This is an optimization exercise on Yosys and OpenROAD, whose aim is small area, not a production implementation.
RTL that was checked went through simulation tests only; none was proved equivalent to the original.
Some runs may be left out. An edit can pass the tests and still lose a function that they never use.
Function not checked in runs 2 to 7: the RTL went through the layout flow alone.
In run 9 the design's own scripts or RTL, not TritonCTS, make the clock network.
The clock port is modelled as an ideal driver, which makes a skipped or thinned clock tree look cheaper than it is; a real chip needs a root buffer or a tree.

--- flow/design.v ---
module HeatControl (input [9:0] currentTemp, targetTemp, output reg heat);
	always @(*) begin
		if (currentTemp < targetTemp) begin
			heat = 1;
		end else begin
			heat = 0;
		end
	end
endmodule
module Temperature (input [9:0] targetTemp, input heat, input tempInputDone, input clk, rst, en, output reg [9:0] currentTemp, output reg preheated);
	reg [9:0] n_temp;
	reg n_pre;
	always @ (posedge clk) begin
		n_temp = currentTemp;
		n_pre = preheated;
		if (n_temp < 65) begin
			n_temp = 65;
		end
		if (tempInputDone) begin
			if (heat) begin
				n_temp = n_temp + 2;
			end else begin
				if ((n_temp - 1) <= 65) begin
					n_temp = 65;
				end else begin
					n_temp = n_temp - 1;
				end
			end
			if ((n_temp >= targetTemp - 2) && (n_temp <= targetTemp + 2)) begin
				n_pre = 1;
			end else begin
				n_pre = 0;
			end
		end else begin
			n_pre = 0;
		end
		if (rst) begin
			currentTemp <= 10'd65;
			preheated <= 1'b0;
		end else if (en) begin
			currentTemp <= n_temp;
			preheated <= n_pre;
		end
	end
endmodule
module OvenTimer (input [12:0] currentTime, cookTime, input preheated, timeinputdone, clk, rst, output reg done);
	integer target_time;
	integer n_target;
	reg n_done;
	always @ (posedge clk) begin
		n_target = target_time;
		n_done = done;
		if (preheated&&timeinputdone) begin
			if (n_target == 0) begin
				n_target = (currentTime + cookTime) % 3600;
			end
			if (currentTime >= n_target) begin
				n_done = 1;
				n_target=0;
			end
		end else begin
			n_done = 0;
			n_target=0;
		end
		if (rst) begin
			n_done = 0;
			n_target = 0;
		end
		done <= n_done;
		target_time <= n_target;
	end
endmodule
module timeclk(input clk, rst, output reg [12:0] current_time);
	reg [31:0] count;
	reg [31:0] n_count;
	reg [12:0] n_time;
	parameter max_count = 23;  
	always @ (posedge clk) begin
			n_count = count;
			n_time = current_time;
			if(n_count <= max_count) begin
				n_count = n_count + 1;
			end else begin
				n_count = 0;
				n_time = n_time + 1;
			end
			if(n_time >= 3600)begin
				n_time = 0;
			end
			if (rst) begin
				n_count = 0;
				n_time = 0;
			end
			count <= n_count;
			current_time <= n_time;
	end
endmodule 
module ovenDisplay(input power, tempInputDone, timeInputDone, input [9:0] current_temp, input [9:0] target_temp, input [12:0] current_time, input [12:0] target_time, output reg [0:6] hex0, output reg [0:6] hex1, output reg [0:6] hex2, output reg [0:6] hex3, output reg [0:6] hex4, output reg [0:6] hex5);
	localparam [6:0] hex_1 = 7'b1001111;  
	localparam [6:0] hex_2 = 7'b0010010;  
	localparam [6:0] hex_3 = 7'b0000110;  
	localparam [6:0] hex_4 = 7'b1001100;  
	localparam [6:0] hex_5 = 7'b0100100;  
	localparam [6:0] hex_6 = 7'b0100000;  
	localparam [6:0] hex_7 = 7'b0001111;  
	localparam [6:0] hex_8 = 7'b0000000;  
	localparam [6:0] hex_9 = 7'b0000100;  
	localparam [6:0] hex_0 = 7'b0000001;  
	localparam [6:0] hex_blank = 7'b1111111;
	integer current_time_minutes, current_time_minutes_ones_place, current_time_minutes_tens_place, current_time_seconds, current_time_seconds_ones_place, current_time_seconds_tens_place;
	integer target_time_minutes, target_time_minutes_ones_place, target_time_minutes_tens_place, target_time_seconds, target_time_seconds_ones_place, target_time_seconds_tens_place;
	integer current_temp_ones_place, current_temp_tens_place, current_temp_hundreds_place;
	integer target_temp_ones_place, target_temp_tens_place, target_temp_hundreds_place;
	always @ (*) begin
		current_time_minutes = (current_time - (current_time % 60)) / 60;
		current_time_minutes_ones_place = current_time_minutes % 10;
		current_time_minutes_tens_place = (current_time_minutes - current_time_minutes_ones_place) / 10;
		current_time_seconds = current_time - (current_time_minutes * 60);
		current_time_seconds_ones_place = current_time_seconds % 10;
		current_time_seconds_tens_place = (current_time_seconds - current_time_seconds_ones_place) / 10;
		target_time_minutes = (target_time - (target_time % 60)) / 60;
		target_time_minutes_ones_place = target_time_minutes % 10;
		target_time_minutes_tens_place = (target_time_minutes - target_time_minutes_ones_place) / 10;
		target_time_seconds = target_time - (target_time_minutes * 60);
		target_time_seconds_ones_place = target_time_seconds % 10;
		target_time_seconds_tens_place = (target_time_seconds - target_time_seconds_ones_place) / 10;
		current_temp_ones_place = current_temp % 10;
		current_temp_tens_place = ((current_temp % 100) - current_temp_ones_place) / 10;
		current_temp_hundreds_place = (current_temp - (current_temp_tens_place * 10) - current_temp_ones_place) / 100;
		target_temp_ones_place = target_temp % 10;
		target_temp_tens_place = ((target_temp % 100) - target_temp_ones_place) / 10;
		target_temp_hundreds_place = (target_temp - (target_temp_tens_place * 10) - target_temp_ones_place) / 100;
	end
	always@(*)begin
		hex0 = hex_blank;
		hex1 = hex_blank;
		hex2 = hex_blank;
		hex3 = hex_blank;
		hex4 = hex_blank;
		hex5 = hex_blank;
		if (power) begin
			if (~tempInputDone) begin
				case (target_temp_ones_place)
					1: hex0 = hex_1;
					2: hex0 = hex_2;
					3: hex0 = hex_3;
					4: hex0 = hex_4;
					5: hex0 = hex_5;
					6: hex0 = hex_6;
					7: hex0 = hex_7;
					8: hex0 = hex_8;
					9: hex0 = hex_9;
					0: hex0 = hex_0;
				endcase
				case (target_temp_tens_place)
					1: hex1 = hex_1;
					2: hex1 = hex_2;
					3: hex1 = hex_3;
					4: hex1 = hex_4;
					5: hex1 = hex_5;
					6: hex1 = hex_6;
					7: hex1 = hex_7;
					8: hex1 = hex_8;
					9: hex1 = hex_9;
					0: hex1 = hex_0;
				endcase
				case (target_temp_hundreds_place)
					1: hex2 = hex_1;
					2: hex2 = hex_2;
					3: hex2 = hex_3;
					4: hex2 = hex_4;
					5: hex2 = hex_5;
					6: hex2 = hex_6;
					7: hex2 = hex_7;
					8: hex2 = hex_8;
					9: hex2 = hex_9;
					0: hex2 = hex_0;
				endcase
				hex3 = hex_blank;
				hex4 = hex_blank;
				hex5 = hex_blank;
			end else begin
				if (~timeInputDone) begin
					hex2 = 7'b1111110;
					case (target_time_seconds_ones_place)
						1: hex0 = hex_1;
						2: hex0 = hex_2;
						3: hex0 = hex_3;
						4: hex0 = hex_4;
						5: hex0 = hex_5;
						6: hex0 = hex_6;
						7: hex0 = hex_7;
						8: hex0 = hex_8;
						9: hex0 = hex_9;
						0: hex0 = hex_0;
					endcase
					case (target_time_seconds_tens_place)
						1: hex1 = hex_1;
						2: hex1 = hex_2;
						3: hex1 = hex_3;
						4: hex1 = hex_4;
						5: hex1 = hex_5;
						0: hex1 = hex_0;
					endcase
					case (target_time_minutes_ones_place)
						1: hex3 = hex_1;
						2: hex3 = hex_2;
						3: hex3 = hex_3;
						4: hex3 = hex_4;
						5: hex3 = hex_5;
						6: hex3 = hex_6;
						7: hex3 = hex_7;
						8: hex3 = hex_8;
						9: hex3 = hex_9;
						0: hex3 = hex_0;
					endcase
					case (target_time_minutes_tens_place)
						1: hex4 = hex_1;
						2: hex4 = hex_2;
						3: hex4 = hex_3;
						4: hex4 = hex_4;
						5: hex4 = hex_5;
						0: hex4 = hex_0;
					endcase
				end else begin
					case (current_temp_ones_place)
						1: hex0 = hex_1;
						2: hex0 = hex_2;
						3: hex0 = hex_3;
						4: hex0 = hex_4;
						5: hex0 = hex_5;
						6: hex0 = hex_6;
						7: hex0 = hex_7;
						8: hex0 = hex_8;
						9: hex0 = hex_9;
						0: hex0 = hex_0;
					endcase
					case (current_temp_tens_place)
						1: hex1 = hex_1;
						2: hex1 = hex_2;
						3: hex1 = hex_3;
						4: hex1 = hex_4;
						5: hex1 = hex_5;
						6: hex1 = hex_6;
						7: hex1 = hex_7;
						8: hex1 = hex_8;
						9: hex1 = hex_9;
						0: hex1 = hex_0;
					endcase
					case (current_temp_hundreds_place)
						1: hex2 = hex_1;
						2: hex2 = hex_2;
						3: hex2 = hex_3;
						4: hex2 = hex_4;
						5: hex2 = hex_5;
						6: hex2 = hex_6;
						7: hex2 = hex_7;
						8: hex2 = hex_8;
						9: hex2 = hex_9;
						0: hex2 = hex_0;
					endcase
					case (target_temp_ones_place)
						1: hex3 = hex_1;
						2: hex3 = hex_2;
						3: hex3 = hex_3;
						4: hex3 = hex_4;
						5: hex3 = hex_5;
						6: hex3 = hex_6;
						7: hex3 = hex_7;
						8: hex3 = hex_8;
						9: hex3 = hex_9;
						0: hex3 = hex_0;
					endcase
					case (target_temp_tens_place)
						1: hex4 = hex_1;
						2: hex4 = hex_2;
						3: hex4 = hex_3;
						4: hex4 = hex_4;
						5: hex4 = hex_5;
						6: hex4 = hex_6;
						7: hex4 = hex_7;
						8: hex4 = hex_8;
						9: hex4 = hex_9;
						0: hex4 = hex_0;
					endcase
					case (target_temp_hundreds_place)
						1: hex5 = hex_1;
						2: hex5 = hex_2;
						3: hex5 = hex_3;
						4: hex5 = hex_4;
						5: hex5 = hex_5;
						6: hex5 = hex_6;
						7: hex5 = hex_7;
						8: hex5 = hex_8;
						9: hex5 = hex_9;
						0: hex5 = hex_0;
					endcase
				end
			end
		end else begin
			hex5 = hex_blank;
			hex2 = 7'b1111110;
			case(current_time_minutes_ones_place)
				1: hex3 = hex_1;
				2: hex3 = hex_2;
				3: hex3 = hex_3;
				4: hex3 = hex_4;
				5: hex3 = hex_5;
				6: hex3 = hex_6;
				7: hex3 = hex_7;
				8: hex3 = hex_8;
				9: hex3 = hex_9;
				0: hex3 = hex_0;
			endcase
			case(current_time_minutes_tens_place)
				1: hex4 = hex_1;
				2: hex4 = hex_2;
				3: hex4 = hex_3;
				4: hex4 = hex_4;
				5: hex4 = hex_5;
				0: hex4 = hex_0;
			endcase
			case(current_time_seconds_ones_place)
				1: hex0 = hex_1;
				2: hex0 = hex_2;
				3: hex0 = hex_3;
				4: hex0 = hex_4;
				5: hex0 = hex_5;
				6: hex0 = hex_6;
				7: hex0 = hex_7;
				8: hex0 = hex_8;
				9: hex0 = hex_9;
				0: hex0 = hex_0;
			endcase
			case(current_time_seconds_tens_place)
				1: hex1 = hex_1;
				2: hex1 = hex_2;
				3: hex1 = hex_3;
				4: hex1 = hex_4;
				5: hex1 = hex_5;
				0: hex1 = hex_0;
			endcase
		end
	end
endmodule 
module FinalProject (input clk, rst, pwr, key0, key1, sw5, sw4, sw3, sw2, sw1, sw0, output wire [0:6] hex0, hex1, hex2, hex3, hex4, hex5, output wire preheated, output wire done);
	parameter default_temp = 300;
	parameter max_temp = 500;
	parameter min_temp = 65;
	parameter max_time = 1800;	
	reg new_clk;
	parameter MAX_COUNT = 3; 
	reg [25:0] count;
	wire temp_tick = (count > MAX_COUNT) && ~new_clk;
	always @ (posedge clk) begin
		if (rst) begin
			count <= 0;
			new_clk <= 1'b0;
		end
		else if (count <= MAX_COUNT) begin
			count <= count + 1;
		end
		else begin
			count <= 0;
			new_clk <= ~new_clk;
		end
	end
	reg key0_old, key1_old;
	reg key0_edge, key1_edge;
	always @ (posedge clk) begin
		if (rst) begin
			key0_old <= 1'b1;
			key0_edge <= 1'b1;
			key1_old <= 1'b1;
			key1_edge <= 1'b1;
		end else begin
			key0_old <= key0;
			key0_edge <= ~(~key0 && key0_old);
			key1_old <= key1;
			key1_edge <= ~(~key1 && key1_old);
		end
	end
	wire [12:0] current_time;
	wire [9:0] current_temp;
	wire heat;
	integer target_temp;
	integer target_time;
	reg tempInputDone, timeInputDone;
	timeclk timeclk(clk, rst, current_time);
	HeatControl heatcontrol(current_temp, target_temp[9:0], heat);
	Temperature tempcontrol(target_temp[9:0], heat, tempInputDone, clk, rst, temp_tick, current_temp, preheated);
	ovenDisplay display(pwr, tempInputDone, timeInputDone, current_temp, target_temp[9:0], current_time, target_time[12:0], hex0, hex1, hex2, hex3, hex4, hex5);
	OvenTimer timer(current_time, target_time[12:0], preheated, timeInputDone, clk, rst, done);
	integer tempChange, timeChange;
	integer n_temp, n_time;
	reg n_tempDone, n_timeDone;
	always @ (posedge clk) begin
		n_temp = target_temp;
		n_time = target_time;
		n_tempDone = tempInputDone;
		n_timeDone = timeInputDone;
		tempChange = 0;
		timeChange = 0;
		if (pwr) begin
			if (n_temp == 65) begin
				n_temp = 300;
			end
			if(~(key0 == 0 && key1 == 0)&&~n_tempDone) begin
				case ({sw5, sw4, sw3, sw2, sw1, sw0})
					5'b00001: tempChange = 5;
					5'b00010: tempChange = 10;
					5'b00100: tempChange = 25;
					5'b01000: tempChange = 50;
					5'b10000: tempChange = 100;
					default: tempChange = 0;
				endcase
				if (~key0_edge && key1_edge) begin
					if ((n_temp + tempChange) >= max_temp) begin
						n_temp = max_temp;
					end else begin
						n_temp = n_temp + tempChange;
					end
				end
				if (~key1_edge && key0_edge) begin
					if ((n_temp - tempChange) <= min_temp) begin
						n_temp = min_temp;
					end else begin
						n_temp = n_temp - tempChange;
					end
				end
			end else begin
				n_tempDone = 1;
				if((~(key0 == 0 && key1 == 0)&&~n_timeDone)||n_time <= 0) begin
					case ({sw5, sw4, sw3, sw2, sw1, sw0})
						5'b00001: timeChange = 5;
						5'b00010: timeChange = 10;
						5'b00100: timeChange = 30;
						5'b01000: timeChange = 60;
						5'b10000: timeChange = 300;
						default: timeChange = 0;
					endcase
					if (~key0_edge && key1_edge) begin
						if ((n_time + timeChange) >= max_time) begin
							n_time = max_time;
						end else begin
							n_time = n_time + timeChange;
						end
					end
					if (~key1_edge && key0_edge) begin
						if ((n_time - timeChange) <= 0) begin
							n_time = 0;
						end else begin
							n_time = n_time - timeChange;
						end
					end
				end else begin
					n_timeDone = 1;
				end
			end
		end else begin
			n_temp = default_temp;
			n_time = 0;
			n_timeDone = 0;
			n_tempDone = 0;
		end
		if (rst) begin
			n_temp = 65;
			n_time = 0;
			n_timeDone = 0;
			n_tempDone = 0;
		end
		target_temp <= n_temp;
		target_time <= n_time;
		tempInputDone <= n_tempDone;
		timeInputDone <= n_timeDone;
	end
endmodule
--- flow/run.sh ---
#!/bin/bash
# synth_recipe.tcl (not shown) runs the flow's synth.tcl, then flattens the netlist and writes it again
# the make line also repeats each setting of config.mk as NAME=value (left out here)
make -C /OpenROAD-flow-scripts/flow DESIGN_CONFIG=/design/flow/config.mk WORK_HOME=/design/flow/orfs CLKGATE_MAP_FILE= SYNTH_SCRIPT=/design/flow/synth_recipe.tcl finish
--- flow/config.mk ---
export PLATFORM = sky130hd
export DESIGN_NAME = FinalProject
export DESIGN_NICKNAME = FinalProject
export VERILOG_FILES = /design/flow/design.v
export SDC_FILE = /design/flow/constraint.sdc
export NUM_CORES = 4
export LEC_CHECK = 0
export CAP_MARGIN = 20
export CORE_MARGIN = 2
export CORE_UTILIZATION = 40
export PLACE_DENSITY = 0.6
export SLEW_MARGIN = 20
--- flow/constraint.sdc ---
create_clock -name core_clock -period 200.0 [get_ports {clk}]
set_input_delay 40.0000 -clock core_clock [delete_from_list [all_inputs] [get_ports {clk}]]
set_output_delay 40.0000 -clock core_clock [all_outputs]
set_load 0.01 [all_outputs]
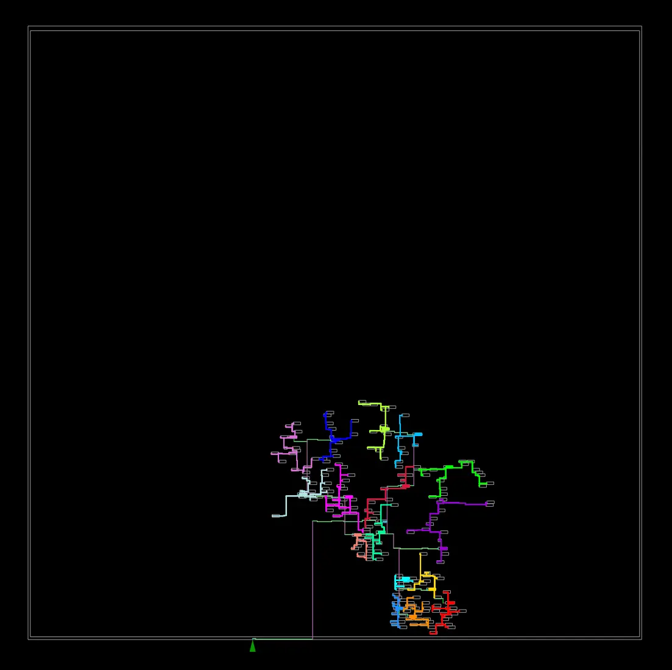
**Above:** run 1 (clock tree branches).
TritonCTS buffer count: 17
Clock Tree Root: sky130_fd_sc_hd__clkbuf_16
CTS sink count: 186
Clock H-tree levels: 4

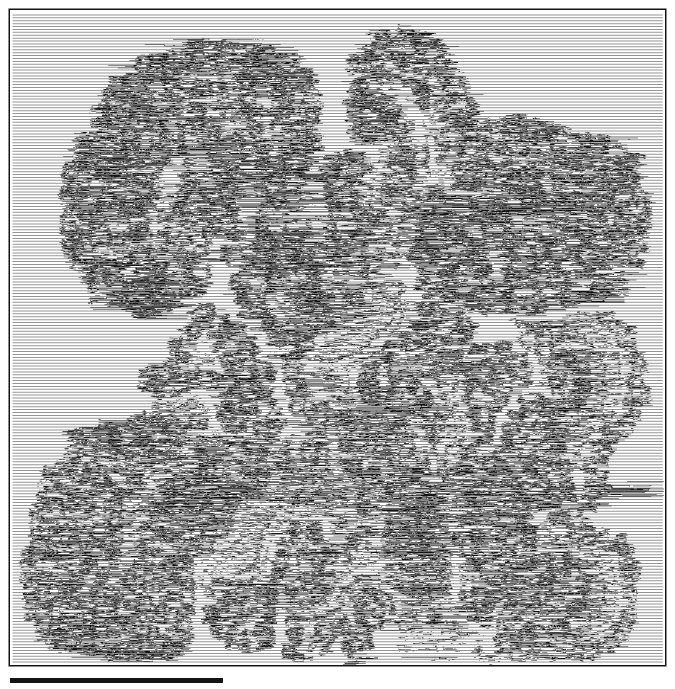
**Above:** run 1 (signal wires on met1).
The bar under the picture is 200 µm long. Supply wires on this layer in gray.
The wires run mostly horizontal. The layer holds 47% of the routed length.
total detailed-routing wirelength: 499600 µm
count of vias placed by the detailed router: 160200
met1 track demand over resource in global routing: 0.3525

==> impl_results.md, run 1 <==
* Result of the run: no timing/DRC/antenna violations
* Post-synth top area share at 0.09877
* Final Max Tran Viols at 0
* Final net count at 21630
* Startpoint of the lowest-slack hold path: key0_old$_SDFF_PP1_
* Critical Path RT at 160.00 ns
* Cells after synthesis at 21160
* Avg Inst Size Synth at 7.032 µm²
* Worst hold-check path type: reg -> reg
* Area used by multi-input combinational logic at 136200 µm²
* Flop and latch count out of synthesis at 186
* Amount of wire on met2 after detailed routing at 220900 µm
* Number of flops mapped to enable cells by yosys at 0
* Primary FF master, synth: sky130_fd_sc_hd__dfxtp_1
* I/O pin total at 55
* Async set-reset flop share out of synthesis at 0
* Residual DRC at 0
* Average wire per standard cell at 19.45 µm
* Total die area at 376900 µm²
* Antenna viol nets, final at 0
* Slew Limit Headroom at 0.2022
* Die width at 613.9 µm
* Violation count after the first detailed-route iteration at 14860
* Top cell category: multi-input gates
* Number of well taps at 4950
* Most common cell after layout, fill and taps aside: sky130_fd_sc_hd__nor2_1
* Non-clock inverters at 953
* Origin of the critical flop-to-flop path: target_temp[6]$_SDFF_PP1_
* TritonCTS clock tree: yes
* Cell occurring most often along the worst timing path: sky130_fd_sc_hd__a21o_1
* Worst Skew at 0.02058 ns
* Unrepaired setup endpoints after global routing: false
* Number of placement rows at 223
* Total track usage at 0.2500
* Critical Path AT at 105.63 ns
* Top layer in use: met4
* Category of the critical setup timing path: reg -> out
* Reg-to-reg setup timing slack at 185.69 ns
* Logic depth of the worst setup path including buffers at 293
* Cell at the slowest stage of the critical path: sky130_fd_sc_hd__and4_1
* Final hold violation count at 0
* Number of vias per cell after detailed routing at 6.233
* Final clock-cell share at 0.004042
* Core Region at 369700 µm²
* Initial antenna violation count at 4
* Height of the die at 613.9 µm
* Share of layout cells above drive strength 1 at 0.1124
* Multi-input comb cells at 19250
* Slew of the pin with the lowest slew margin at 1.193 ns
* Achievable Freq at 6.867 MHz
* Most numerous cell in the Yosys netlist: sky130_fd_sc_hd__nor2_1
* Crit path launch type: flip-flop
* Clock latency (worst-skew pair) at 0.50 ns
* Sequential cells at 186
* Launching instance or port of the critical path: target_time[9]$_SDFFE_PP0P_
* Crit path max fanout at 39
* Largest net degree at the start of global routing at 66
* Tmin final at 145.63 ns
* ANT cells at 0
* Clock transition time at the flip-flop clock pins of the worst setup and hold paths at 0.08 ns
* GR met2 Demand/Resource at 0.4020
* CP Capture Point: hex4[4]
* Multi-input logic portion of the cell area at 0.8906
* Buffer depth of the longest clock path at 2
* Most crowded layer after global routing: met2
* Non-clock buffer share at 0.01688
* DP HPWL at 404600 µm
* Length in cells of the worst reg-to-reg path at 57
* Starting Density at 0.4025
* Reg-to-Reg End: target_temp[22]$_SDFF_PP0_
* Wire length of the first global-routing pass at 793900 µm
* Met3 wire length at 27960 µm
* Leading cell types in the layout, fill and taps excluded: 2103 x sky130_fd_sc_hd__nor2_1, 1833 x sky130_fd_sc_hd__nand2_1, 1668 x sky130_fd_sc_hd__xnor2_1
* Number of global-route vias before repair at 144100
* Period Utilization, post-route at 0.7282
* Count of cell types in the netlist at 239
* Summed negative setup slack over all endpoints at 0 ns
* Family with the most delay on the worst path: simple AND/OR/NAND/NOR gates
* Largest stage delay on the critical path at 1.06 ns
* Hold-fix buffers at CTS at 0
* Number of max-capacitance violations reported at 0
* Layout clock buffers at 17
* Met3 routing resource usage after global routing at 0.01837
* Setup crit end kind: output pin
* Hold-critical path depth at 1
* Number of search-and-repair iterations in the first detailed-routing pass at 8
* Synthesis warning total at 6
* Largest cells by area after synthesis: sky130_fd_sc_hd__xnor2_1 9.9%, sky130_fd_sc_hd__ha_1 6.4%, sky130_fd_sc_hd__nor2_1 5.3%
* Buffering stage count on the worst path with inverters included at 13
* Number of resized instances in the post-cts repair step at 0
* Sequential cell area share at 0.02435
* Count of input and output buffers at 54
* Mapped Area at 148800 µm²
* Met1 WL at 233900 µm
* Synthesis-to-layout area growth at 2.778%
* Synth top cells by count: 2104 x sky130_fd_sc_hd__nor2_1, 1833 x sky130_fd_sc_hd__nand2_1, 1678 x sky130_fd_sc_hd__xnor2_1, 1298 x sky130_fd_sc_hd__a21oi_1, 1114 x sky130_fd_sc_hd__o21ai_0
* Seq/Total Area, Yosys at 0.02502
* Area taken by flip-flops and latches at 3724 µm²
* Fraction of the core area covered by cells at the end of the flow at 0.4137
* Post-CTS Setup Repair Bufs at 0
* Most area-hungry cell type in the Yosys netlist: sky130_fd_sc_hd__xnor2_1
* Endpoint, Worst Hold: key0_edge$_SDFF_PP1_
* Count of fill cells added during filler insertion at 38690
* Global placer's final weighted congestion at 0.9910
* Number of setup violations in the final report at 0
* Gr ovfl total at 0
* Non-clock buffer total of the final layout at 326
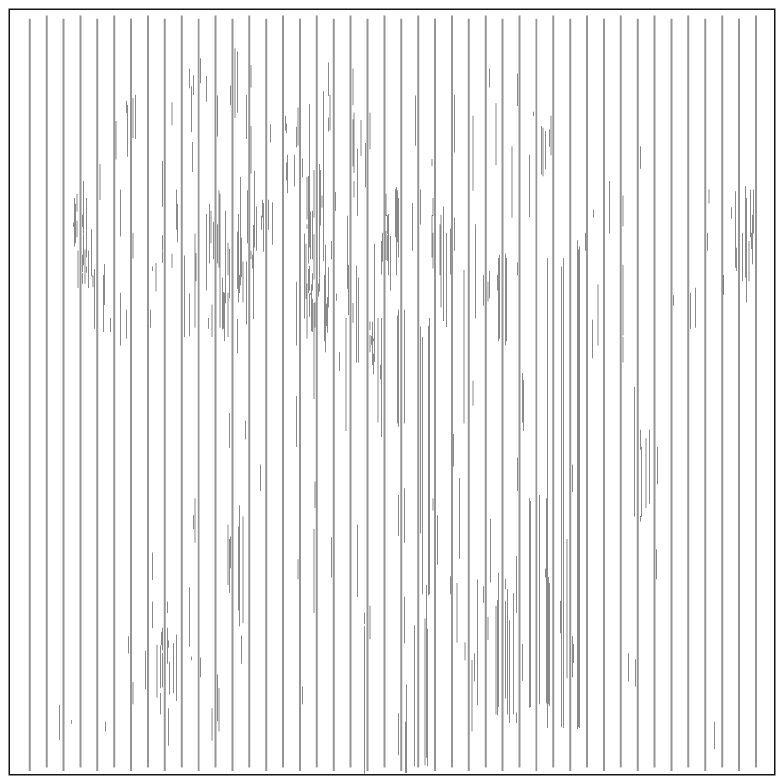
**Above:** run 1 (the metal 4 layer).
Supply wires on this layer in gray.
The layer holds 3.4% of the routed length. The layer carries 16900 µm of wire.

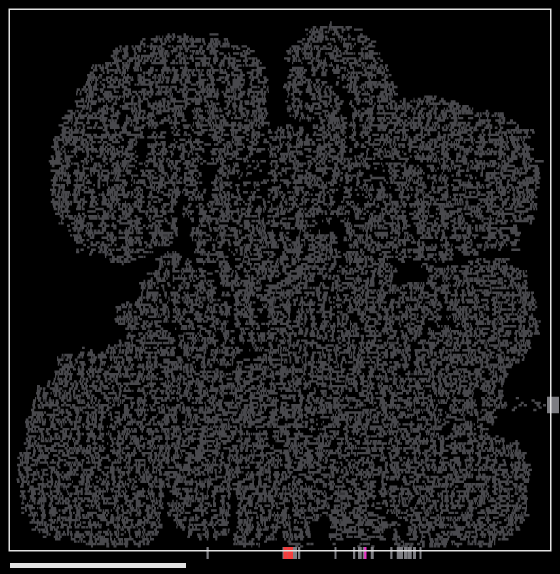
**Above:** run 1 (pin map).
The bar under the picture is 200 µm long. Pins as bars across the die edge, other pins in gray.
Magenta is sw3, pins 1, direction input, edge bottom. Red is hex3, pins 7, direction output, edge bottom.
All pins by edge: 42 bottom, 13 right.

==> run 1: per-stage QoR <==
| stage | area [µm²] | hold slack, ns | setup slack (ns) | instances |
|---|---|---|---|---|
| floorplan | 149000 | 0.3434 | 79.89 | 21220 |
| finish | 152900 | 0.3723 | 54.37 | 25700 |
| global placement | 152200 | 0.3467 | 58.20 | 25660 |
| global route | 152900 | 0.3808 | 46.89 | 25700 |
| CTS | 152800 | 0.3731 | 55.56 | 25690 |
| detailed placement | 152200 | 0.3554 | 56.47 | 25660 |
==> run 1: cell families (layout without fill, tap and decap cells) <==
group / Yosys count / in the layout / synth area share
other: 2 / 64 / 0.00005047
AO/OA/AOI/OAI: 6454 / 6454 / 0.3179
XOR/XNOR: 2569 / 2569 / 0.1566
multiplexers: 431 / 431 / 0.03136
buffers and inverters: 1788 / 1311 / 0.06355
AND/OR/NAND/NOR: 8693 / 8693 / 0.3144
adder cells (fa/ha/maj): 1037 / 1037 / 0.09115
flip-flops: 186 / 186 / 0.02502
**Run 1: clock nets**

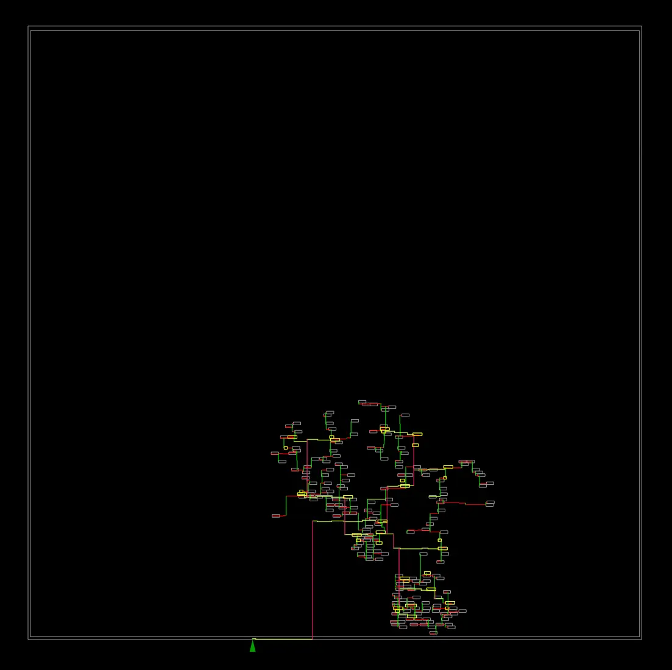

==> run 2: a larger rewrite; changed files in full <==
removed: flow/run.sh
==> flow/design.v <==
module FinalProject (input clk, rst, pwr, key0, key1, sw5, sw4, sw3, sw2, sw1, sw0, output [0:6] hex0, hex1, hex2, hex3, hex4, hex5, output reg preheated, output reg done);
	localparam [6:0] hex_1 = 7'b1001111;
	localparam [6:0] hex_2 = 7'b0010010;
	localparam [6:0] hex_3 = 7'b0000110;
	localparam [6:0] hex_4 = 7'b1001100;
	localparam [6:0] hex_5 = 7'b0100100;
	localparam [6:0] hex_6 = 7'b0100000;
	localparam [6:0] hex_7 = 7'b0001111;
	localparam [6:0] hex_8 = 7'b0000000;
	localparam [6:0] hex_9 = 7'b0000100;
	localparam [6:0] hex_0 = 7'b0000001;
	localparam [6:0] hex_blank = 7'b1111111;
	localparam [6:0] hex_dash = 7'b1111110;
	function [6:0] seg(input [3:0] d);
		case (d)
			4'd0: seg = hex_0;
			4'd1: seg = hex_1;
			4'd2: seg = hex_2;
			4'd3: seg = hex_3;
			4'd4: seg = hex_4;
			4'd5: seg = hex_5;
			4'd6: seg = hex_6;
			4'd7: seg = hex_7;
			4'd8: seg = hex_8;
			4'd9: seg = hex_9;
			4'd14: seg = hex_dash;
			default: seg = hex_blank;
		endcase
	endfunction
	function [6:0] b2d(input [5:0] x);
		reg [2:0] t;
		reg [3:0] o;
		begin
			t = (x >= 6'd50) ? 3'd5 : (x >= 6'd40) ? 3'd4 : (x >= 6'd30) ? 3'd3 :
			    (x >= 6'd20) ? 3'd2 : (x >= 6'd10) ? 3'd1 : 3'd0;
			o = x[3:0] - {t[2:0], 1'b0} - {t[0], 3'b000};
			b2d = {t, o};
		end
	endfunction
	reg [2:0] u, w;
	reg v;
	wire u4 = (u == 3'd4);
	wire temp_tick = u4 & ~v;
	wire time_tick = u4 & (w == 3'd4);
	always @(posedge clk) begin
		if (rst) begin
			u <= 0; v <= 0; w <= 0;
		end else begin
			u <= u4 ? 3'd0 : u + 3'd1;
			if (u4) begin
				v <= ~v;
				w <= (w == 3'd4) ? 3'd0 : w + 3'd1;
			end
		end
	end
	reg [5:0] wm;
	reg [3:0] wq;
	reg [2:0] ws;
	always @(posedge clk) begin
		if (rst) begin
			wm <= 0; wq <= 0; ws <= 0;
		end else if (time_tick) begin
			if (ws == 3'd4) begin
				ws <= 0;
				if (wq == 4'd11) begin
					wq <= 0;
					wm <= (wm == 6'd59) ? 6'd0 : wm + 6'd1;
				end else
					wq <= wq + 4'd1;
			end else
				ws <= ws + 3'd1;
		end
	end
	reg k0o, k1o, f0, f1;  
	always @(posedge clk) begin
		if (rst) begin
			k0o <= 1; k1o <= 1; f0 <= 0; f1 <= 0;
		end else begin
			k0o <= key0; k1o <= key1;
			f0 <= ~key0 & k0o;
			f1 <= ~key1 & k1o;
		end
	end
	wire kinc = f0 & ~f1;
	wire kdec = f1 & ~f0;
	wire both = ~key0 & ~key1;
	reg [6:0] tk;
	reg [4:0] cm;
	reg [3:0] cq;
	reg tdone, cdone;
	wire [5:0] swv = {sw5, sw4, sw3, sw2, sw1, sw0};
	reg [6:0] dT;
	reg [6:0] dC;  
	always @(*) begin
		case (swv)
			6'b000001: begin dT = 1;  dC = 1;  end
			6'b000010: begin dT = 2;  dC = 2;  end
			6'b000100: begin dT = 5;  dC = 6;  end
			6'b001000: begin dT = 10; dC = 12; end
			6'b010000: begin dT = 20; dC = 60; end
			default:   begin dT = 0;  dC = 0;  end
		endcase
	end
	wire [6:0] t0 = (tk == 7'd13) ? 7'd60 : tk;
	wire [7:0] tsum = t0 + dT;
	wire [7:0] tdif = t0 - dT;
	reg [6:0] tnext;
	always @(*) begin
		tnext = t0;
		if (kinc) tnext = (tsum >= 8'd100) ? 7'd100 : tsum[6:0];
		if (kdec) tnext = ({1'b0, t0} <= dT + 8'd13) ? 7'd13 : tdif[6:0];
	end
	wire cinc = ~cdone & kinc;
	wire cdn = cdone | kdec;
	wire [6:0] dCe = cdone ? 7'd1 : dC;
	reg [4:0] cmn;
	reg [3:0] cqn;
	reg [6:0] mt;
	reg [4:0] qt;
	always @(*) begin
		cmn = cm; cqn = cq; qt = cq; mt = cm;
		if (cinc) begin
			case (dCe)
				7'd1, 7'd2, 7'd6: begin
					qt = cq + dCe[3:0];
					if (qt >= 5'd12) begin qt = qt - 5'd12; mt = cm + 7'd1; end
					else mt = cm;
				end
				7'd12: begin qt = cq; mt = cm + 7'd1; end
				7'd60: begin qt = cq; mt = cm + 7'd5; end
				default: begin qt = cq; mt = cm; end
			endcase
			if (mt >= 7'd30) begin cmn = 5'd30; cqn = 4'd0; end
			else begin cmn = mt[4:0]; cqn = qt[3:0]; end
		end
		if (cdn) begin
			case (dCe)
				7'd1, 7'd2, 7'd6: begin
					qt = {1'b0, cq} - dCe[4:0];
					if (qt[4]) begin qt = qt + 5'd12; mt = {2'b0, cm} - 7'd1; end
					else mt = cm;
				end
				7'd12: begin qt = cq; mt = {2'b0, cm} - 7'd1; end
				7'd60: begin qt = cq; mt = {2'b0, cm} - 7'd5; end
				default: begin qt = cq; mt = cm; end
			endcase
			if (mt[6] | (mt == 0 && qt[3:0] == 0)) begin cmn = 0; cqn = 0; end
			else begin cmn = mt[4:0]; cqn = qt[3:0]; end
		end
	end
	wire czero = (cm == 0) && (cq == 0);
	always @(posedge clk) begin
		if (rst) begin
			tk <= 7'd13; cm <= 0; cq <= 0; tdone <= 0; cdone <= 0;
		end else if (~pwr) begin
			tk <= 7'd60; cm <= 0; cq <= 0; tdone <= 0; cdone <= 0;
		end else if (~both & ~tdone) begin
			tk <= tnext;
		end else begin
			tk <= t0;
			tdone <= 1;
			if (~cdone & (~both | czero)) begin
				cm <= cmn;
				cq <= cqn;
			end else begin
				cdone <= 1;
				if (cdec) begin
					cm <= cmn;
					cq <= cqn;
				end
			end
		end
	end
	reg [5:0] xg;
	reg [3:0] xo;
	wire [5:0] tj = tk[6:1];
	wire tf = tk[0];
	wire geq = (xg == tj);
	wire g1 = (xg + 6'd1 == tj);
	wire heat = (xg < tj) | (geq & tf & (xo < 4'd5));
	wire inband = tf ? (geq & (xo >= 4'd1) & (xo <= 4'd8))
	                 : ((geq & (xo <= 4'd3)) | (g1 & (xo >= 4'd6)));
	always @(posedge clk) begin
		if (rst) begin
			xg <= 6'd6; xo <= 4'd5; preheated <= 0;
		end else if (temp_tick) begin
			preheated <= tdone & inband;
			if (tdone) begin
				if (heat) begin
					if (xo >= 4'd8) begin xo <= xo - 4'd8; xg <= xg + 6'd1; end
					else xo <= xo + 4'd2;
				end else begin
					if (xo == 4'd0) begin xo <= 4'd9; xg <= xg - 6'd1; end
					else xo <= xo - 4'd1;
				end
			end
		end
	end
	reg [2:0] rs;
	wire run = preheated & cdone;
	wire rs4 = (rs == 3'd4);
	wire rs0 = (rs == 3'd0);
	wire cdec = run & time_tick & rs4;
	wire wrap = (wm + cm >= 7'd60) | ((wm + cm == 7'd59) & (wq + cq >= 5'd12));
	always @(posedge clk) begin
		if (rst | ~run) begin
			done <= 0;
			rs <= 0;
		end else begin
			if (rs0 & (czero | wrap)) done <= 1;
			if (time_tick) rs <= rs4 ? 3'd0 : rs + 3'd1;
		end
	end
	reg [5:0] cin;
	wire [2:0] ctens, xtens;
	wire [3:0] cones, xones;
	assign {ctens, cones} = b2d(cin);
	assign {xtens, xones} = b2d(xg);
	always @(*) begin
		if (~pwr) cin = wm;
		else if (~tdone | cdone) cin = tj;
		else cin = {1'b0, cm};
	end
	wire [3:0] wsec1 = wq[0] ? {1'b0, ws} + 4'd5 : {1'b0, ws};
	reg [3:0] d0, d1, d2, d3, d4, d5;
	always @(*) begin
		d0 = 4'd15; d1 = 4'd15; d2 = 4'd15; d3 = 4'd15; d4 = 4'd15; d5 = 4'd15;
		if (~pwr) begin
			d2 = 4'd14;
			d4 = {1'b0, ctens};
			d3 = cones;
			d1 = {1'b0, wq[3:1]};
			d0 = wsec1;
		end else if (~tdone) begin
			d2 = {1'b0, ctens};
			d1 = cones;
			d0 = tf ? 4'd5 : 4'd0;
		end else if (~cdone) begin
			d2 = 4'd14;
			d4 = {1'b0, ctens};
			d3 = cones;
			d1 = {1'b0, cq[3:1]};
			d0 = cq[0] ? 4'd5 : 4'd0;
		end else begin
			d5 = {1'b0, ctens};
			d4 = cones;
			d3 = tf ? 4'd5 : 4'd0;
			d2 = {1'b0, xtens};
			d1 = xones;
			d0 = xo;
		end
	end
	assign hex0 = seg(d0);
	assign hex1 = seg(d1);
	assign hex2 = seg(d2);
	assign hex3 = seg(d3);
	assign hex4 = seg(d4);
	assign hex5 = seg(d5);
endmodule
==> flow/flow/run.sh <==
#!/bin/bash
# Own layout flow: the standard flow (standard.sh) with an area-oriented synthesis
# script (flow/my_synth.tcl) and the smallest buffer for the port buffers.
set -euo pipefail
W=$(pwd)
VARS=(SYNTH_SCRIPT="$W/flow/my_synth.tcl" BUFFER_PORTS_ARGS="-buffer_cell sky130_fd_sc_hd__buf_1")
bash standard.sh "${VARS[@]}" synth > "$W/synth.log" 2>&1
bash standard.sh "${VARS[@]}" finish > "$W/layout.log" 2>&1
==> flow/flow/abc_area.script <==
strash
&get -n
&deepsyn -T 30
&put
strash
&get -n
&dch -f
&nf -R 1000 -p
&put
topo
stime -c
==> flow/flow/my_synth.tcl <==
# The standard synthesis (synth_recipe.tcl, sourced unchanged below) with two changes:
# ABC runs the area script beside this file, and full/half-adder extraction is skipped so
# that ABC sees all of the logic. Registers are inferred and mapped exactly as standard.
set my_dir [file dirname [file normalize [info script]]]
proc abc {args} {
  set i [lsearch -exact $args -script]
  if {$i >= 0} { set args [lreplace $args [expr {$i+1}] [expr {$i+1}] $::my_dir/abc_area.script] }
  yosys abc {*}$args
}
proc extract_fa {args} { puts "skipping extract_fa" }
source [file dirname $my_dir]/synth_recipe.tcl
==> flow/standard.sh <==
#!/bin/bash
# synth_recipe.tcl (not shown) runs the flow's synth.tcl, then flattens the netlist and writes it again
# the make line also repeats each setting of config.mk as NAME=value (left out here)
make -C /OpenROAD-flow-scripts/flow DESIGN_CONFIG=/design/flow/config.mk WORK_HOME=/design/flow/orfs CLKGATE_MAP_FILE= SYNTH_SCRIPT=/design/flow/synth_recipe.tcl "${@:-finish}"
==> flow/config.mk <==
export PLATFORM = sky130hd
export DESIGN_NAME = FinalProject
export DESIGN_NICKNAME = FinalProject
export VERILOG_FILES = /design/flow/design.v
export SDC_FILE = /design/flow/constraint.sdc
export NUM_CORES = 4
export LEC_CHECK = 0
export ABC_AREA = 1
export CAP_MARGIN = 20
export CORE_MARGIN = 2
export CORE_UTILIZATION = 60
export CTS_BUF_LIST = sky130_fd_sc_hd__clkbuf_4 sky130_fd_sc_hd__clkbuf_2
export PLACE_DENSITY = 0.7
export SLEW_MARGIN = 20
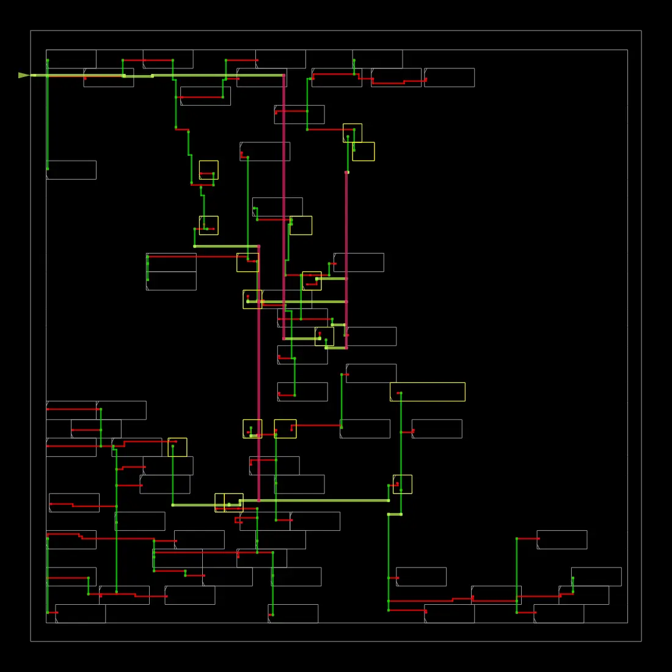
**Above:** run 2 (clock nets).
Worst Skew: 0.01693 ns
sequential cells: 57

==> impl_results.md, run 2 <==
* Length in cells of the worst reg-to-reg path at 13 (was 57)
* Leading cell types in the layout, fill and taps excluded: 105 x sky130_fd_sc_hd__nor2_1, 75 x sky130_fd_sc_hd__nand2_1, 68 x sky130_fd_sc_hd__a21oi_1 (was 2103 x sky130_fd_sc_hd__nor2_1, 1833 x sky130_fd_sc_hd__nand2_1, 1668 x sky130_fd_sc_hd__xnor2_1)
* Buffering stage count on the worst path with inverters included at 4 (was 13)
* Total track usage at 0.3163 (was 0.2500)
* Hold-critical path depth at 1 (unchanged)
* Die width at 89.88 µm (was 613.9 µm)
* Worst hold-check path type: reg -> reg (unchanged)
* Area of placed instances at 4775 µm² (was 152200 µm²)
* Wire length of the first global-routing pass at 21460 µm (was 793900 µm)
* Async set-reset flop share out of synthesis at 0 (unchanged)
* Clock transition time at the flip-flop clock pins of the worst setup and hold paths at 0.12 ns (was 0.08 ns)
* Number of max-capacitance violations reported at 0 (unchanged)
* Most crowded layer after global routing: met2 (unchanged)
* Number of global-route vias before repair at 4609 (was 144100)
* Cells after synthesis at 657 (was 21160)
* Summed negative setup slack over all endpoints at 0 ns (unchanged)
* Count of fill cells added during filler insertion at 658 (was 38690)
* Critical Path AT at 44.92 ns (was 105.63 ns)
* I/O pin total at 55 (unchanged)
* Avg Inst Size Synth at 6.736 µm² (was 7.032 µm²)
* Tmin final at 84.92 ns (was 145.63 ns)
* Amount of wire on met2 after detailed routing at 6038 µm (was 220900 µm)
* Number of vias per cell after detailed routing at 6.374 (was 6.233)
* Number of resized instances in the post-cts repair step at 0 (unchanged)
* Count of input and output buffers at 54 (unchanged)
* Met1 track demand over resource in global routing at 0.4044 (was 0.3525)
* Largest stage delay on the critical path at 0.75 ns (was 1.06 ns)
* TritonCTS clock tree: yes (unchanged)
* Count of cell types in the netlist at 53 (was 239)
* Number of placement rows at 31 (was 223)
* Critical Path RT at 160.00 ns (about the same)
* Category of the critical setup timing path: in -> out (was reg -> out)
* Largest cells by area after synthesis: sky130_fd_sc_hd__dfxtp_1 26%, sky130_fd_sc_hd__nor2_1 8.9%, sky130_fd_sc_hd__a21oi_1 7.7% (was sky130_fd_sc_hd__xnor2_1 9.9%, sky130_fd_sc_hd__ha_1 6.4%, sky130_fd_sc_hd__nor2_1 5.3%)
* Launching instance or port of the critical path: pwr (was target_time[9]$_SDFFE_PP0P_)
* Slew Limit Headroom at 0.2754 (was 0.2022)
* Hold-fix buffers at CTS at 0 (unchanged)
* Mapped Area at 4425 µm² (was 148800 µm²)
* Starting Density at 0.6134 (was 0.4025)
* Top layer in use: met4 (unchanged)
* Family with the most delay on the worst path: compound AO/OA/AOI/OAI gates (was simple AND/OR/NAND/NOR gates)
* Crit path max fanout at 19 (was 39)
* Height of the die at 89.88 µm (was 613.9 µm)
* Logic depth of the worst setup path including buffers at 22 (was 293)
* Clock H-tree levels at 3 (was 4)
* Final net count at 736 (was 21630)
* Reg-to-Reg End: cq[3]$_SDFFE_PP0P_ (was target_temp[22]$_SDFF_PP0_)
* Gr ovfl total at 0 (unchanged)
* Number of setup violations in the final report at 0 (unchanged)
* Most numerous cell in the Yosys netlist: sky130_fd_sc_hd__nor2_1 (unchanged)
* Met1 WL at 5645 µm (was 233900 µm)
* Result of the run: no timing/DRC/antenna violations (unchanged)
* Average wire per standard cell at 15.82 µm (was 19.45 µm)
* Reg-to-reg setup timing slack at 196.20 ns (was 185.69 ns)
* Share of layout cells above drive strength 1 at 0.02466 (was 0.1124)
* Largest net degree at the start of global routing at 38 (was 66)
* Slew of the pin with the lowest slew margin at 1.080 ns (was 1.193 ns)
* Endpoint, Worst Hold: f1$_SDFF_PP0_ (was key0_edge$_SDFF_PP1_)
* ANT cells at 0 (unchanged)
* Pre-CTS WS at 115.15 ns (was 56.47 ns)
* Antenna viol nets, final at 0 (unchanged)
* Cell at the slowest stage of the critical path: sky130_fd_sc_hd__a211oi_1 (was sky130_fd_sc_hd__and4_1)
* Violation count after the first detailed-route iteration at 386 (was 14860)
* Period Utilization, post-route at 0.4246 (was 0.7282)
* Synthesis warning total at 1 (was 6)
* Least setup slack across all paths after layout at 115.09 ns (was 54.37 ns)
* TritonCTS buffer count at 9 (was 17)
* Final Max Tran Viols at 0 (unchanged)
* Most common cell after layout, fill and taps aside: sky130_fd_sc_hd__nor2_1 (unchanged)
* Cell occurring most often along the worst timing path: sky130_fd_sc_hd__nor2_1 (was sky130_fd_sc_hd__a21o_1)
* Clock Tree Root: sky130_fd_sc_hd__clkbuf_4 (was sky130_fd_sc_hd__clkbuf_16)
* Total non-filler cell area in the finished layout at 4918 µm² (was 152900 µm²)
* Initial antenna violation count at 0 (was 4)
* Buffer depth of the longest clock path at 2 (unchanged)
* Primary FF master, synth: sky130_fd_sc_hd__dfxtp_1 (unchanged)
* Setup crit end kind: output pin (unchanged)
* DP HPWL at 9754 µm (was 404600 µm)
* Most area-hungry cell type in the Yosys netlist: sky130_fd_sc_hd__dfxtp_1 (was sky130_fd_sc_hd__xnor2_1)
* GR met2 Demand/Resource at 0.5316 (was 0.4020)
* Number of flops mapped to enable cells by yosys at 0 (unchanged)
* Crit path launch type: input port (was flip-flop)
* Flop and latch count out of synthesis at 57 (was 186)
* Core Region at 7214 µm² (was 369700 µm²)
* Global placer's final weighted congestion at 0.9727 (was 0.9910)
* Seq/Total Area, Yosys at 0.2578 (was 0.02502)
* CTS sink count at 57 (was 186)
* Total die area at 8078 µm² (was 376900 µm²)
* Unrepaired setup endpoints after global routing: false (unchanged)
* Met3 routing resource usage after global routing at 0.04694 (was 0.01837)
* Synthesis-to-layout area growth at 11.14% (was 2.778%)
* Clock latency (worst-skew pair) at 0.42 ns (was 0.50 ns)
* Final hold violation count at 0 (unchanged)
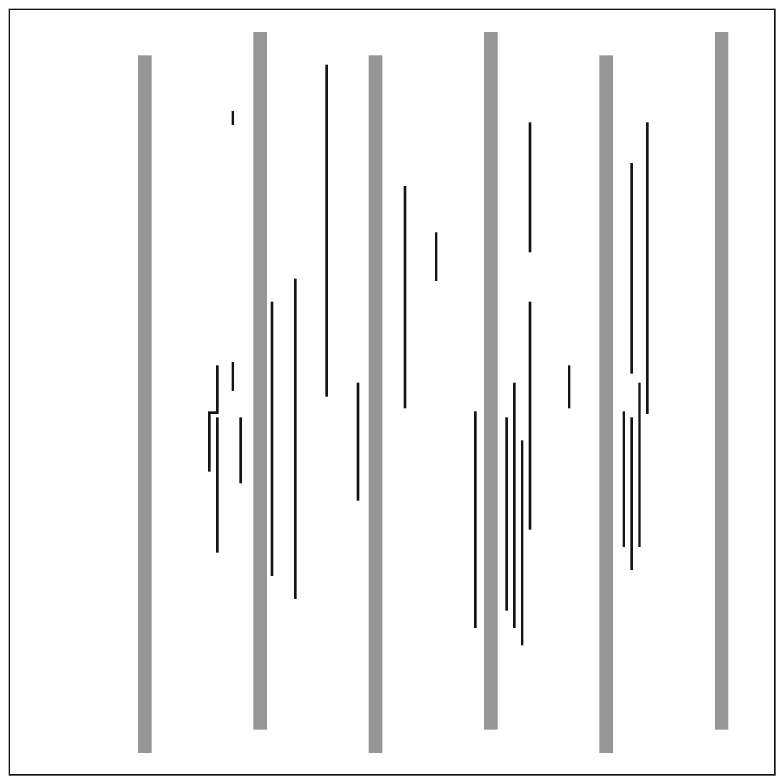
**Above:** run 2 (the metal 4 layer).
Supply wires on this layer in gray.
The wires run mostly vertical. The layer carries 451 µm of wire. The layer holds 3.4% of the routed length.
count of vias placed by the detailed router: 5284
total detailed-routing wirelength: 13110 µm

-- run 2: cell count changes after synthesis, sizes merged, moves of 936 or more --
cell | previous run | this run
inv | 936 | 0
a21oi | 1386 | 68
xnor2 | 1747 | 21
o21ai | 1267 | 58
nand2 | 1875 | 75
nor2 | 2167 | 105
-- run 2: kinds of logic after synthesis --
kind of cell	synth area share
DFF	0.2578
muxes	0.009330
and+or+nand+nor	0.3509
adders and majority gates	0.002262
xor gates and xnor gates	0.05542
AOI/OAI and AO/OA	0.3031
buffers and inverters	0.02120
-- run 2: final cells by class --
cell class / count / area [µm²] / share of cell area
sequential: 57 / 1141 / 0.2320
inverter: 25 / 93.84 / 0.01908
tap: 99 / 123.9 / 0.02518
multi-input combinational: 575 / 3191 / 0.6487
clock buffer: 9 / 67.56 / 0.01374
timing repair buffer: 57 / 225.2 / 0.04579
clock inverter: 7 / 76.32 / 0.01552
-- run 2: per-stage QoR --
| step | cells | hold WS [ns] |
|---|---|---|
| finish | 829 | 0.4619 |
| global route | 829 | 0.4716 |
| CTS | 829 | 0.4627 |
| detailed placement | 813 | 0.4366 |
| global placement | 813 | 0.4209 |
| floorplan | 657 | 0.4138 |
**Run 2: pin map**

The bar under the picture is 20 µm long. Pins as bars across the die edge, other pins in gray.
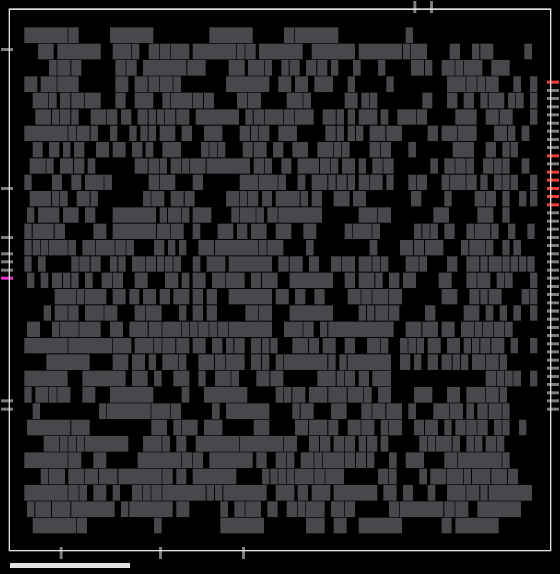

## Run 3: what changed since run 2
==> flow/flow/run.sh (replaced) <==
#!/bin/bash
# Own layout flow: the standard flow (standard.sh) with an area-oriented synthesis
# script (flow/my_synth.tcl) and the smallest buffer for the port buffers.
set -euo pipefail
W=$(pwd)
VARS=(SYNTH_SCRIPT="$W/flow/my_synth.tcl" BUFFER_PORTS_ARGS="-buffer_cell sky130_fd_sc_hd__buf_1" "CTS_ARGS=-repair_clock_nets -dont_use_dummy_load -buf_list sky130_fd_sc_hd__clkbuf_16")
bash standard.sh "${VARS[@]}" synth > "$W/synth.log" 2>&1
bash standard.sh "${VARS[@]}" finish > "$W/layout.log" 2>&1
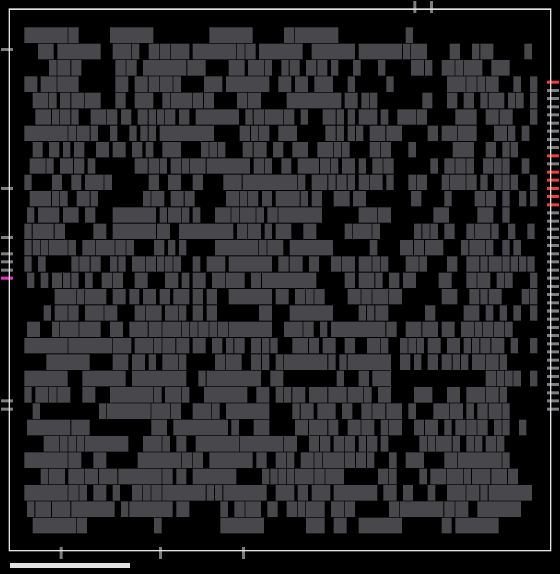
**Above:** run 3 (pin map).
The bar under the picture is 20 µm long. Pins as bars across the die edge, other pins in gray.
Magenta is sw3, pins 1, direction input, edge left. Red is hex3, pins 7, direction output, edge right.
All pins by edge: 41 right, 9 left, 3 bottom, 2 top.
count of input and output buffers: 54
height of the die: 89.88 µm
die width: 89.88 µm

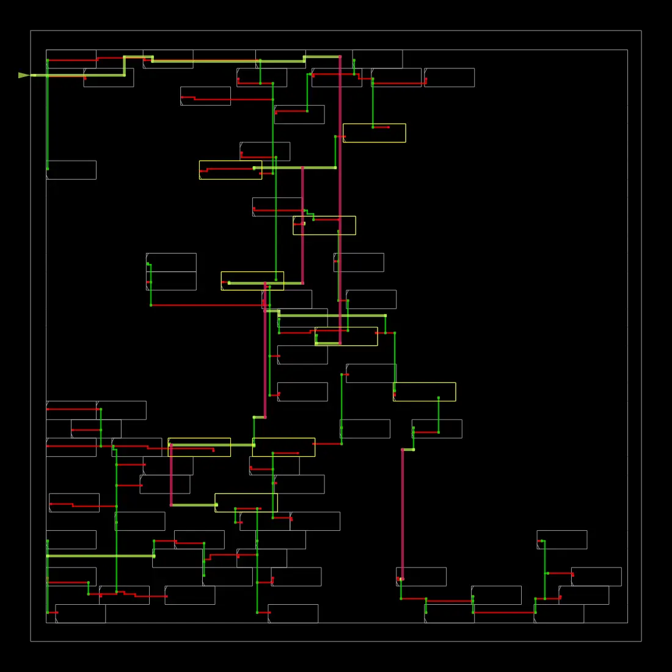
**Above:** run 3 (clock nets).
clock latency (worst-skew pair): 0.33 ns
Layout clock buffers: 9
TritonCTS buffer count: 9

==> impl_results.md, run 3 <==
* Wire length of the first global-routing pass at 21550 µm (was 21460 µm)
* Buffer depth of the longest clock path at 2 (unchanged)
* Final hold violation count at 0 (unchanged)
* Clock Tree Root: sky130_fd_sc_hd__clkbuf_16 (was sky130_fd_sc_hd__clkbuf_4)
* Tmin final at 84.89 ns (was 84.92 ns)
* Antenna viol nets, final at 0 (unchanged)
* Count of fill cells added during filler insertion at 650 (was 658)
* Synthesis-to-layout area growth at 12.98% (was 11.14%)
* Cell occurring most often along the worst timing path: sky130_fd_sc_hd__nor2_1 (unchanged)
* Violation count after the first detailed-route iteration at 406 (was 386)
* Slew of the pin with the lowest slew margin at 1.136 ns (was 1.080 ns)
* Post-Layout Cell Count at 822 (was 829)
* Total non-filler cell area in the finished layout at 5000 µm² (was 4918 µm²)
* Logic depth of the worst setup path including buffers at 22 (unchanged)
* Unrepaired setup endpoints after global routing: false (unchanged)
* Starting Density at 0.6134 (unchanged)
* Met1 WL at 5657 µm (was 5645 µm)
* Critical Path RT at 160.00 ns (about the same)
* Number of search-and-repair iterations in the first detailed-routing pass at 5 (unchanged)
* CTS sink count at 57 (unchanged)
* DP HPWL at 9754 µm (unchanged)
* Compound-gate portion of the synthesized area at 0.3031 (unchanged)
* Post-CTS Setup Repair Bufs at 0 (unchanged)
* Number of setup violations in the final report at 0 (unchanged)
* Reg-to-reg setup timing slack at 196.24 ns (was 196.20 ns)
* Count of vias placed by the detailed router at 5210 (was 5284)
* Final Max Tran Viols at 0 (unchanged)
* Crit path max fanout at 19 (unchanged)
* Result of the run: no timing/DRC/antenna violations (unchanged)
* Cell at the slowest stage of the critical path: sky130_fd_sc_hd__a211oi_1 (unchanged)
* Total detailed-routing wirelength at 13080 µm (was 13110 µm)
* Amount of wire on met2 after detailed routing at 6024 µm (was 6038 µm)
* Global placer's final weighted congestion at 0.9727 (unchanged)
* Area taken by flip-flops and latches at 1141 µm² (unchanged)
* Clock transition time at the flip-flop clock pins of the worst setup and hold paths at 0.06 ns (was 0.12 ns)
* Largest net degree at the start of global routing at 38 (unchanged)
* Met1 track demand over resource in global routing at 0.4110 (was 0.4044)
* Avg Inst Size Synth at 6.736 µm² (unchanged)
* Core Region at 7214 µm² (unchanged)
* I/O pin total at 55 (unchanged)
* Critical Path AT at 44.89 ns (was 44.92 ns)
* Main combinational cell family by area after synthesis: simple AND/OR/NAND/NOR gates (unchanged)
* Share of layout cells above drive strength 1 at 0.01660 (was 0.02466)
* Most common cell after layout, fill and taps aside: sky130_fd_sc_hd__nor2_1 (unchanged)
* Reg-to-Reg End: cq[3]$_SDFFE_PP0P_ (unchanged)
* Most crowded layer after global routing: met2 (unchanged)
* Setup crit end kind: output pin (unchanged)
* Total track usage at 0.3189 (was 0.3163)
* Leading cell types in the layout, fill and taps excluded: 105 x sky130_fd_sc_hd__nor2_1, 75 x sky130_fd_sc_hd__nand2_1, 68 x sky130_fd_sc_hd__a21oi_1 (unchanged)
* Count of cell types in the netlist at 53 (unchanged)
* Primary FF master, synth: sky130_fd_sc_hd__dfxtp_1 (unchanged)
* Slew Limit Headroom at 0.2377 (was 0.2754)
* Number of flops mapped to enable cells by yosys at 0 (unchanged)
* Length in cells of the worst reg-to-reg path at 13 (unchanged)
* Synthesis warning total at 1 (unchanged)
* Buffering stage count on the worst path with inverters included at 4 (unchanged)
* Mapped Area at 4425 µm² (unchanged)
* Cells after synthesis at 657 (unchanged)
* Worst hold slack at 0.4506 ns (was 0.4619 ns)
* Initial antenna violation count at 0 (unchanged)
* Top layer in use: met4 (unchanged)
* ANT cells at 0 (unchanged)
* Gr ovfl total at 0 (unchanged)
* Achievable Freq at 11.78 MHz (about the same)
* CP Capture Point: hex4[2] (unchanged)
* GR met2 Demand/Resource at 0.5278 (was 0.5316)
* Number of max-capacitance violations reported at 0 (unchanged)
* Largest stage delay on the critical path at 0.75 ns (about the same)
* Area of placed instances at 4775 µm² (unchanged)
* Crit path launch type: input port (unchanged)
* Average wire per standard cell at 15.91 µm (was 15.82 µm)
* Most area-hungry cell type in the Yosys netlist: sky130_fd_sc_hd__dfxtp_1 (unchanged)
* Share of synthesized cell area in and, or, nand and nor gates at 0.3509 (unchanged)
* Total die area at 8078 µm² (unchanged)
* Category of the critical setup timing path: in -> out (unchanged)
* Number of resized instances in the post-cts repair step at 0 (unchanged)
* Most numerous cell in the Yosys netlist: sky130_fd_sc_hd__nor2_1 (unchanged)
* Post-synth top area share at 0.2578 (unchanged)
* Summed negative setup slack over all endpoints at 0 ns (unchanged)
* Period Utilization, post-route at 0.4245 (was 0.4246)
* # placed instances at 813 (unchanged)
* Met3 routing resource usage after global routing at 0.05616 (was 0.04694)
* Number of vias per cell after detailed routing at 6.338 (was 6.374)
* Fraction of the core area covered by cells at the end of the flow at 0.6930 (was 0.6818)
* Worst Skew at 0.01995 ns (was 0.01693 ns)
* Family with the most delay on the worst path: compound AO/OA/AOI/OAI gates (unchanged)
* Origin of the critical flop-to-flop path: cdone$_SDFFE_PP0P_ (unchanged)
* Seq/Total Area, Yosys at 0.2578 (unchanged)
* TritonCTS clock tree: yes (unchanged)
* Pre-CTS WS at 115.15 ns (unchanged)
* Worst hold-check path type: reg -> reg (unchanged)
* Hold-fix buffers at CTS at 0 (unchanged)
* Least setup slack across all paths after layout at 115.11 ns (was 115.09 ns)
* Number of placement rows at 31 (unchanged)
* Number of global-route vias before repair at 4586 (was 4609)
* Clock H-tree levels at 3 (unchanged)
* Residual DRC at 0 (unchanged)
* Async set-reset flop share out of synthesis at 0 (unchanged)
* Synth top cells by count: 105 x sky130_fd_sc_hd__nor2_1, 75 x sky130_fd_sc_hd__nand2_1, 68 x sky130_fd_sc_hd__a21oi_1, 58 x sky130_fd_sc_hd__o21ai_0, 57 x sky130_fd_sc_hd__dfxtp_1 (unchanged)
* Launching instance or port of the critical path: pwr (unchanged)
* Xor and xnor fraction of the mapped netlist area at 0.05541 (unchanged)
* Largest cells by area after synthesis: sky130_fd_sc_hd__dfxtp_1 26%, sky130_fd_sc_hd__nor2_1 8.9%, sky130_fd_sc_hd__a21oi_1 7.7% (unchanged)
run 3: cell type report:
type                            count  area share
Sequential cell                    57      0.2282
Multi-Input combinational cell    575      0.6381
Timing Repair Buffer               57     0.04505
Tap cell                           99     0.02477
Clock buffer                        9     0.04505
Inverter                           25     0.01877
run 3: how the worst min path moves through the flow:
| stage | from | to | cells after the start |
|---|---|---|---|
| global placement | k1o$_SDFF_PP1_ | f1$_SDFF_PP0_ | 1 |
| CTS | k1o$_SDFF_PP1_ | f1$_SDFF_PP0_ | 1 |
| detailed placement | k0o$_SDFF_PP1_ | f0$_SDFF_PP0_ | 1 |
| global route | k1o$_SDFF_PP1_ | f1$_SDFF_PP0_ | 1 |
| floorplan | k0o$_SDFF_PP1_ | f0$_SDFF_PP0_ | 1 |
| finish | k1o$_SDFF_PP1_ | f1$_SDFF_PP0_ | 1 |
run 3: kinds of logic after synthesis:
kind of cell	Yosys count
simple gates	322
compound gates	220
flops	57
xor+xnor	28
buf+inv	25
mux	4
fa+ha+maj	1
## Run 4: what changed since run 3
==> flow/flow/run.sh (replaced) <==
#!/bin/bash
# Own layout flow: the standard flow (standard.sh) with an area-oriented synthesis
# script (flow/my_synth.tcl) and the smallest buffer for the port buffers.
set -euo pipefail
W=$(pwd)
VARS=(SYNTH_SCRIPT="$W/flow/my_synth.tcl" BUFFER_PORTS_ARGS="-buffer_cell sky130_fd_sc_hd__buf_1" "CTS_ARGS=-sink_clustering_enable -repair_clock_nets -dont_use_dummy_load -buf_list sky130_fd_sc_hd__clkbuf_4 sky130_fd_sc_hd__clkbuf_8")
bash standard.sh "${VARS[@]}" synth > "$W/synth.log" 2>&1
bash standard.sh "${VARS[@]}" finish > "$W/layout.log" 2>&1
==> impl_results.md, run 4 <==
* Result of the run: did not finish (was no timing/DRC/antenna violations)
* Failing step: clock tree synthesis (4_1_cts)
* First error line in the log: [ERROR STA-0564] clock_tree_synthesis positional arguments not supported.
* Main combinational cell family by area after synthesis: simple AND/OR/NAND/NOR gates (unchanged)
* Xor and xnor fraction of the mapped netlist area at 0.05541 (unchanged)
* Compound-gate portion of the synthesized area at 0.3031 (unchanged)
* Seq/Total Area, Yosys at 0.2578 (unchanged)
* Synthesis warning total at 1 (unchanged)
* Avg Inst Size Synth at 6.736 µm² (unchanged)
* Die width at 89.88 µm (unchanged)
* Global placer's final weighted congestion at 0.9727 (unchanged)
* Most numerous cell in the Yosys netlist: sky130_fd_sc_hd__nor2_1 (unchanged)
* Height of the die at 89.88 µm (unchanged)
* Starting Density at 0.6134 (unchanged)
* Count of cell types in the netlist at 53 (unchanged)
* Post-synthesis adder-cell area fraction at 0.002262 (unchanged)
* Primary FF master, synth: sky130_fd_sc_hd__dfxtp_1 (unchanged)
* Number of placement rows at 31 (unchanged)
* Share of synthesized cell area in and, or, nand and nor gates at 0.3509 (unchanged)
* Post-synth top area share at 0.2578 (unchanged)
* DP HPWL at 9754 µm (unchanged)
* Mapped Area at 4425 µm² (unchanged)
* Count of input and output buffers at 54 (unchanged)
* Largest cells by area after synthesis: sky130_fd_sc_hd__dfxtp_1 26%, sky130_fd_sc_hd__nor2_1 8.9%, sky130_fd_sc_hd__a21oi_1 7.7% (unchanged)
* Flop and latch count out of synthesis at 57 (unchanged)
* Cells after synthesis at 657 (unchanged)
* Synth top cells by count: 105 x sky130_fd_sc_hd__nor2_1, 75 x sky130_fd_sc_hd__nand2_1, 68 x sky130_fd_sc_hd__a21oi_1, 58 x sky130_fd_sc_hd__o21ai_0, 57 x sky130_fd_sc_hd__dfxtp_1 (unchanged)
* I/O pin total at 55 (unchanged)
* Async set-reset flop share out of synthesis at 0 (unchanged)
* Multiplexer share of the synthesized area at 0.009330 (unchanged)
* Pre-CTS WS at 115.15 ns (unchanged)
* Most area-hungry cell type in the Yosys netlist: sky130_fd_sc_hd__dfxtp_1 (unchanged)
* Number of flops mapped to enable cells by yosys at 0 (unchanged)
-- run 4: cell counts after synthesis --
Identical to the previous run, type by type.
-- run 4: kinds of logic after synthesis --
group	count (synthesis)
buffers and inverters	25
AOI/OAI and AO/OA	220
DFF	57
muxes	4
adders and majority gates	1
and+or+nand+nor	322
xor gates and xnor gates	28
-- run 4: worst min path at each step --
stage / from / endpoint
2_1_floorplan: k0o$_SDFF_PP1_ / f0$_SDFF_PP0_
3_3_place_gp: k1o$_SDFF_PP1_ / f1$_SDFF_PP0_
3_5_place_dp: k0o$_SDFF_PP1_ / f0$_SDFF_PP0_
-- run 4: metrics by stage --
step	hold WS (ns)	cells	instance area (µm²)
after global placement	0.4209	813	4775
after floorplan	0.4138	657	4425
after detailed placement	0.4366	813	4775
## Run 5: what changed since run 4
==> flow/flow/run.sh (replaced) <==
#!/bin/bash
# Own layout flow: the standard flow (standard.sh) with an area-oriented synthesis
# script (flow/my_synth.tcl) and the smallest buffer for the port buffers.
set -euo pipefail
W=$(pwd)
VARS=(SYNTH_SCRIPT="$W/flow/my_synth.tcl" BUFFER_PORTS_ARGS="-buffer_cell sky130_fd_sc_hd__buf_1" "CTS_ARGS=-sink_clustering_enable -repair_clock_nets -dont_use_dummy_load -buf_list {sky130_fd_sc_hd__clkbuf_4 sky130_fd_sc_hd__clkbuf_8}")
bash standard.sh "${VARS[@]}" synth > "$W/synth.log" 2>&1
bash standard.sh "${VARS[@]}" finish > "$W/layout.log" 2>&1
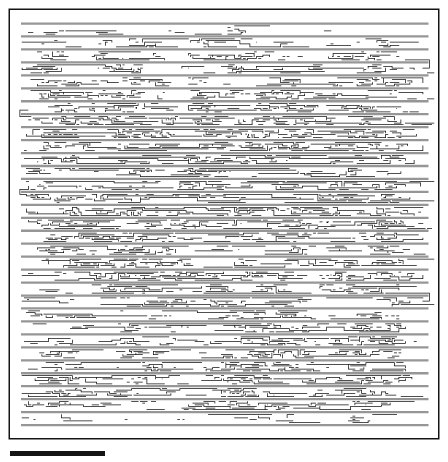
**Above:** run 5 (signal wires on met1).
The bar under the picture is 20 µm long. Supply wires on this layer in gray.
The layer holds 44% of the routed length. The longest straight run is 27.6 µm. 679 nets have wire on it. The wires run mostly horizontal.

==> impl_results.md, run 5 <==
* Initial antenna violation count at 0
* I/O pin total at 55 (unchanged)
* Gr ovfl total at 0
* Total non-filler cell area in the finished layout at 4898 µm²
* Non-clock buffer total of the final layout at 57
* Residual DRC at 0
* Critical Path AT at 44.90 ns
* Die width at 89.88 µm (unchanged)
* Number of well taps at 99
* Post-CTS Setup Repair Bufs at 0
* Worst Skew at 0.02940 ns
* GR met2 Demand/Resource at 0.5158
* Period Utilization, post-route at 0.4245
* Mapped Area at 4425 µm² (unchanged)
* Pre-CTS WS at 115.15 ns (unchanged)
* Count of input and output buffers at 54 (unchanged)
* Layout clock buffers at 9
* Top cell category: multi-input gates
* # placed instances at 813 (unchanged)
* Synthesis-to-layout area growth at 10.69%
* Global placer's final weighted congestion at 0.9727 (unchanged)
* Result of the run: no timing/DRC/antenna violations (was did not finish)
* Post-synth top area share at 0.2578 (unchanged)
* Crit path launch type: input port
* Most numerous cell in the Yosys netlist: sky130_fd_sc_hd__nor2_1 (unchanged)
* Seq/Total Area, Yosys at 0.2578 (unchanged)
* Count of cell types in the netlist at 53 (unchanged)
* Total track usage at 0.3115
* Number of search-and-repair iterations in the first detailed-routing pass at 7
* Async set-reset flop share out of synthesis at 0 (unchanged)
* Buffer depth of the longest clock path at 2
* Category of the critical setup timing path: in -> out
* Achievable Freq at 11.78 MHz
* Final net count at 736
* Final hold violation count at 0
* Final clock-cell share at 0.02529
* Multi-input logic portion of the cell area at 0.6513
* Worst hold slack at 0.4552 ns
* Post-Layout Cell Count at 822
* DP HPWL at 9754 µm (unchanged)
* Crit path max fanout at 19
* Number of vias per cell after detailed routing at 6.326
* Slew of the pin with the lowest slew margin at 1.056 ns
* Synth top cells by count: 105 x sky130_fd_sc_hd__nor2_1, 75 x sky130_fd_sc_hd__nand2_1, 68 x sky130_fd_sc_hd__a21oi_1, 58 x sky130_fd_sc_hd__o21ai_0, 57 x sky130_fd_sc_hd__dfxtp_1 (unchanged)
* Clock latency (worst-skew pair) at 0.33 ns
* Area of placed instances at 4775 µm² (unchanged)
* Final Max Tran Viols at 0
* Flop and latch count out of synthesis at 57 (unchanged)
* Synthesis warning total at 1 (unchanged)
* Family with the most delay on the worst path: compound AO/OA/AOI/OAI gates
* Cells after synthesis at 657 (unchanged)
* Average wire per standard cell at 15.65 µm
* Leading cell types in the layout, fill and taps excluded: 105 x sky130_fd_sc_hd__nor2_1, 75 x sky130_fd_sc_hd__nand2_1, 68 x sky130_fd_sc_hd__a21oi_1
* Cell occurring most often along the worst timing path: sky130_fd_sc_hd__nor2_1
* Total detailed-routing wirelength at 12860 µm
* Largest net degree at the start of global routing at 38
* Starting Density at 0.6134 (unchanged)
* Wire length of the first global-routing pass at 21160 µm
* Clock transition time at the flip-flop clock pins of the worst setup and hold paths at 0.08 ns
* Least setup slack across all paths after layout at 115.10 ns
* Largest cells by area after synthesis: sky130_fd_sc_hd__dfxtp_1 26%, sky130_fd_sc_hd__nor2_1 8.9%, sky130_fd_sc_hd__a21oi_1 7.7% (unchanged)
* Fraction of the core area covered by cells at the end of the flow at 0.6790
* Met1 WL at 5658 µm
* Number of resized instances in the post-cts repair step at 0
* ANT cells at 0
* Number of global-route vias before repair at 4544
* Core Region at 7214 µm²
* Tmin final at 84.90 ns
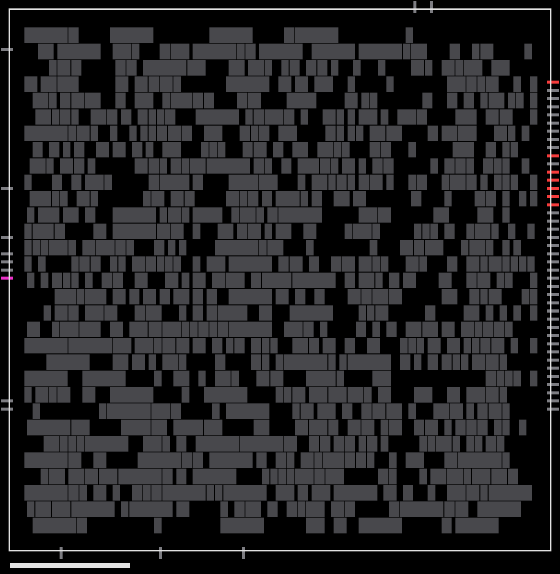
**Above:** run 5 (pin map).
The bar under the picture is 20 µm long. Pins as bars across the die edge, other pins in gray.
Red is hex3, pins 7, direction output, edge right. Magenta is sw3, pins 1, direction input, edge left.

==> run 5: cell counts after synthesis <==
Identical to the previous run, type by type.
==> run 5: worst paths after layout <==
check,start,cells after the start,end,slack (ns)
setup / recovery,pwr,22,hex4[2],115.10
hold / removal,k1o$_SDFF_PP1_,1,f1$_SDFF_PP0_,0.46
hold reg to reg,k1o$_SDFF_PP1_,1,f1$_SDFF_PP0_,0.46
setup reg to reg,cdone$_SDFFE_PP0P_,13,cq[3]$_SDFFE_PP0P_,196.24
==> run 5: cells by family (layout without fill, tap and decap cells) <==
family	Yosys count	in the layout	share of synthesized area
simple gates	322	322	0.3509
compound gates	220	220	0.3031
flops	57	57	0.2578
xor+xnor	28	28	0.05542
buf+inv	25	91	0.02120
mux	4	4	0.009330
fa+ha+maj	1	1	0.002262
**Run 5: clock tree branches**

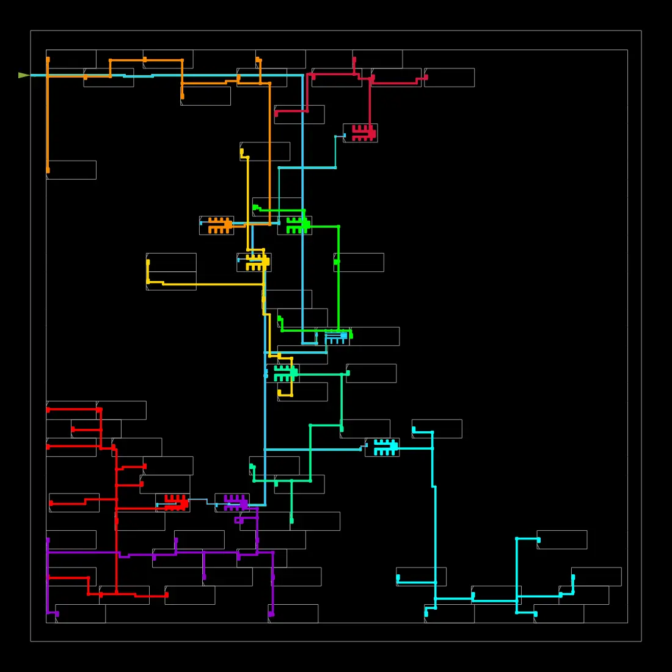

## Run 6: what changed since run 5
==> flow/flow/run.sh (replaced) <==
#!/bin/bash
# Own layout flow: the standard flow (standard.sh) with an area-oriented synthesis
# script (flow/my_synth.tcl) and the smallest buffer for the port buffers.
set -euo pipefail
W=$(pwd)
VARS=(SYNTH_SCRIPT="$W/flow/my_synth.tcl" BUFFER_PORTS_ARGS="-buffer_cell sky130_fd_sc_hd__buf_1" "CTS_ARGS=-sink_clustering_enable -sink_clustering_size 30 -sink_clustering_max_diameter 500 -repair_clock_nets -dont_use_dummy_load -buf_list {sky130_fd_sc_hd__clkbuf_4}")
bash standard.sh "${VARS[@]}" synth > "$W/synth.log" 2>&1
bash standard.sh "${VARS[@]}" finish > "$W/layout.log" 2>&1
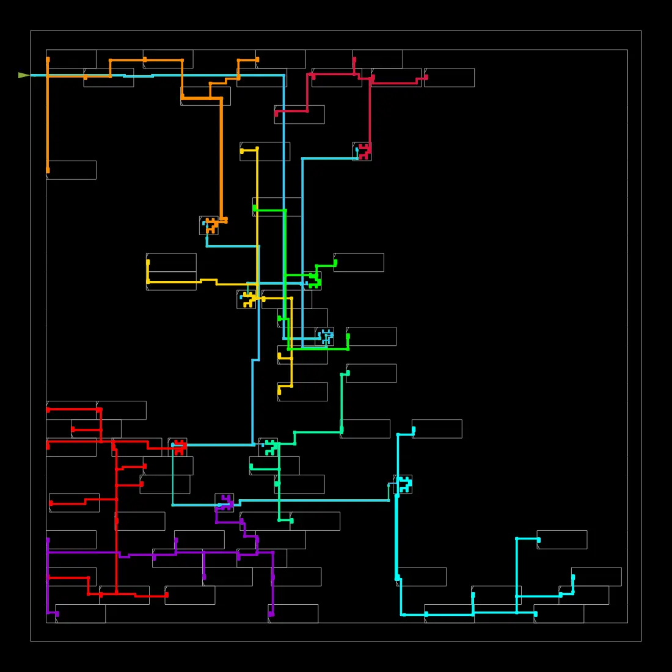
**Above:** run 6 (clock tree branches).
Clock H-tree levels: 3
CTS sink count: 57
Clock Tree Root: sky130_fd_sc_hd__clkbuf_4

==> impl_results.md, run 6 <==
* Result of the run: no timing/DRC/antenna violations (unchanged)
* Count of vias placed by the detailed router at 5209 (was 5200)
* Slew Limit Headroom at 0.2669 (was 0.2914)
* Count of cell types in the netlist at 53 (unchanged)
* Number of placement rows at 31 (unchanged)
* Most area-hungry cell type in the Yosys netlist: sky130_fd_sc_hd__dfxtp_1 (unchanged)
* Achievable Freq at 11.78 MHz (about the same)
* Synth top cells by count: 105 x sky130_fd_sc_hd__nor2_1, 75 x sky130_fd_sc_hd__nand2_1, 68 x sky130_fd_sc_hd__a21oi_1, 58 x sky130_fd_sc_hd__o21ai_0, 57 x sky130_fd_sc_hd__dfxtp_1 (unchanged)
* Total detailed-routing wirelength at 12920 µm (was 12860 µm)
* Sequential cells at 57 (unchanged)
* Final net count at 736 (unchanged)
* Top cell category: multi-input gates (unchanged)
* TritonCTS clock tree: yes (unchanged)
* Registers with the most flip-flops: tk (7), wm (6), xg (6) (unchanged)
* Final Max Tran Viols at 0 (unchanged)
* Die width at 89.88 µm (unchanged)
* Number of global-route vias before repair at 4575 (was 4544)
* Worst hold slack at 0.4623 ns (was 0.4552 ns)
* Primary FF master, synth: sky130_fd_sc_hd__dfxtp_1 (unchanged)
* Most numerous cell in the Yosys netlist: sky130_fd_sc_hd__nor2_1 (unchanged)
* Hold-critical path depth at 1 (unchanged)
* Unrepaired setup endpoints after global routing: false (unchanged)
* Family with the most delay on the worst path: compound AO/OA/AOI/OAI gates (unchanged)
* # placed instances at 813 (unchanged)
* Category of the critical setup timing path: in -> out (unchanged)
* Startpoint of the lowest-slack hold path: k1o$_SDFF_PP1_ (unchanged)
* Initial antenna violation count at 0 (unchanged)
* Endpoint, Worst Hold: f1$_SDFF_PP0_ (unchanged)
* Number of flops mapped to enable cells by yosys at 0 (unchanged)
* Height of the die at 89.88 µm (unchanged)
* Cell at the slowest stage of the critical path: sky130_fd_sc_hd__a211oi_1 (unchanged)
* Buffer depth of the longest clock path at 2 (unchanged)
* Number of setup violations in the final report at 0 (unchanged)
* Worst hold-check path type: reg -> reg (unchanged)
* Number of well taps at 99 (unchanged)
* Cell occurring most often along the worst timing path: sky130_fd_sc_hd__nor2_1 (unchanged)
* Post-synth top area share at 0.2578 (unchanged)
* Gr ovfl total at 0 (unchanged)
* Hold-fix buffers at CTS at 0 (unchanged)
* Area used by multi-input combinational logic at 3191 µm² (unchanged)
* Sequential cell area share at 0.2357 (was 0.2329)
* Count of fill cells added during filler insertion at 677 (was 662)
* Clock latency (worst-skew pair) at 0.41 ns (was 0.33 ns)
* Average wire per standard cell at 15.72 µm (was 15.65 µm)
* Critical Path AT at 44.92 ns (was 44.90 ns)
* Flop and latch count out of synthesis at 57 (unchanged)
* Share of layout cells above drive strength 1 at 0.01660 (unchanged)
* Setup crit end kind: output pin (unchanged)
* Reg-to-Reg End: cq[3]$_SDFFE_PP0P_ (unchanged)
* Seq/Total Area, Yosys at 0.2578 (unchanged)
* Number of search-and-repair iterations in the first detailed-routing pass at 6 (was 7)
* Non-clock buffer total of the final layout at 57 (unchanged)
* Buffering stage count on the worst path with inverters included at 4 (unchanged)
* Crit path max fanout at 19 (unchanged)
* Number of max-capacitance violations reported at 0 (unchanged)
* Tmin final at 84.92 ns (was 84.90 ns)
* Multi-input logic portion of the cell area at 0.6589 (was 0.6513)
* Origin of the critical flop-to-flop path: cdone$_SDFFE_PP0P_ (unchanged)
* DP HPWL at 9754 µm (unchanged)
* Post-CTS Setup Repair Bufs at 0 (unchanged)
* Avg Inst Size Synth at 6.736 µm² (unchanged)
* Largest cells by area after synthesis: sky130_fd_sc_hd__dfxtp_1 26%, sky130_fd_sc_hd__nor2_1 8.9%, sky130_fd_sc_hd__a21oi_1 7.7% (unchanged)
* Core Region at 7214 µm² (unchanged)
* Length in cells of the worst reg-to-reg path at 13 (unchanged)
* Total die area at 8078 µm² (unchanged)
* Count of input and output buffers at 54 (unchanged)
* Clock transition time at the flip-flop clock pins of the worst setup and hold paths at 0.12 ns (was 0.08 ns)
* Cells after synthesis at 657 (unchanged)
* Slew of the pin with the lowest slew margin at 1.092 ns (was 1.056 ns)
* Largest net degree at the start of global routing at 38 (unchanged)
* Violation count after the first detailed-route iteration at 405 (was 355)
* I/O pin total at 55 (unchanged)
* Final clock-cell share at 0.01395 (was 0.02529)
* TritonCTS buffer count at 9 (unchanged)
* Launching instance or port of the critical path: pwr (unchanged)
* Mapped Area at 4425 µm² (unchanged)
* Logic depth of the worst setup path including buffers at 22 (unchanged)
* Period Utilization, post-route at 0.4246 (was 0.4245)
* Most common cell after layout, fill and taps aside: sky130_fd_sc_hd__nor2_1 (unchanged)
* Crit path launch type: input port (unchanged)
* Leading cell types in the layout, fill and taps excluded: 105 x sky130_fd_sc_hd__nor2_1, 75 x sky130_fd_sc_hd__nand2_1, 68 x sky130_fd_sc_hd__a21oi_1 (unchanged)
* Synthesis-to-layout area growth at 9.415% (was 10.69%)
* Multi-input comb cells at 575 (unchanged)
* Non-clock buffer share at 0.04651 (was 0.04598)
* Largest stage delay on the critical path at 0.74 ns (about the same)
* Layout clock buffers at 9 (unchanged)
* Global placer's final weighted congestion at 0.9727 (unchanged)
* Critical Path RT at 160.00 ns (about the same)
* Antenna viol nets, final at 0 (unchanged)
* Reg-to-reg setup timing slack at 196.22 ns (was 196.24 ns)
* Residual DRC at 0 (unchanged)
* Starting Density at 0.6134 (unchanged)
* Summed negative setup slack over all endpoints at 0 ns (unchanged)
* CP Capture Point: hex4[2] (unchanged)
* ANT cells at 0 (unchanged)
* Number of vias per cell after detailed routing at 6.337 (was 6.326)
* Post-Layout Cell Count at 822 (unchanged)
* Async set-reset flop share out of synthesis at 0 (unchanged)
* Wire length of the first global-routing pass at 21290 µm (was 21160 µm)
* Area taken by flip-flops and latches at 1141 µm² (unchanged)
* Total track usage at 0.3129 (was 0.3115)
* Worst Skew at 0.04542 ns (was 0.02940 ns)
* Number of resized instances in the post-cts repair step at 0 (unchanged)
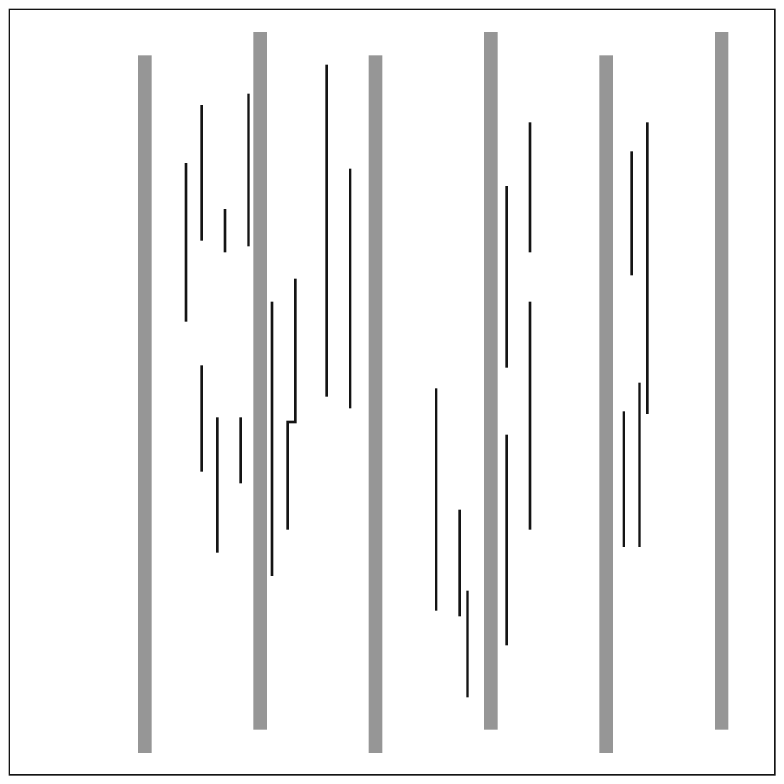
**Above:** run 6 (the metal 4 layer).
Supply wires on this layer in gray.
The wires run mostly vertical. 20 nets have wire on it.

-- run 6: cell counts after synthesis --
No cell type changed its count.
-- run 6: through the flow --
stage | setup WS, ns | instance area (µm²) | utilization
finish | 115.09 | 4842 | 0.6712
global route | 114.45 | 4842 | 0.6712
CTS | 115.15 | 4842 | 0.6712
detailed placement | 115.15 | 4775 | 0.6618
global placement | 115.52 | 4775 | 0.6618
floorplan | 116.00 | 4425 | -
-- run 6: layer usage --
| metal | up-vias | GRT usage | routed length, µm |
|---|---|---|---|
| met1 | 2361 | 0.4028 | 5523 |
| met3 | 47 | 0.04610 | 1016 |
| met2 | 257 | 0.5227 | 5938 |
| li1 | 2544 | - | - |
| met5 | - | 0 | 0 |
| met4 | 0 | 0.1372 | 440 |
-- run 6: cells by family after synthesis --
group	after synthesis	synth area share
adders and majority gates	1	0.002262
DFF	57	0.2578
AOI/OAI and AO/OA	220	0.3031
buffers and inverters	25	0.02120
and+or+nand+nor	322	0.3509
xor gates and xnor gates	28	0.05542
muxes	4	0.009330
**Run 6: sizing map**

The bar under the picture is 20 µm long.
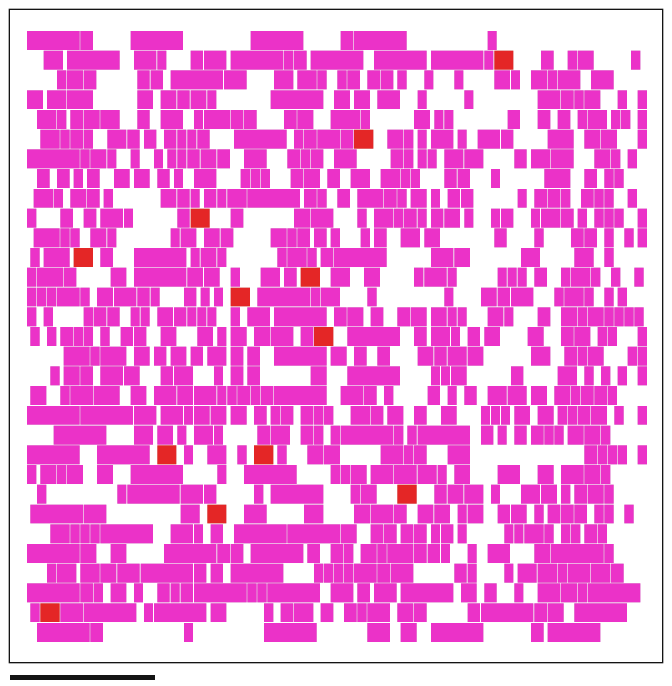

## Run 7: what changed since run 6
==> flow/flow/run.sh (replaced) <==
#!/bin/bash
# Own layout flow: the standard flow (standard.sh) with an area-oriented synthesis
# script (flow/my_synth.tcl) and the smallest buffer for the port buffers.
set -euo pipefail
W=$(pwd)
VARS=(SYNTH_SCRIPT="$W/flow/my_synth.tcl" BUFFER_PORTS_ARGS="-buffer_cell sky130_fd_sc_hd__buf_1" "CTS_ARGS=-sink_clustering_enable -sink_clustering_size 64 -sink_clustering_max_diameter 500 -repair_clock_nets -dont_use_dummy_load -buf_list {sky130_fd_sc_hd__clkbuf_8}")
bash standard.sh "${VARS[@]}" synth > "$W/synth.log" 2>&1
bash standard.sh "${VARS[@]}" finish > "$W/layout.log" 2>&1
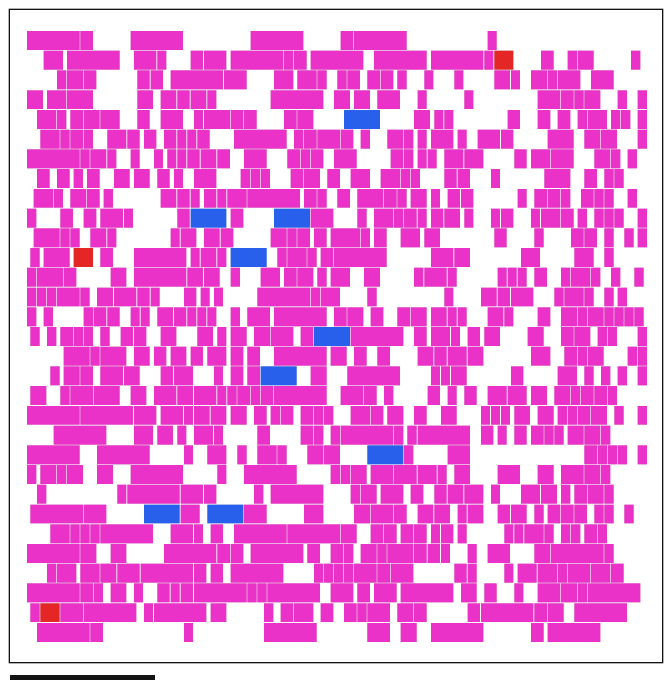
**Above:** run 7 (sizing map).
The bar under the picture is 20 µm long.
Magenta is x1 and smaller, cells 711, share 98%, most used nor2_1. Red is x3 and x4, cells 3, share 0.41%, most used buf_4. Blue is x6 and larger, cells 9, share 1.2%, most used clkbuf_8.
least setup slack across all paths after layout: 115.10 ns
non-clock buffer total of the final layout: 57

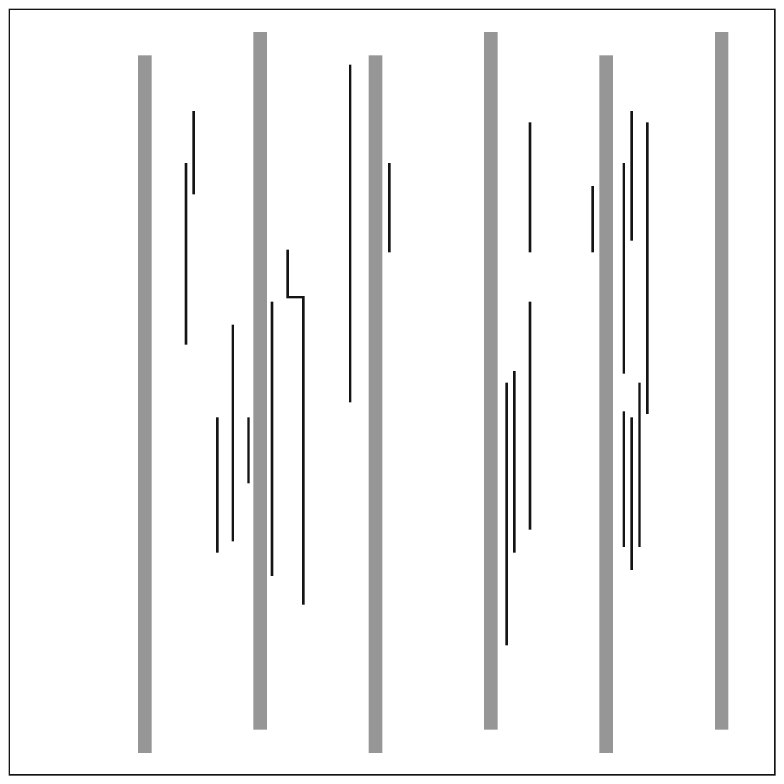
**Above:** run 7 (the metal 4 layer).
Supply wires on this layer in gray.
The wires run mostly vertical. 19 nets have wire on it. The layer carries 430 µm of wire. The layer holds 3.3% of the routed length.

==> impl_results.md, run 7 <==
* Core Region at 7214 µm² (unchanged)
* Tmin final at 84.90 ns (was 84.92 ns)
* Synthesis warning total at 1 (unchanged)
* Global placer's final weighted congestion at 0.9727 (unchanged)
* Total detailed-routing wirelength at 12860 µm (was 12920 µm)
* Pre-CTS WS at 115.15 ns (unchanged)
* Buffering stage count on the worst path with inverters included at 4 (unchanged)
* Clock latency (worst-skew pair) at 0.33 ns (was 0.41 ns)
* Number of search-and-repair iterations in the first detailed-routing pass at 7 (was 6)
* Violation count after the first detailed-route iteration at 355 (was 405)
* Buffer depth of the longest clock path at 2 (unchanged)
* Post-CTS Setup Repair Bufs at 0 (unchanged)
* Summed negative setup slack over all endpoints at 0 ns (unchanged)
* ANT cells at 0 (unchanged)
* Total track usage at 0.3115 (was 0.3129)
* Category of the critical setup timing path: in -> out (unchanged)
* Number of global-route vias before repair at 4544 (was 4575)
* Reg-to-reg setup timing slack at 196.24 ns (was 196.22 ns)
* Hold-critical path depth at 1 (unchanged)
* Final hold violation count at 0 (unchanged)
* Unrepaired setup endpoints after global routing: false (unchanged)
* Synthesis-to-layout area growth at 10.69% (was 9.415%)
* Wire length of the first global-routing pass at 21160 µm (was 21290 µm)
* Mapped Area at 4425 µm² (unchanged)
* Cell at the slowest stage of the critical path: sky130_fd_sc_hd__a211oi_1 (unchanged)
* Number of max-capacitance violations reported at 0 (unchanged)
* Crit path launch type: input port (unchanged)
* Seq/Total Area, Yosys at 0.2578 (unchanged)
* Cells after synthesis at 657 (unchanged)
* Endpoint, Worst Hold: f1$_SDFF_PP0_ (unchanged)
* Post-Layout Cell Count at 822 (unchanged)
* Clock Tree Root: sky130_fd_sc_hd__clkbuf_8 (was sky130_fd_sc_hd__clkbuf_4)
* Critical Path RT at 160.00 ns (about the same)
* Total die area at 8078 µm² (unchanged)
* Family with the most delay on the worst path: compound AO/OA/AOI/OAI gates (unchanged)
* Area taken by flip-flops and latches at 1141 µm² (unchanged)
* Reg-to-Reg End: cq[3]$_SDFFE_PP0P_ (unchanged)
* Number of resized instances in the post-cts repair step at 0 (unchanged)
* Height of the die at 89.88 µm (unchanged)
* Most numerous cell in the Yosys netlist: sky130_fd_sc_hd__nor2_1 (unchanged)
* Flop and latch count out of synthesis at 57 (unchanged)
* Period Utilization, post-route at 0.4245 (was 0.4246)
* Setup crit end kind: output pin (unchanged)
* Starting Density at 0.6134 (unchanged)
* Initial antenna violation count at 0 (unchanged)
* Result of the run: no timing/DRC/antenna violations (unchanged)
* Antenna viol nets, final at 0 (unchanged)
* Count of vias placed by the detailed router at 5200 (was 5209)
* CP Capture Point: hex4[2] (unchanged)
* Length in cells of the worst reg-to-reg path at 13 (unchanged)
* Async set-reset flop share out of synthesis at 0 (unchanged)
* Share of layout cells above drive strength 1 at 0.01660 (unchanged)
* Largest net degree at the start of global routing at 38 (unchanged)
* Largest cells by area after synthesis: sky130_fd_sc_hd__dfxtp_1 26%, sky130_fd_sc_hd__nor2_1 8.9%, sky130_fd_sc_hd__a21oi_1 7.7% (unchanged)
* Slew Limit Headroom at 0.2914 (was 0.2669)
* Startpoint of the lowest-slack hold path: k1o$_SDFF_PP1_ (unchanged)
* Critical Path AT at 44.90 ns (was 44.92 ns)
* Number of setup violations in the final report at 0 (unchanged)
* Synth top cells by count: 105 x sky130_fd_sc_hd__nor2_1, 75 x sky130_fd_sc_hd__nand2_1, 68 x sky130_fd_sc_hd__a21oi_1, 58 x sky130_fd_sc_hd__o21ai_0, 57 x sky130_fd_sc_hd__dfxtp_1 (unchanged)
* Most area-hungry cell type in the Yosys netlist: sky130_fd_sc_hd__dfxtp_1 (unchanged)
* Average wire per standard cell at 15.65 µm (was 15.72 µm)
* Origin of the critical flop-to-flop path: cdone$_SDFFE_PP0P_ (unchanged)
* Most common cell after layout, fill and taps aside: sky130_fd_sc_hd__nor2_1 (unchanged)
* Worst Skew at 0.02940 ns (was 0.04542 ns)
* Number of vias per cell after detailed routing at 6.326 (was 6.337)
* Count of input and output buffers at 54 (unchanged)
* Logic depth of the worst setup path including buffers at 22 (unchanged)
* Die width at 89.88 µm (unchanged)
* Clock transition time at the flip-flop clock pins of the worst setup and hold paths at 0.08 ns (was 0.12 ns)
* Leading cell types in the layout, fill and taps excluded: 105 x sky130_fd_sc_hd__nor2_1, 75 x sky130_fd_sc_hd__nand2_1, 68 x sky130_fd_sc_hd__a21oi_1 (unchanged)
* DP HPWL at 9754 µm (unchanged)
* CTS sink count at 57 (unchanged)
* Area used by multi-input combinational logic at 3191 µm² (unchanged)
* TritonCTS buffer count at 9 (unchanged)
* Cell breakdown of the critical path: buf_1 -> buf_4 -> clkinv_1 -> nor2_1 -> nand2_1 -> nor2_1 -> a21oi_1 -> o21ai_0 -> o21ai_0 -> a21oi_1 -> nor2_1 -> a211oi_1 -> nor3b_1 -> nor2_1 -> o21ai_0 -> nor2_1 -> a311oi_1 -> a31o_1 -> or2_0 -> a21boi_0 -> nor2b_1 -> buf_1 (unchanged)
* Register ranked first by flip-flop count: tk (unchanged)
* Launching instance or port of the critical path: pwr (unchanged)
* Gr ovfl total at 0 (unchanged)
* Number of flops mapped to enable cells by yosys at 0 (unchanged)
* # placed instances at 813 (unchanged)
* Cell occurring most often along the worst timing path: sky130_fd_sc_hd__nor2_1 (unchanged)
* Clock H-tree levels at 3 (unchanged)
* Achievable Freq at 11.78 MHz (about the same)
* Largest stage delay on the critical path at 0.74 ns (about the same)
* Slew of the pin with the lowest slew margin at 1.056 ns (was 1.092 ns)
* Avg Inst Size Synth at 6.736 µm² (unchanged)
* Count of fill cells added during filler insertion at 662 (was 677)
* Area of placed instances at 4775 µm² (unchanged)
* Number of placement rows at 31 (unchanged)
* Primary FF master, synth: sky130_fd_sc_hd__dfxtp_1 (unchanged)
* Crit path max fanout at 19 (unchanged)
* I/O pin total at 55 (unchanged)
* Fraction of the core area covered by cells at the end of the flow at 0.6790 (was 0.6712)
* Residual DRC at 0 (unchanged)
* Count of cell types in the netlist at 53 (unchanged)
* Number of flip-flops in the largest register at 7 (unchanged)
* Worst hold-check path type: reg -> reg (unchanged)
* Final Max Tran Viols at 0 (unchanged)
* Registers with the most flip-flops: tk (7), wm (6), xg (6) (unchanged)
* Post-synth top area share at 0.2578 (unchanged)
* TritonCTS clock tree: yes (unchanged)
* Hold-fix buffers at CTS at 0 (unchanged)
* Final net count at 736 (unchanged)
* Total non-filler cell area in the finished layout at 4898 µm² (was 4842 µm²)
* Worst hold slack at 0.4552 ns (was 0.4623 ns)
run 7: logic make-up (layout without fill, tap and decap cells):
kind of cell / Yosys count / in the layout / synth area share
compound gates: 220 / 220 / 0.3031
xor+xnor: 28 / 28 / 0.05542
fa+ha+maj: 1 / 1 / 0.002262
buf+inv: 25 / 91 / 0.02120
simple gates: 322 / 322 / 0.3509
mux: 4 / 4 / 0.009330
flops: 57 / 57 / 0.2578
run 7: layer usage:
metal	routed length [µm]	share of wire	global-route usage
met1	5658	0.44	0.4023
met5	0	0	0
met2	5909	0.46	0.5158
met4	430	0.033	0.1346
met3	865	0.067	0.05113
run 7: area by class of cell:
| class | count | area share |
|---|---|---|
| inverter | 25 | 0.01916 |
| timing repair buffer | 57 | 0.04598 |
| clock buffer | 9 | 0.02529 |
| sequential | 57 | 0.2329 |
| tap | 99 | 0.02529 |
| multi-input combinational | 575 | 0.6513 |
**Run 7: clock nets**

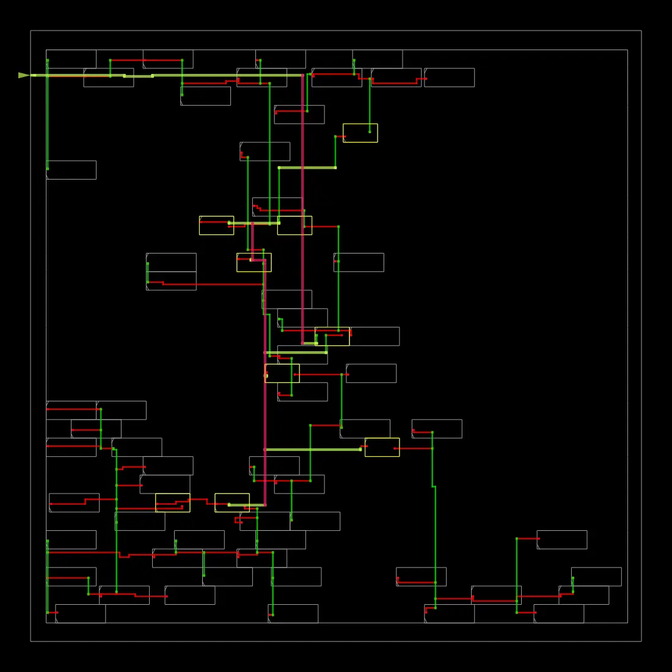

## Run 8: what changed since run 7
--- a/flow/design.v
+++ b/flow/design.v
@@ -110,19 +110,16 @@
 		if (kinc) tnext = (tsum >= 8'd100) ? 7'd100 : tsum[6:0];
 		if (kdec) tnext = ({1'b0, t0} <= dT + 8'd13) ? 7'd13 : tdif[6:0];
 	end
-	wire cinc = ~cdone & kinc;
-	wire cdn = cdone | kdec;
-	wire [6:0] dCe = cdone ? 7'd1 : dC;
 	reg [4:0] cmn;
 	reg [3:0] cqn;
 	reg [6:0] mt;
 	reg [4:0] qt;
 	always @(*) begin
 		cmn = cm; cqn = cq; qt = cq; mt = cm;
-		if (cinc) begin
-			case (dCe)
+		if (kinc) begin
+			case (dC)
 				7'd1, 7'd2, 7'd6: begin
-					qt = cq + dCe[3:0];
+					qt = cq + dC[3:0];
 					if (qt >= 5'd12) begin qt = qt - 5'd12; mt = cm + 7'd1; end
 					else mt = cm;
 				end
@@ -133,10 +130,10 @@
 			if (mt >= 7'd30) begin cmn = 5'd30; cqn = 4'd0; end
 			else begin cmn = mt[4:0]; cqn = qt[3:0]; end
 		end
-		if (cdn) begin
-			case (dCe)
+		if (kdec) begin
+			case (dC)
 				7'd1, 7'd2, 7'd6: begin
-					qt = {1'b0, cq} - dCe[4:0];
+					qt = {1'b0, cq} - dC[4:0];
 					if (qt[4]) begin qt = qt + 5'd12; mt = {2'b0, cm} - 7'd1; end
 					else mt = cm;
 				end
@@ -159,16 +156,11 @@
 		end else begin
 			tk <= t0;
 			tdone <= 1;
-			if (~cdone & (~both | czero)) begin
+			if ((~both & ~cdone) | czero) begin
 				cm <= cmn;
 				cq <= cqn;
-			end else begin
+			end else
 				cdone <= 1;
-				if (cdec) begin
-					cm <= cmn;
-					cq <= cqn;
-				end
-			end
 		end
 	end
 	reg [5:0] xg;
@@ -196,19 +188,31 @@
 			end
 		end
 	end
+	reg [4:0] rm;
+	reg [3:0] rq;
 	reg [2:0] rs;
+	reg tst;
 	wire run = preheated & cdone;
-	wire rs4 = (rs == 3'd4);
-	wire rs0 = (rs == 3'd0);
-	wire cdec = run & time_tick & rs4;
 	wire wrap = (wm + cm >= 7'd60) | ((wm + cm == 7'd59) & (wq + cq >= 5'd12));
+	wire rzero = (rm == 0) & (rq == 0) & (rs == 0);
+	wire [4:0] am = tst ? rm : cm;
+	wire [3:0] aq = tst ? rq : cq;
+	wire [2:0] as = tst ? rs : 3'd0;
 	always @(posedge clk) begin
 		if (rst | ~run) begin
-			done <= 0;
-			rs <= 0;
-		end else begin
-			if (rs0 & (czero | wrap)) done <= 1;
-			if (time_tick) rs <= rs4 ? 3'd0 : rs + 3'd1;
+			done <= 0; tst <= 0;
+			rm <= 0; rq <= 0; rs <= 0;
+		end else begin
+			tst <= 1;
+			if (tst ? rzero : wrap) done <= 1;
+			rm <= am; rq <= aq; rs <= as;
+			if (time_tick) begin
+				if (as == 0) begin
+					rs <= 3'd4;
+					if (aq == 0) begin rq <= 4'd11; rm <= am - 5'd1; end
+					else rq <= aq - 4'd1;
+				end else rs <= as - 3'd1;
+			end
 		end
 	end
 	reg [5:0] cin;
==> flow/run.sh (new file) <==
#!/bin/bash
# synth_recipe.tcl (not shown) runs the flow's synth.tcl, then flattens the netlist and writes it again
# the make line also repeats each setting of config.mk as NAME=value (left out here)
make -C /OpenROAD-flow-scripts/flow DESIGN_CONFIG=/design/flow/config.mk WORK_HOME=/design/flow/orfs CLKGATE_MAP_FILE= SYNTH_SCRIPT=/design/flow/synth_recipe.tcl finish
--- a/flow/config.mk
+++ b/flow/config.mk
@@ -9,6 +9,5 @@
 export CAP_MARGIN = 20
 export CORE_MARGIN = 2
 export CORE_UTILIZATION = 60
-export CTS_BUF_LIST = sky130_fd_sc_hd__clkbuf_4 sky130_fd_sc_hd__clkbuf_2
 export PLACE_DENSITY = 0.7
 export SLEW_MARGIN = 20
removed: flow/flow/run.sh
removed: flow/flow/abc_area.script
removed: flow/flow/my_synth.tcl
removed: flow/standard.sh
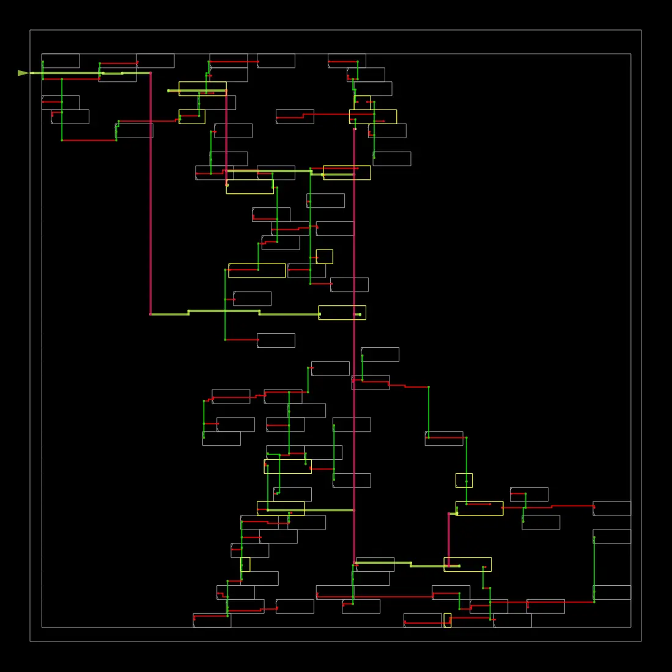
**Above:** run 8 (clock nets).
clock latency (worst-skew pair): 0.34 ns
Layout clock buffers: 11

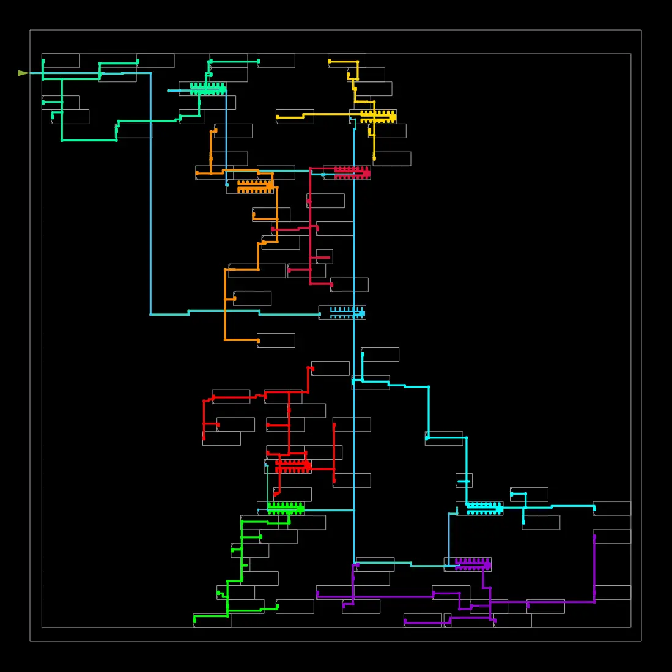
**Above:** run 8 (clock tree branches).
Clock Tree Root: sky130_fd_sc_hd__clkbuf_16
CTS sink count: 67
sequential cells: 67

==> impl_results.md, run 8 <==
* Final Max Tran Viols at 0 (unchanged)
* Starting Density at 0.6198 (was 0.6134)
* Largest cells by area after synthesis: sky130_fd_sc_hd__dfxtp_1 17%, sky130_fd_sc_hd__ha_1 17%, sky130_fd_sc_hd__nand2_1 15% (was sky130_fd_sc_hd__dfxtp_1 26%, sky130_fd_sc_hd__nor2_1 8.9%, sky130_fd_sc_hd__a21oi_1 7.7%)
* Tmin final at 84.60 ns (was 84.90 ns)
* Cell at the slowest stage of the critical path: sky130_fd_sc_hd__clkdlybuf4s50_1 (was sky130_fd_sc_hd__a211oi_1)
* Registers with the most flip-flops: tk (7), wm (6), xg (6) (unchanged)
* Met3 wire length at 1023 µm (was 865 µm)
* Worst Skew at 0.01113 ns (was 0.02940 ns)
* Final clock-cell share at 0.03423 (was 0.02529)
* GR met2 Demand/Resource at 0.4860 (was 0.5158)
* Number of setup violations in the final report at 0 (unchanged)
* Number of resized instances in the post-cts repair step at 0 (unchanged)
* Most common cell after layout, fill and taps aside: sky130_fd_sc_hd__nand2_1 (was sky130_fd_sc_hd__nor2_1)
* Non-clock buffer share at 0.06085 (was 0.04598)
* Setup crit end kind: output pin (unchanged)
* Gr ovfl total at 0 (unchanged)
* Async set-reset flop share out of synthesis at 0 (unchanged)
* Pre-CTS WS at 115.42 ns (was 115.15 ns)
* Number of well taps at 172 (was 99)
* Mapped Area at 7918 µm² (was 4425 µm²)
* Non-clock inverters at 190 (was 25)
* Non-clock buffer total of the final layout at 54 (was 57)
* # placed instances at 1468 (was 813)
* Crit path launch type: input port (unchanged)
* Share of layout cells above drive strength 1 at 0.04726 (was 0.01660)
* Top layer in use: met4 (unchanged)
* Period Utilization, post-route at 0.4230 (was 0.4245)
* Worst hold slack at 0.4215 ns (was 0.4552 ns)
* Area used by multi-input combinational logic at 5769 µm² (was 3191 µm²)
* Met1 track demand over resource in global routing at 0.3795 (was 0.4023)
* Met1 WL at 9273 µm (was 5658 µm)
* TritonCTS buffer count at 9 (unchanged)
* Number of global-route vias before repair at 7376 (was 4544)
* Synthesis-to-layout area growth at 12.20% (was 10.69%)
* Cell breakdown of the critical path: clkdlybuf4s50_1 -> inv_1 -> nand2_1 -> nand2_4 -> inv_2 -> ha_1 -> o31ai_4 -> nand2_4 -> ha_1 -> inv_1 -> o21ai_0 -> inv_1 -> ha_1 -> or2_2 -> o21ai_0 -> nand3_1 -> nand2_1 -> clkdlybuf4s50_1 (was buf_1 -> buf_4 -> clkinv_1 -> nor2_1 -> nand2_1 -> nor2_1 -> a21oi_1 -> o21ai_0 -> o21ai_0 -> a21oi_1 -> nor2_1 -> a211oi_1 -> nor3b_1 -> nor2_1 -> o21ai_0 -> nor2_1 -> a311oi_1 -> a31o_1 -> or2_0 -> a21boi_0 -> nor2b_1 -> buf_1)
* Cells after synthesis at 1264 (was 657)
* Count of input and output buffers at 54 (unchanged)
* Seq/Total Area, Yosys at 0.1694 (was 0.2578)
* Result of the run: no timing/DRC/antenna violations (unchanged)
* Buffering stage count on the worst path with inverters included at 6 (was 4)
* Critical Path RT at 160.00 ns (about the same)
* Met3 routing resource usage after global routing at 0.04262 (was 0.05113)
* Hold-fix buffers at CTS at 0 (unchanged)
* Unrepaired setup endpoints after global routing: false (unchanged)
* Number of search-and-repair iterations in the first detailed-routing pass at 5 (was 7)
* Total non-filler cell area in the finished layout at 8884 µm² (was 4898 µm²)
* Number of flip-flops in the largest register at 7 (unchanged)
* Number of max-capacitance violations reported at 0 (unchanged)
* Avg Inst Size Synth at 6.264 µm² (was 6.736 µm²)
* Wire length of the first global-routing pass at 34330 µm (was 21160 µm)
* Most crowded layer after global routing: met2 (unchanged)
* Most numerous cell in the Yosys netlist: sky130_fd_sc_hd__nand2_1 (was sky130_fd_sc_hd__nor2_1)
* Primary FF master, synth: sky130_fd_sc_hd__dfxtp_1 (unchanged)
* Clock H-tree levels at 3 (unchanged)
* Slew of the pin with the lowest slew margin at 0.7136 ns (was 1.056 ns)
* TritonCTS clock tree: yes (unchanged)
* I/O pin total at 55 (unchanged)
* Multi-input logic portion of the cell area at 0.6494 (was 0.6513)
* Global placer's final weighted congestion at 0.9156 (was 0.9727)
* Crit path max fanout at 18 (was 19)
* Clock transition time at the flip-flop clock pins of the worst setup and hold paths at 0.05 ns (was 0.08 ns)
* ANT cells at 0 (unchanged)
* Area taken by flip-flops and latches at 1341 µm² (was 1141 µm²)
* Total die area at 14130 µm² (was 8078 µm²)
* Synth top cells by count: 315 x sky130_fd_sc_hd__nand2_1, 177 x sky130_fd_sc_hd__inv_1, 112 x sky130_fd_sc_hd__nor2_1, 106 x sky130_fd_sc_hd__o21ai_0, 105 x sky130_fd_sc_hd__ha_1 (was 105 x sky130_fd_sc_hd__nor2_1, 75 x sky130_fd_sc_hd__nand2_1, 68 x sky130_fd_sc_hd__a21oi_1, 58 x sky130_fd_sc_hd__o21ai_0, 57 x sky130_fd_sc_hd__dfxtp_1)
* Leading cell types in the layout, fill and taps excluded: 315 x sky130_fd_sc_hd__nand2_1, 177 x sky130_fd_sc_hd__inv_1, 112 x sky130_fd_sc_hd__nor2_1 (was 105 x sky130_fd_sc_hd__nor2_1, 75 x sky130_fd_sc_hd__nand2_1, 68 x sky130_fd_sc_hd__a21oi_1)
* DP HPWL at 15930 µm (was 9754 µm)
* Final hold violation count at 0 (unchanged)
* Post-Layout Cell Count at 1484 (was 822)
* Initial antenna violation count at 0 (unchanged)
* Largest net degree at the start of global routing at 19 (was 38)
* Fraction of the core area covered by cells at the end of the flow at 0.6955 (was 0.6790)
[run 8: kinds of logic (layout without fill, tap and decap cells)]
family	count (synthesis)	in the layout	share of synthesized area
compound gates	245	245	0.1737
xor+xnor	41	41	0.04535
fa+ha+maj	111	111	0.1811
buf+inv	212	260	0.1019
flops	67	67	0.1694
simple gates	588	588	0.3285
[run 8: path summary, 6_finish.rpt]
check / startpoint / depth (start not counted) / slack [ns] / endpoint
max: pwr / 18 / 115.40 / hex3[6]
min: k0o$_SDFF_PP1_ / 2 / 0.42 / f0$_SDFF_PP0_
max reg2reg: cq[1]$_SDFFE_PP0P_ / 20 / 196.53 / cq[1]$_SDFFE_PP0P_
min reg2reg: k0o$_SDFF_PP1_ / 2 / 0.42 / f0$_SDFF_PP0_
**Run 8: signal wires on met1**

The bar under the picture is 20 µm long. Supply wires on this layer in gray.
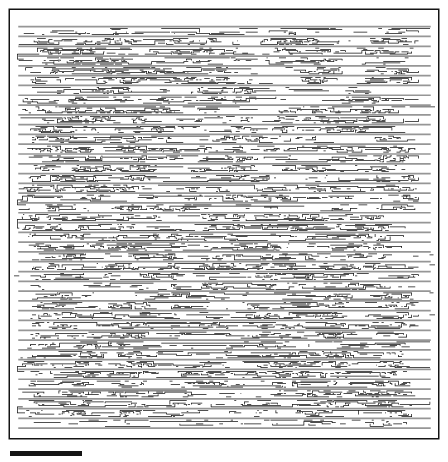

## Run 9: large edit since run 8, in outline
flow/design.v: 263 -> 230 lines; modules unchanged: 0
  FinalProject: edited, 263 -> 230 lines
==> flow/flow/run.sh (new file) <==
#!/bin/bash
# Own layout flow: the standard flow (standard.sh) with
#  - an area-oriented synthesis (my_synth.tcl: synth_recipe.tcl with a stronger ABC
#    script and no adder extraction; registers are inferred exactly as standard),
#  - the smallest buffer cell for the port buffers,
#  - a smaller two-level clock tree (clock_tree.tcl, run after TritonCTS).
# Each make run's full output goes to its own log here; ORFS's per-step logs are
# under orfs/logs.
set -euo pipefail
W=$(pwd)
VARS=(SYNTH_SCRIPT="$W/flow/my_synth.tcl"
      BUFFER_PORTS_ARGS="-buffer_cell sky130_fd_sc_hd__buf_1"
      "CTS_ARGS=-sink_clustering_enable -repair_clock_nets -dont_use_dummy_load -buf_list {sky130_fd_sc_hd__clkbuf_4}"
      POST_CTS_TCL="$W/flow/clock_tree.tcl"
      CLK_LEAVES=4 CLK_LEAF_BUF=sky130_fd_sc_hd__clkbuf_8 CLK_ROOT_BUF=sky130_fd_sc_hd__clkbuf_4)
bash standard.sh "${VARS[@]}" synth > "$W/synth.log" 2>&1
bash standard.sh "${VARS[@]}" finish > "$W/layout.log" 2>&1
==> flow/flow/abc_area.script (new file) <==
strash
&get -n
&deepsyn -J 100 -T 120
&put
strash
&get -n
&dch -f
&nf -R 1000 -p -F 10 -A 10 -a
&put
topo
stime -c
==> flow/flow/clock_tree.tcl (new file) <==
# POST_CTS hook: rebuild the clock tree TritonCTS made as a two-level tree: its root
# buffer drives CLK_LEAVES leaf buffers, each placed at the centre of a group of nearby
# registers (k-means on register positions) and driving that group's clock pins. Every
# register is two buffers from the clock port, as in TritonCTS's tree.
set block [ord::get_db_block]
set db [ord::get_db]
set nleaf $::env(CLK_LEAVES)
set leaf_master [$db findMaster $::env(CLK_LEAF_BUF)]
set root [$block findInst clkbuf_0_clk]
set root_net [[$root findITerm X] getNet]

# collect the register clock pins and remove TritonCTS's leaf buffers
set sinks {}
set old {}
foreach it [$root_net getITerms] {
  set inst [$it getInst]
  if {$inst eq $root} { continue }
  if {[string match clkbuf_* [$inst getName]]} {
    lappend old $inst
  } else {
    lappend sinks $it
  }
}
foreach inst $old {
  set leaf_net [[$inst findITerm X] getNet]
  foreach s [$leaf_net getITerms] {
    if {[$s getInst] ne $inst} { lappend sinks $s }
  }
}
foreach s $sinks { $s disconnect }
foreach inst $old {
  set leaf_net [[$inst findITerm X] getNet]
  odb::dbInst_destroy $inst
  odb::dbNet_destroy $leaf_net
}

if {$nleaf == 0} {
  # no leaves: the root buffer drives every register
  foreach s $sinks { $s connect $root_net }
  $root swapMaster [$db findMaster $::env(CLK_ROOT_BUF)]
  puts "clock_tree.tcl: root drives [llength $sinks] registers"
  detailed_placement
  check_placement -verbose
  estimate_parasitics -placement
  return
}
# k-means on the registers' centres
set pts {}
foreach s $sinks {
  set b [[$s getInst] getBBox]
  lappend pts [list [expr {([$b xMin] + [$b xMax]) / 2.0}] [expr {([$b yMin] + [$b yMax]) / 2.0}]]
}
set n [llength $pts]
set order [lsort -real -index 0 $pts]
set cent {}
for {set k 0} {$k < $nleaf} {incr k} {
  lappend cent [lindex $order [expr {int(($k + 0.5) * $n / $nleaf)}]]
}
for {set iter 0} {$iter < 50} {incr iter} {
  set asg {}
  foreach p $pts {
    set best 0; set bd 1e30
    for {set k 0} {$k < $nleaf} {incr k} {
      set c [lindex $cent $k]
      set d [expr {abs([lindex $p 0] - [lindex $c 0]) + abs([lindex $p 1] - [lindex $c 1])}]
      if {$d < $bd} { set bd $d; set best $k }
    }
    lappend asg $best
  }
  set new {}
  for {set k 0} {$k < $nleaf} {incr k} {
    set sx 0.0; set sy 0.0; set cnt 0
    foreach p $pts a $asg {
      if {$a == $k} { set sx [expr {$sx + [lindex $p 0]}]; set sy [expr {$sy + [lindex $p 1]}]; incr cnt }
    }
    if {$cnt > 0} { lappend new [list [expr {$sx / $cnt}] [expr {$sy / $cnt}]] } else { lappend new [lindex $cent $k] }
  }
  set cent $new
}

# one leaf buffer per group
for {set k 0} {$k < $nleaf} {incr k} {
  set net [odb::dbNet_create $block clknet_leaf_$k]
  $net setSigType CLOCK
  set buf [odb::dbInst_create $block $leaf_master clkleaf_$k]
  [$buf findITerm A] connect $root_net
  [$buf findITerm X] connect $net
  set c [lindex $cent $k]
  $buf setLocation [expr {int([lindex $c 0])}] [expr {int([lindex $c 1])}]
  $buf setPlacementStatus PLACED
  set cnt 0
  foreach s $sinks a $asg {
    if {$a == $k} { $s connect $net; incr cnt }
  }
  puts "clock_tree.tcl: leaf $k drives $cnt registers"
}
$root swapMaster [$db findMaster $::env(CLK_ROOT_BUF)]
detailed_placement
check_placement -verbose
estimate_parasitics -placement
==> flow/flow/my_synth.tcl (new file) <==
# The standard synthesis (synth_recipe.tcl, sourced unchanged below) with two changes:
# ABC runs the area script beside this file, and full/half-adder extraction is skipped so
# that ABC sees all of the logic. Registers are inferred and mapped exactly as standard.
set my_dir [file dirname [file normalize [info script]]]
proc abc {args} {
  set i [lsearch -exact $args -script]
  if {$i >= 0} { set args [lreplace $args [expr {$i+1}] [expr {$i+1}] $::my_dir/abc_area.script] }
  yosys abc {*}$args
}
proc extract_fa {args} { puts "skipping extract_fa" }
source [file dirname $my_dir]/synth_recipe.tcl
==> flow/standard.sh (new file) <==
#!/bin/bash
# synth_recipe.tcl (not shown) runs the flow's synth.tcl, then flattens the netlist and writes it again
# the make line also repeats each setting of config.mk as NAME=value (left out here)
make -C /OpenROAD-flow-scripts/flow DESIGN_CONFIG=/design/flow/config.mk WORK_HOME=/design/flow/orfs CLKGATE_MAP_FILE= SYNTH_SCRIPT=/design/flow/synth_recipe.tcl "${@:-finish}"
--- a/flow/config.mk
+++ b/flow/config.mk
@@ -6,5 +6,4 @@
 export NUM_CORES = 4
 export LEC_CHECK = 0
-export ABC_AREA = 1
 export CAP_MARGIN = 20
 export CORE_MARGIN = 2
removed: flow/run.sh
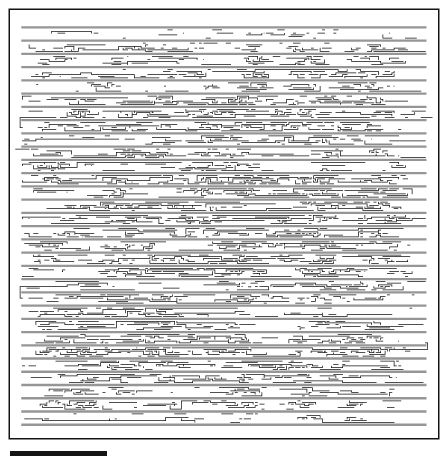
**Above:** run 9 (signal wires on met1).
The bar under the picture is 20 µm long. Supply wires on this layer in gray.
647 nets have wire on it. The longest straight run is 25.3 µm. The layer holds 42% of the routed length.

==> impl_results.md, run 9 <==
* Global placer's final weighted congestion at 0.9463 (was 0.9156)
* Core Region at 6794 µm² (was 12770 µm²)
* Reg-to-reg setup timing slack at 195.55 ns (was 196.53 ns)
* Length in cells of the worst reg-to-reg path at 19 (was 20)
* Total detailed-routing wirelength at 11930 µm (was 20170 µm)
* Origin of the critical flop-to-flop path: tk[3]$_SDFF_PP1_ (was cq[1]$_SDFFE_PP0P_)
* Main combinational cell family by area after synthesis: simple AND/OR/NAND/NOR gates (unchanged)
* Flop and latch count out of synthesis at 57 (was 67)
* Cell occurring most often along the worst timing path: sky130_fd_sc_hd__o21ai_0
* Clock latency (worst-skew pair) at 0.37 ns (was 0.34 ns)
* Crit path launch type: input port (unchanged)
* Largest net degree at the start of global routing at 40 (was 19)
* Cell at the slowest stage of the critical path: sky130_fd_sc_hd__nor3_1 (was sky130_fd_sc_hd__clkdlybuf4s50_1)
* CP Capture Point: hex1[1] (was hex3[6])
* Register ranked first by flip-flop count: tk (unchanged)
* Critical Path RT at 160.00 ns (about the same)
* Fraction of the core area covered by cells at the end of the flow at 0.6807 (was 0.6955)
* Crit path max fanout at 31 (was 18)
* CTS sink count at 57 (was 67)
* Number of flip-flops in the largest register at 7 (unchanged)
* Antenna viol nets, final at 0 (unchanged)
* Average wire per standard cell at 15.52 µm (was 13.59 µm)
* Most numerous cell in the Yosys netlist: sky130_fd_sc_hd__nor2_1 (was sky130_fd_sc_hd__nand2_1)
* Largest stage delay on the critical path at 0.45 ns (was 0.75 ns)
* Number of global-route vias before repair at 4204 (was 7376)
* Primary FF master, synth: sky130_fd_sc_hd__dfxtp_1 (unchanged)
* Summed negative setup slack over all endpoints at 0 ns (unchanged)
* Cell breakdown of the critical path: buf_1 -> buf_4 -> nand2_1 -> o221ai_1 -> clkinv_1 -> nor3_1 -> o31ai_1 -> nor2_1 -> o21ai_0 -> o21ai_0 -> nor2_1 -> xnor2_1 -> a221oi_1 -> a21oi_1 -> nor2_1 -> o21ai_0 -> nand3_1 -> o21ai_0 -> buf_1 (was clkdlybuf4s50_1 -> inv_1 -> nand2_1 -> nand2_4 -> inv_2 -> ha_1 -> o31ai_4 -> nand2_4 -> ha_1 -> inv_1 -> o21ai_0 -> inv_1 -> ha_1 -> or2_2 -> o21ai_0 -> nand3_1 -> nand2_1 -> clkdlybuf4s50_1)
* Count of cell types in the netlist at 55 (was 49)
* DP HPWL at 9035 µm (was 15930 µm)
* ANT cells at 0 (unchanged)
* Result of the run: no timing/DRC/antenna violations (unchanged)
* Final hold violation count at 0 (unchanged)
* Share of synthesized cell area in and, or, nand and nor gates at 0.3232 (was 0.3285)
* Share of layout cells above drive strength 1 at 0.01040 (was 0.04726)
* Leading cell types in the layout, fill and taps excluded: 84 x sky130_fd_sc_hd__nor2_1, 72 x sky130_fd_sc_hd__nand2_1, 57 x sky130_fd_sc_hd__a21oi_1, 57 x sky130_fd_sc_hd__o21ai_0, 57 x sky130_fd_sc_hd__dfxtp_1 (was 315 x sky130_fd_sc_hd__nand2_1, 177 x sky130_fd_sc_hd__inv_1, 112 x sky130_fd_sc_hd__nor2_1)
* Registers with the most flip-flops: tk (7), wm (6), xg (6) (unchanged)
* Compound-gate portion of the synthesized area at 0.2959 (was 0.1737)
* I/O pin total at 55 (unchanged)
* Number of search-and-repair iterations in the first detailed-routing pass at 6 (was 5)
* Synthesis-to-layout area growth at 9.479% (was 12.20%)
* Most common cell after layout, fill and taps aside: sky130_fd_sc_hd__nor2_1 (was sky130_fd_sc_hd__nand2_1)
* Number of setup violations in the final report at 0 (unchanged)
* Unrepaired setup endpoints after global routing: false (unchanged)
* Period Utilization, post-route at 0.4209 (was 0.4230)
* Number of max-capacitance violations reported at 0 (unchanged)
* Total track usage at 0.3098 (was 0.2904)
* Starting Density at 0.6217 (was 0.6198)
* Synth top cells by count: 84 x sky130_fd_sc_hd__nor2_1, 72 x sky130_fd_sc_hd__nand2_1, 57 x sky130_fd_sc_hd__a21oi_1, 57 x sky130_fd_sc_hd__dfxtp_1, 57 x sky130_fd_sc_hd__o21ai_0 (was 315 x sky130_fd_sc_hd__nand2_1, 177 x sky130_fd_sc_hd__inv_1, 112 x sky130_fd_sc_hd__nor2_1, 106 x sky130_fd_sc_hd__o21ai_0, 105 x sky130_fd_sc_hd__ha_1)
* Async set-reset flop share out of synthesis at 0 (unchanged)
* Number of placement rows at 30 (was 41)
* Most crowded layer after global routing: met2 (unchanged)
* Residual DRC at 0 (unchanged)
* Post-synth top area share at 0.2701 (was 0.1694)
* Height of the die at 87.91 µm (was 118.9 µm)
* Number of vias per cell after detailed routing at 6.325 (was 5.447)
* Met1 track demand over resource in global routing at 0.4213 (was 0.3795)
* Logic depth of the worst setup path including buffers at 19 (was 18)
* Endpoint, Worst Hold: f0$_SDFF_PP0_ (unchanged)
* Worst Skew at 0.03863 ns (was 0.01113 ns)
* Hold-critical path depth at 1 (was 2)
* Family with the most delay on the worst path: compound AO/OA/AOI/OAI gates (was buffers and inverters)
* Tmin final at 84.19 ns (was 84.60 ns)
* Violation count after the first detailed-route iteration at 561 (was 449)
* Category of the critical setup timing path: in -> out (unchanged)
* Startpoint of the lowest-slack hold path: k0o$_SDFF_PP1_ (unchanged)
* Setup crit end kind: output pin (unchanged)
* Final Max Tran Viols at 0 (unchanged)
* Slew Limit Headroom at 0.3913 (was 0.5206)
* GR met2 Demand/Resource at 0.5124 (was 0.4860)
* Total die area at 7727 µm² (was 14130 µm²)
* Worst hold-check path type: reg -> reg (unchanged)
* Avg Inst Size Synth at 6.902 µm² (was 6.264 µm²)
* Mapped Area at 4224 µm² (was 7918 µm²)
* Seq/Total Area, Yosys at 0.2701 (was 0.1694)
* Most area-hungry cell type in the Yosys netlist: sky130_fd_sc_hd__dfxtp_1 (unchanged)
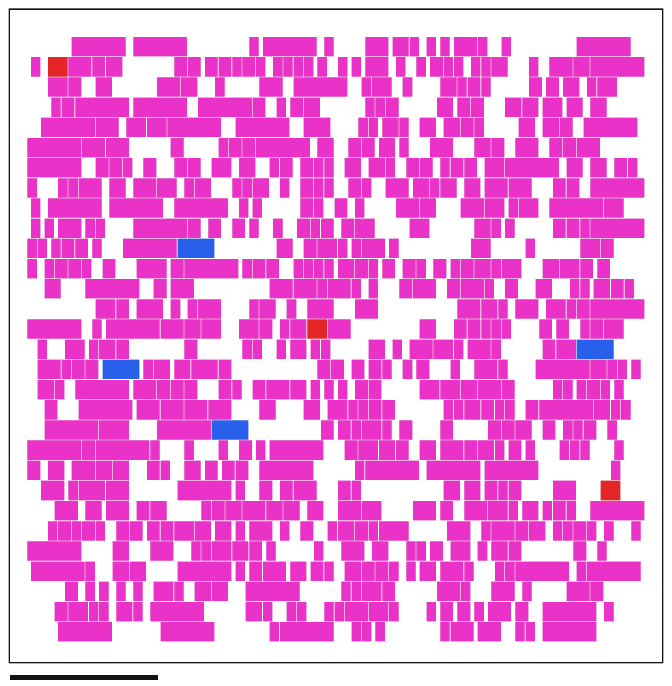
**Above:** run 9 (sizing map).
The bar under the picture is 20 µm long.
Magenta is x1 and smaller, cells 666, share 99%, most used nor2_1. Blue is x6 and larger, cells 4, share 0.59%, most used clkbuf_8. Red is x3 and x4, cells 3, share 0.45%, most used buf_4.

==> run 9: layer usage <==
layer  share of wire  vias up
met5               0        -
met4           0.021        0
met3           0.088       29
met2            0.47      232
met1            0.42     2227
li1                -     2376
==> run 9: through the flow <==
| step | hold slack [ns] | setup WS [ns] | area [µm²] |
|---|---|---|---|
| 3_5_place_dp | 0.4315 | 116.01 | 4562 |
| 2_1_floorplan | 0.4138 | 117.01 | 4224 |
| 6_report | 0.4535 | 115.81 | 4624 |
| 3_3_place_gp | 0.4188 | 116.27 | 4562 |
| 5_1_grt | 0.4612 | 115.41 | 4624 |
==> run 9: cell type report, clock buffers not listed <==
class                   instances  area, µm²
inverters                      24      90.09
well taps                      96      120.1
repair buffers                 56      217.7
fillers                       631       2170
flip-flops and latches         57       1141
multi-input cells             531       2993
plain buffers                   4      55.05
==> run 9: cell families (layout without fill, tap and decap cells) <==
kind of cell               Yosys count  in the layout
and+or+nand+nor                    286            286
AOI/OAI and AO/OA                  203            203
DFF                                 57             57
xor gates and xnor gates            37             37
buffers and inverters               24             85
muxes                                4              4
adders and majority gates            1              1

[re-timing with driven ports]
Ports are ideal in the flow. The routed layouts listed here were re-timed in OpenROAD.
Step 1, drivers: a clkbuf_16 drives clk and a buf_2 each remaining input, both assumed.
Step 2, shift: input delay + t, output delay - t, t = (earliest + latest rising clock arrival at the registers) / 2. This alone moves slack from input paths to output paths.
Three values: ideal, step 1, step 2; two values: the first two.
run	shift t [ns]	slack for setup (ns)	latest minus earliest clock arrival (ns)	worst register clock-pin slew, ns	cell pins on the clock port's net
run 1	0.550	54.367 / 54.306 / 54.856	0.021 / 0.022	0.09 / 0.09	1
run 2	0.439	115.085 / 115.062 / 115.062	0.016 / 0.016	0.12 / 0.12	1
run 3	0.355	115.106 / 115.084 / 115.084	0.020 / 0.020	0.06 / 0.06	1
run 5	0.353	115.096 / 115.074 / 115.074	0.030 / 0.029	0.08 / 0.08	1
run 6	0.422	115.085 / 115.063 / 115.063	0.045 / 0.045	0.12 / 0.12	1
run 7	0.353	115.096 / 115.074 / 115.074	0.030 / 0.029	0.08 / 0.08	1
run 8	0.382	115.399 / 115.361 / 115.361	0.011 / 0.011	0.06 / 0.06	1
run 9	0.385	115.813 / 115.791 / 115.791	0.038 / 0.038	0.11 / 0.11	1
After both steps every run listed still meets setup and hold. For run 8, which loses most, drivers alone change the setup slack by -0.038 ns; drivers and shift together by -0.038 ns.
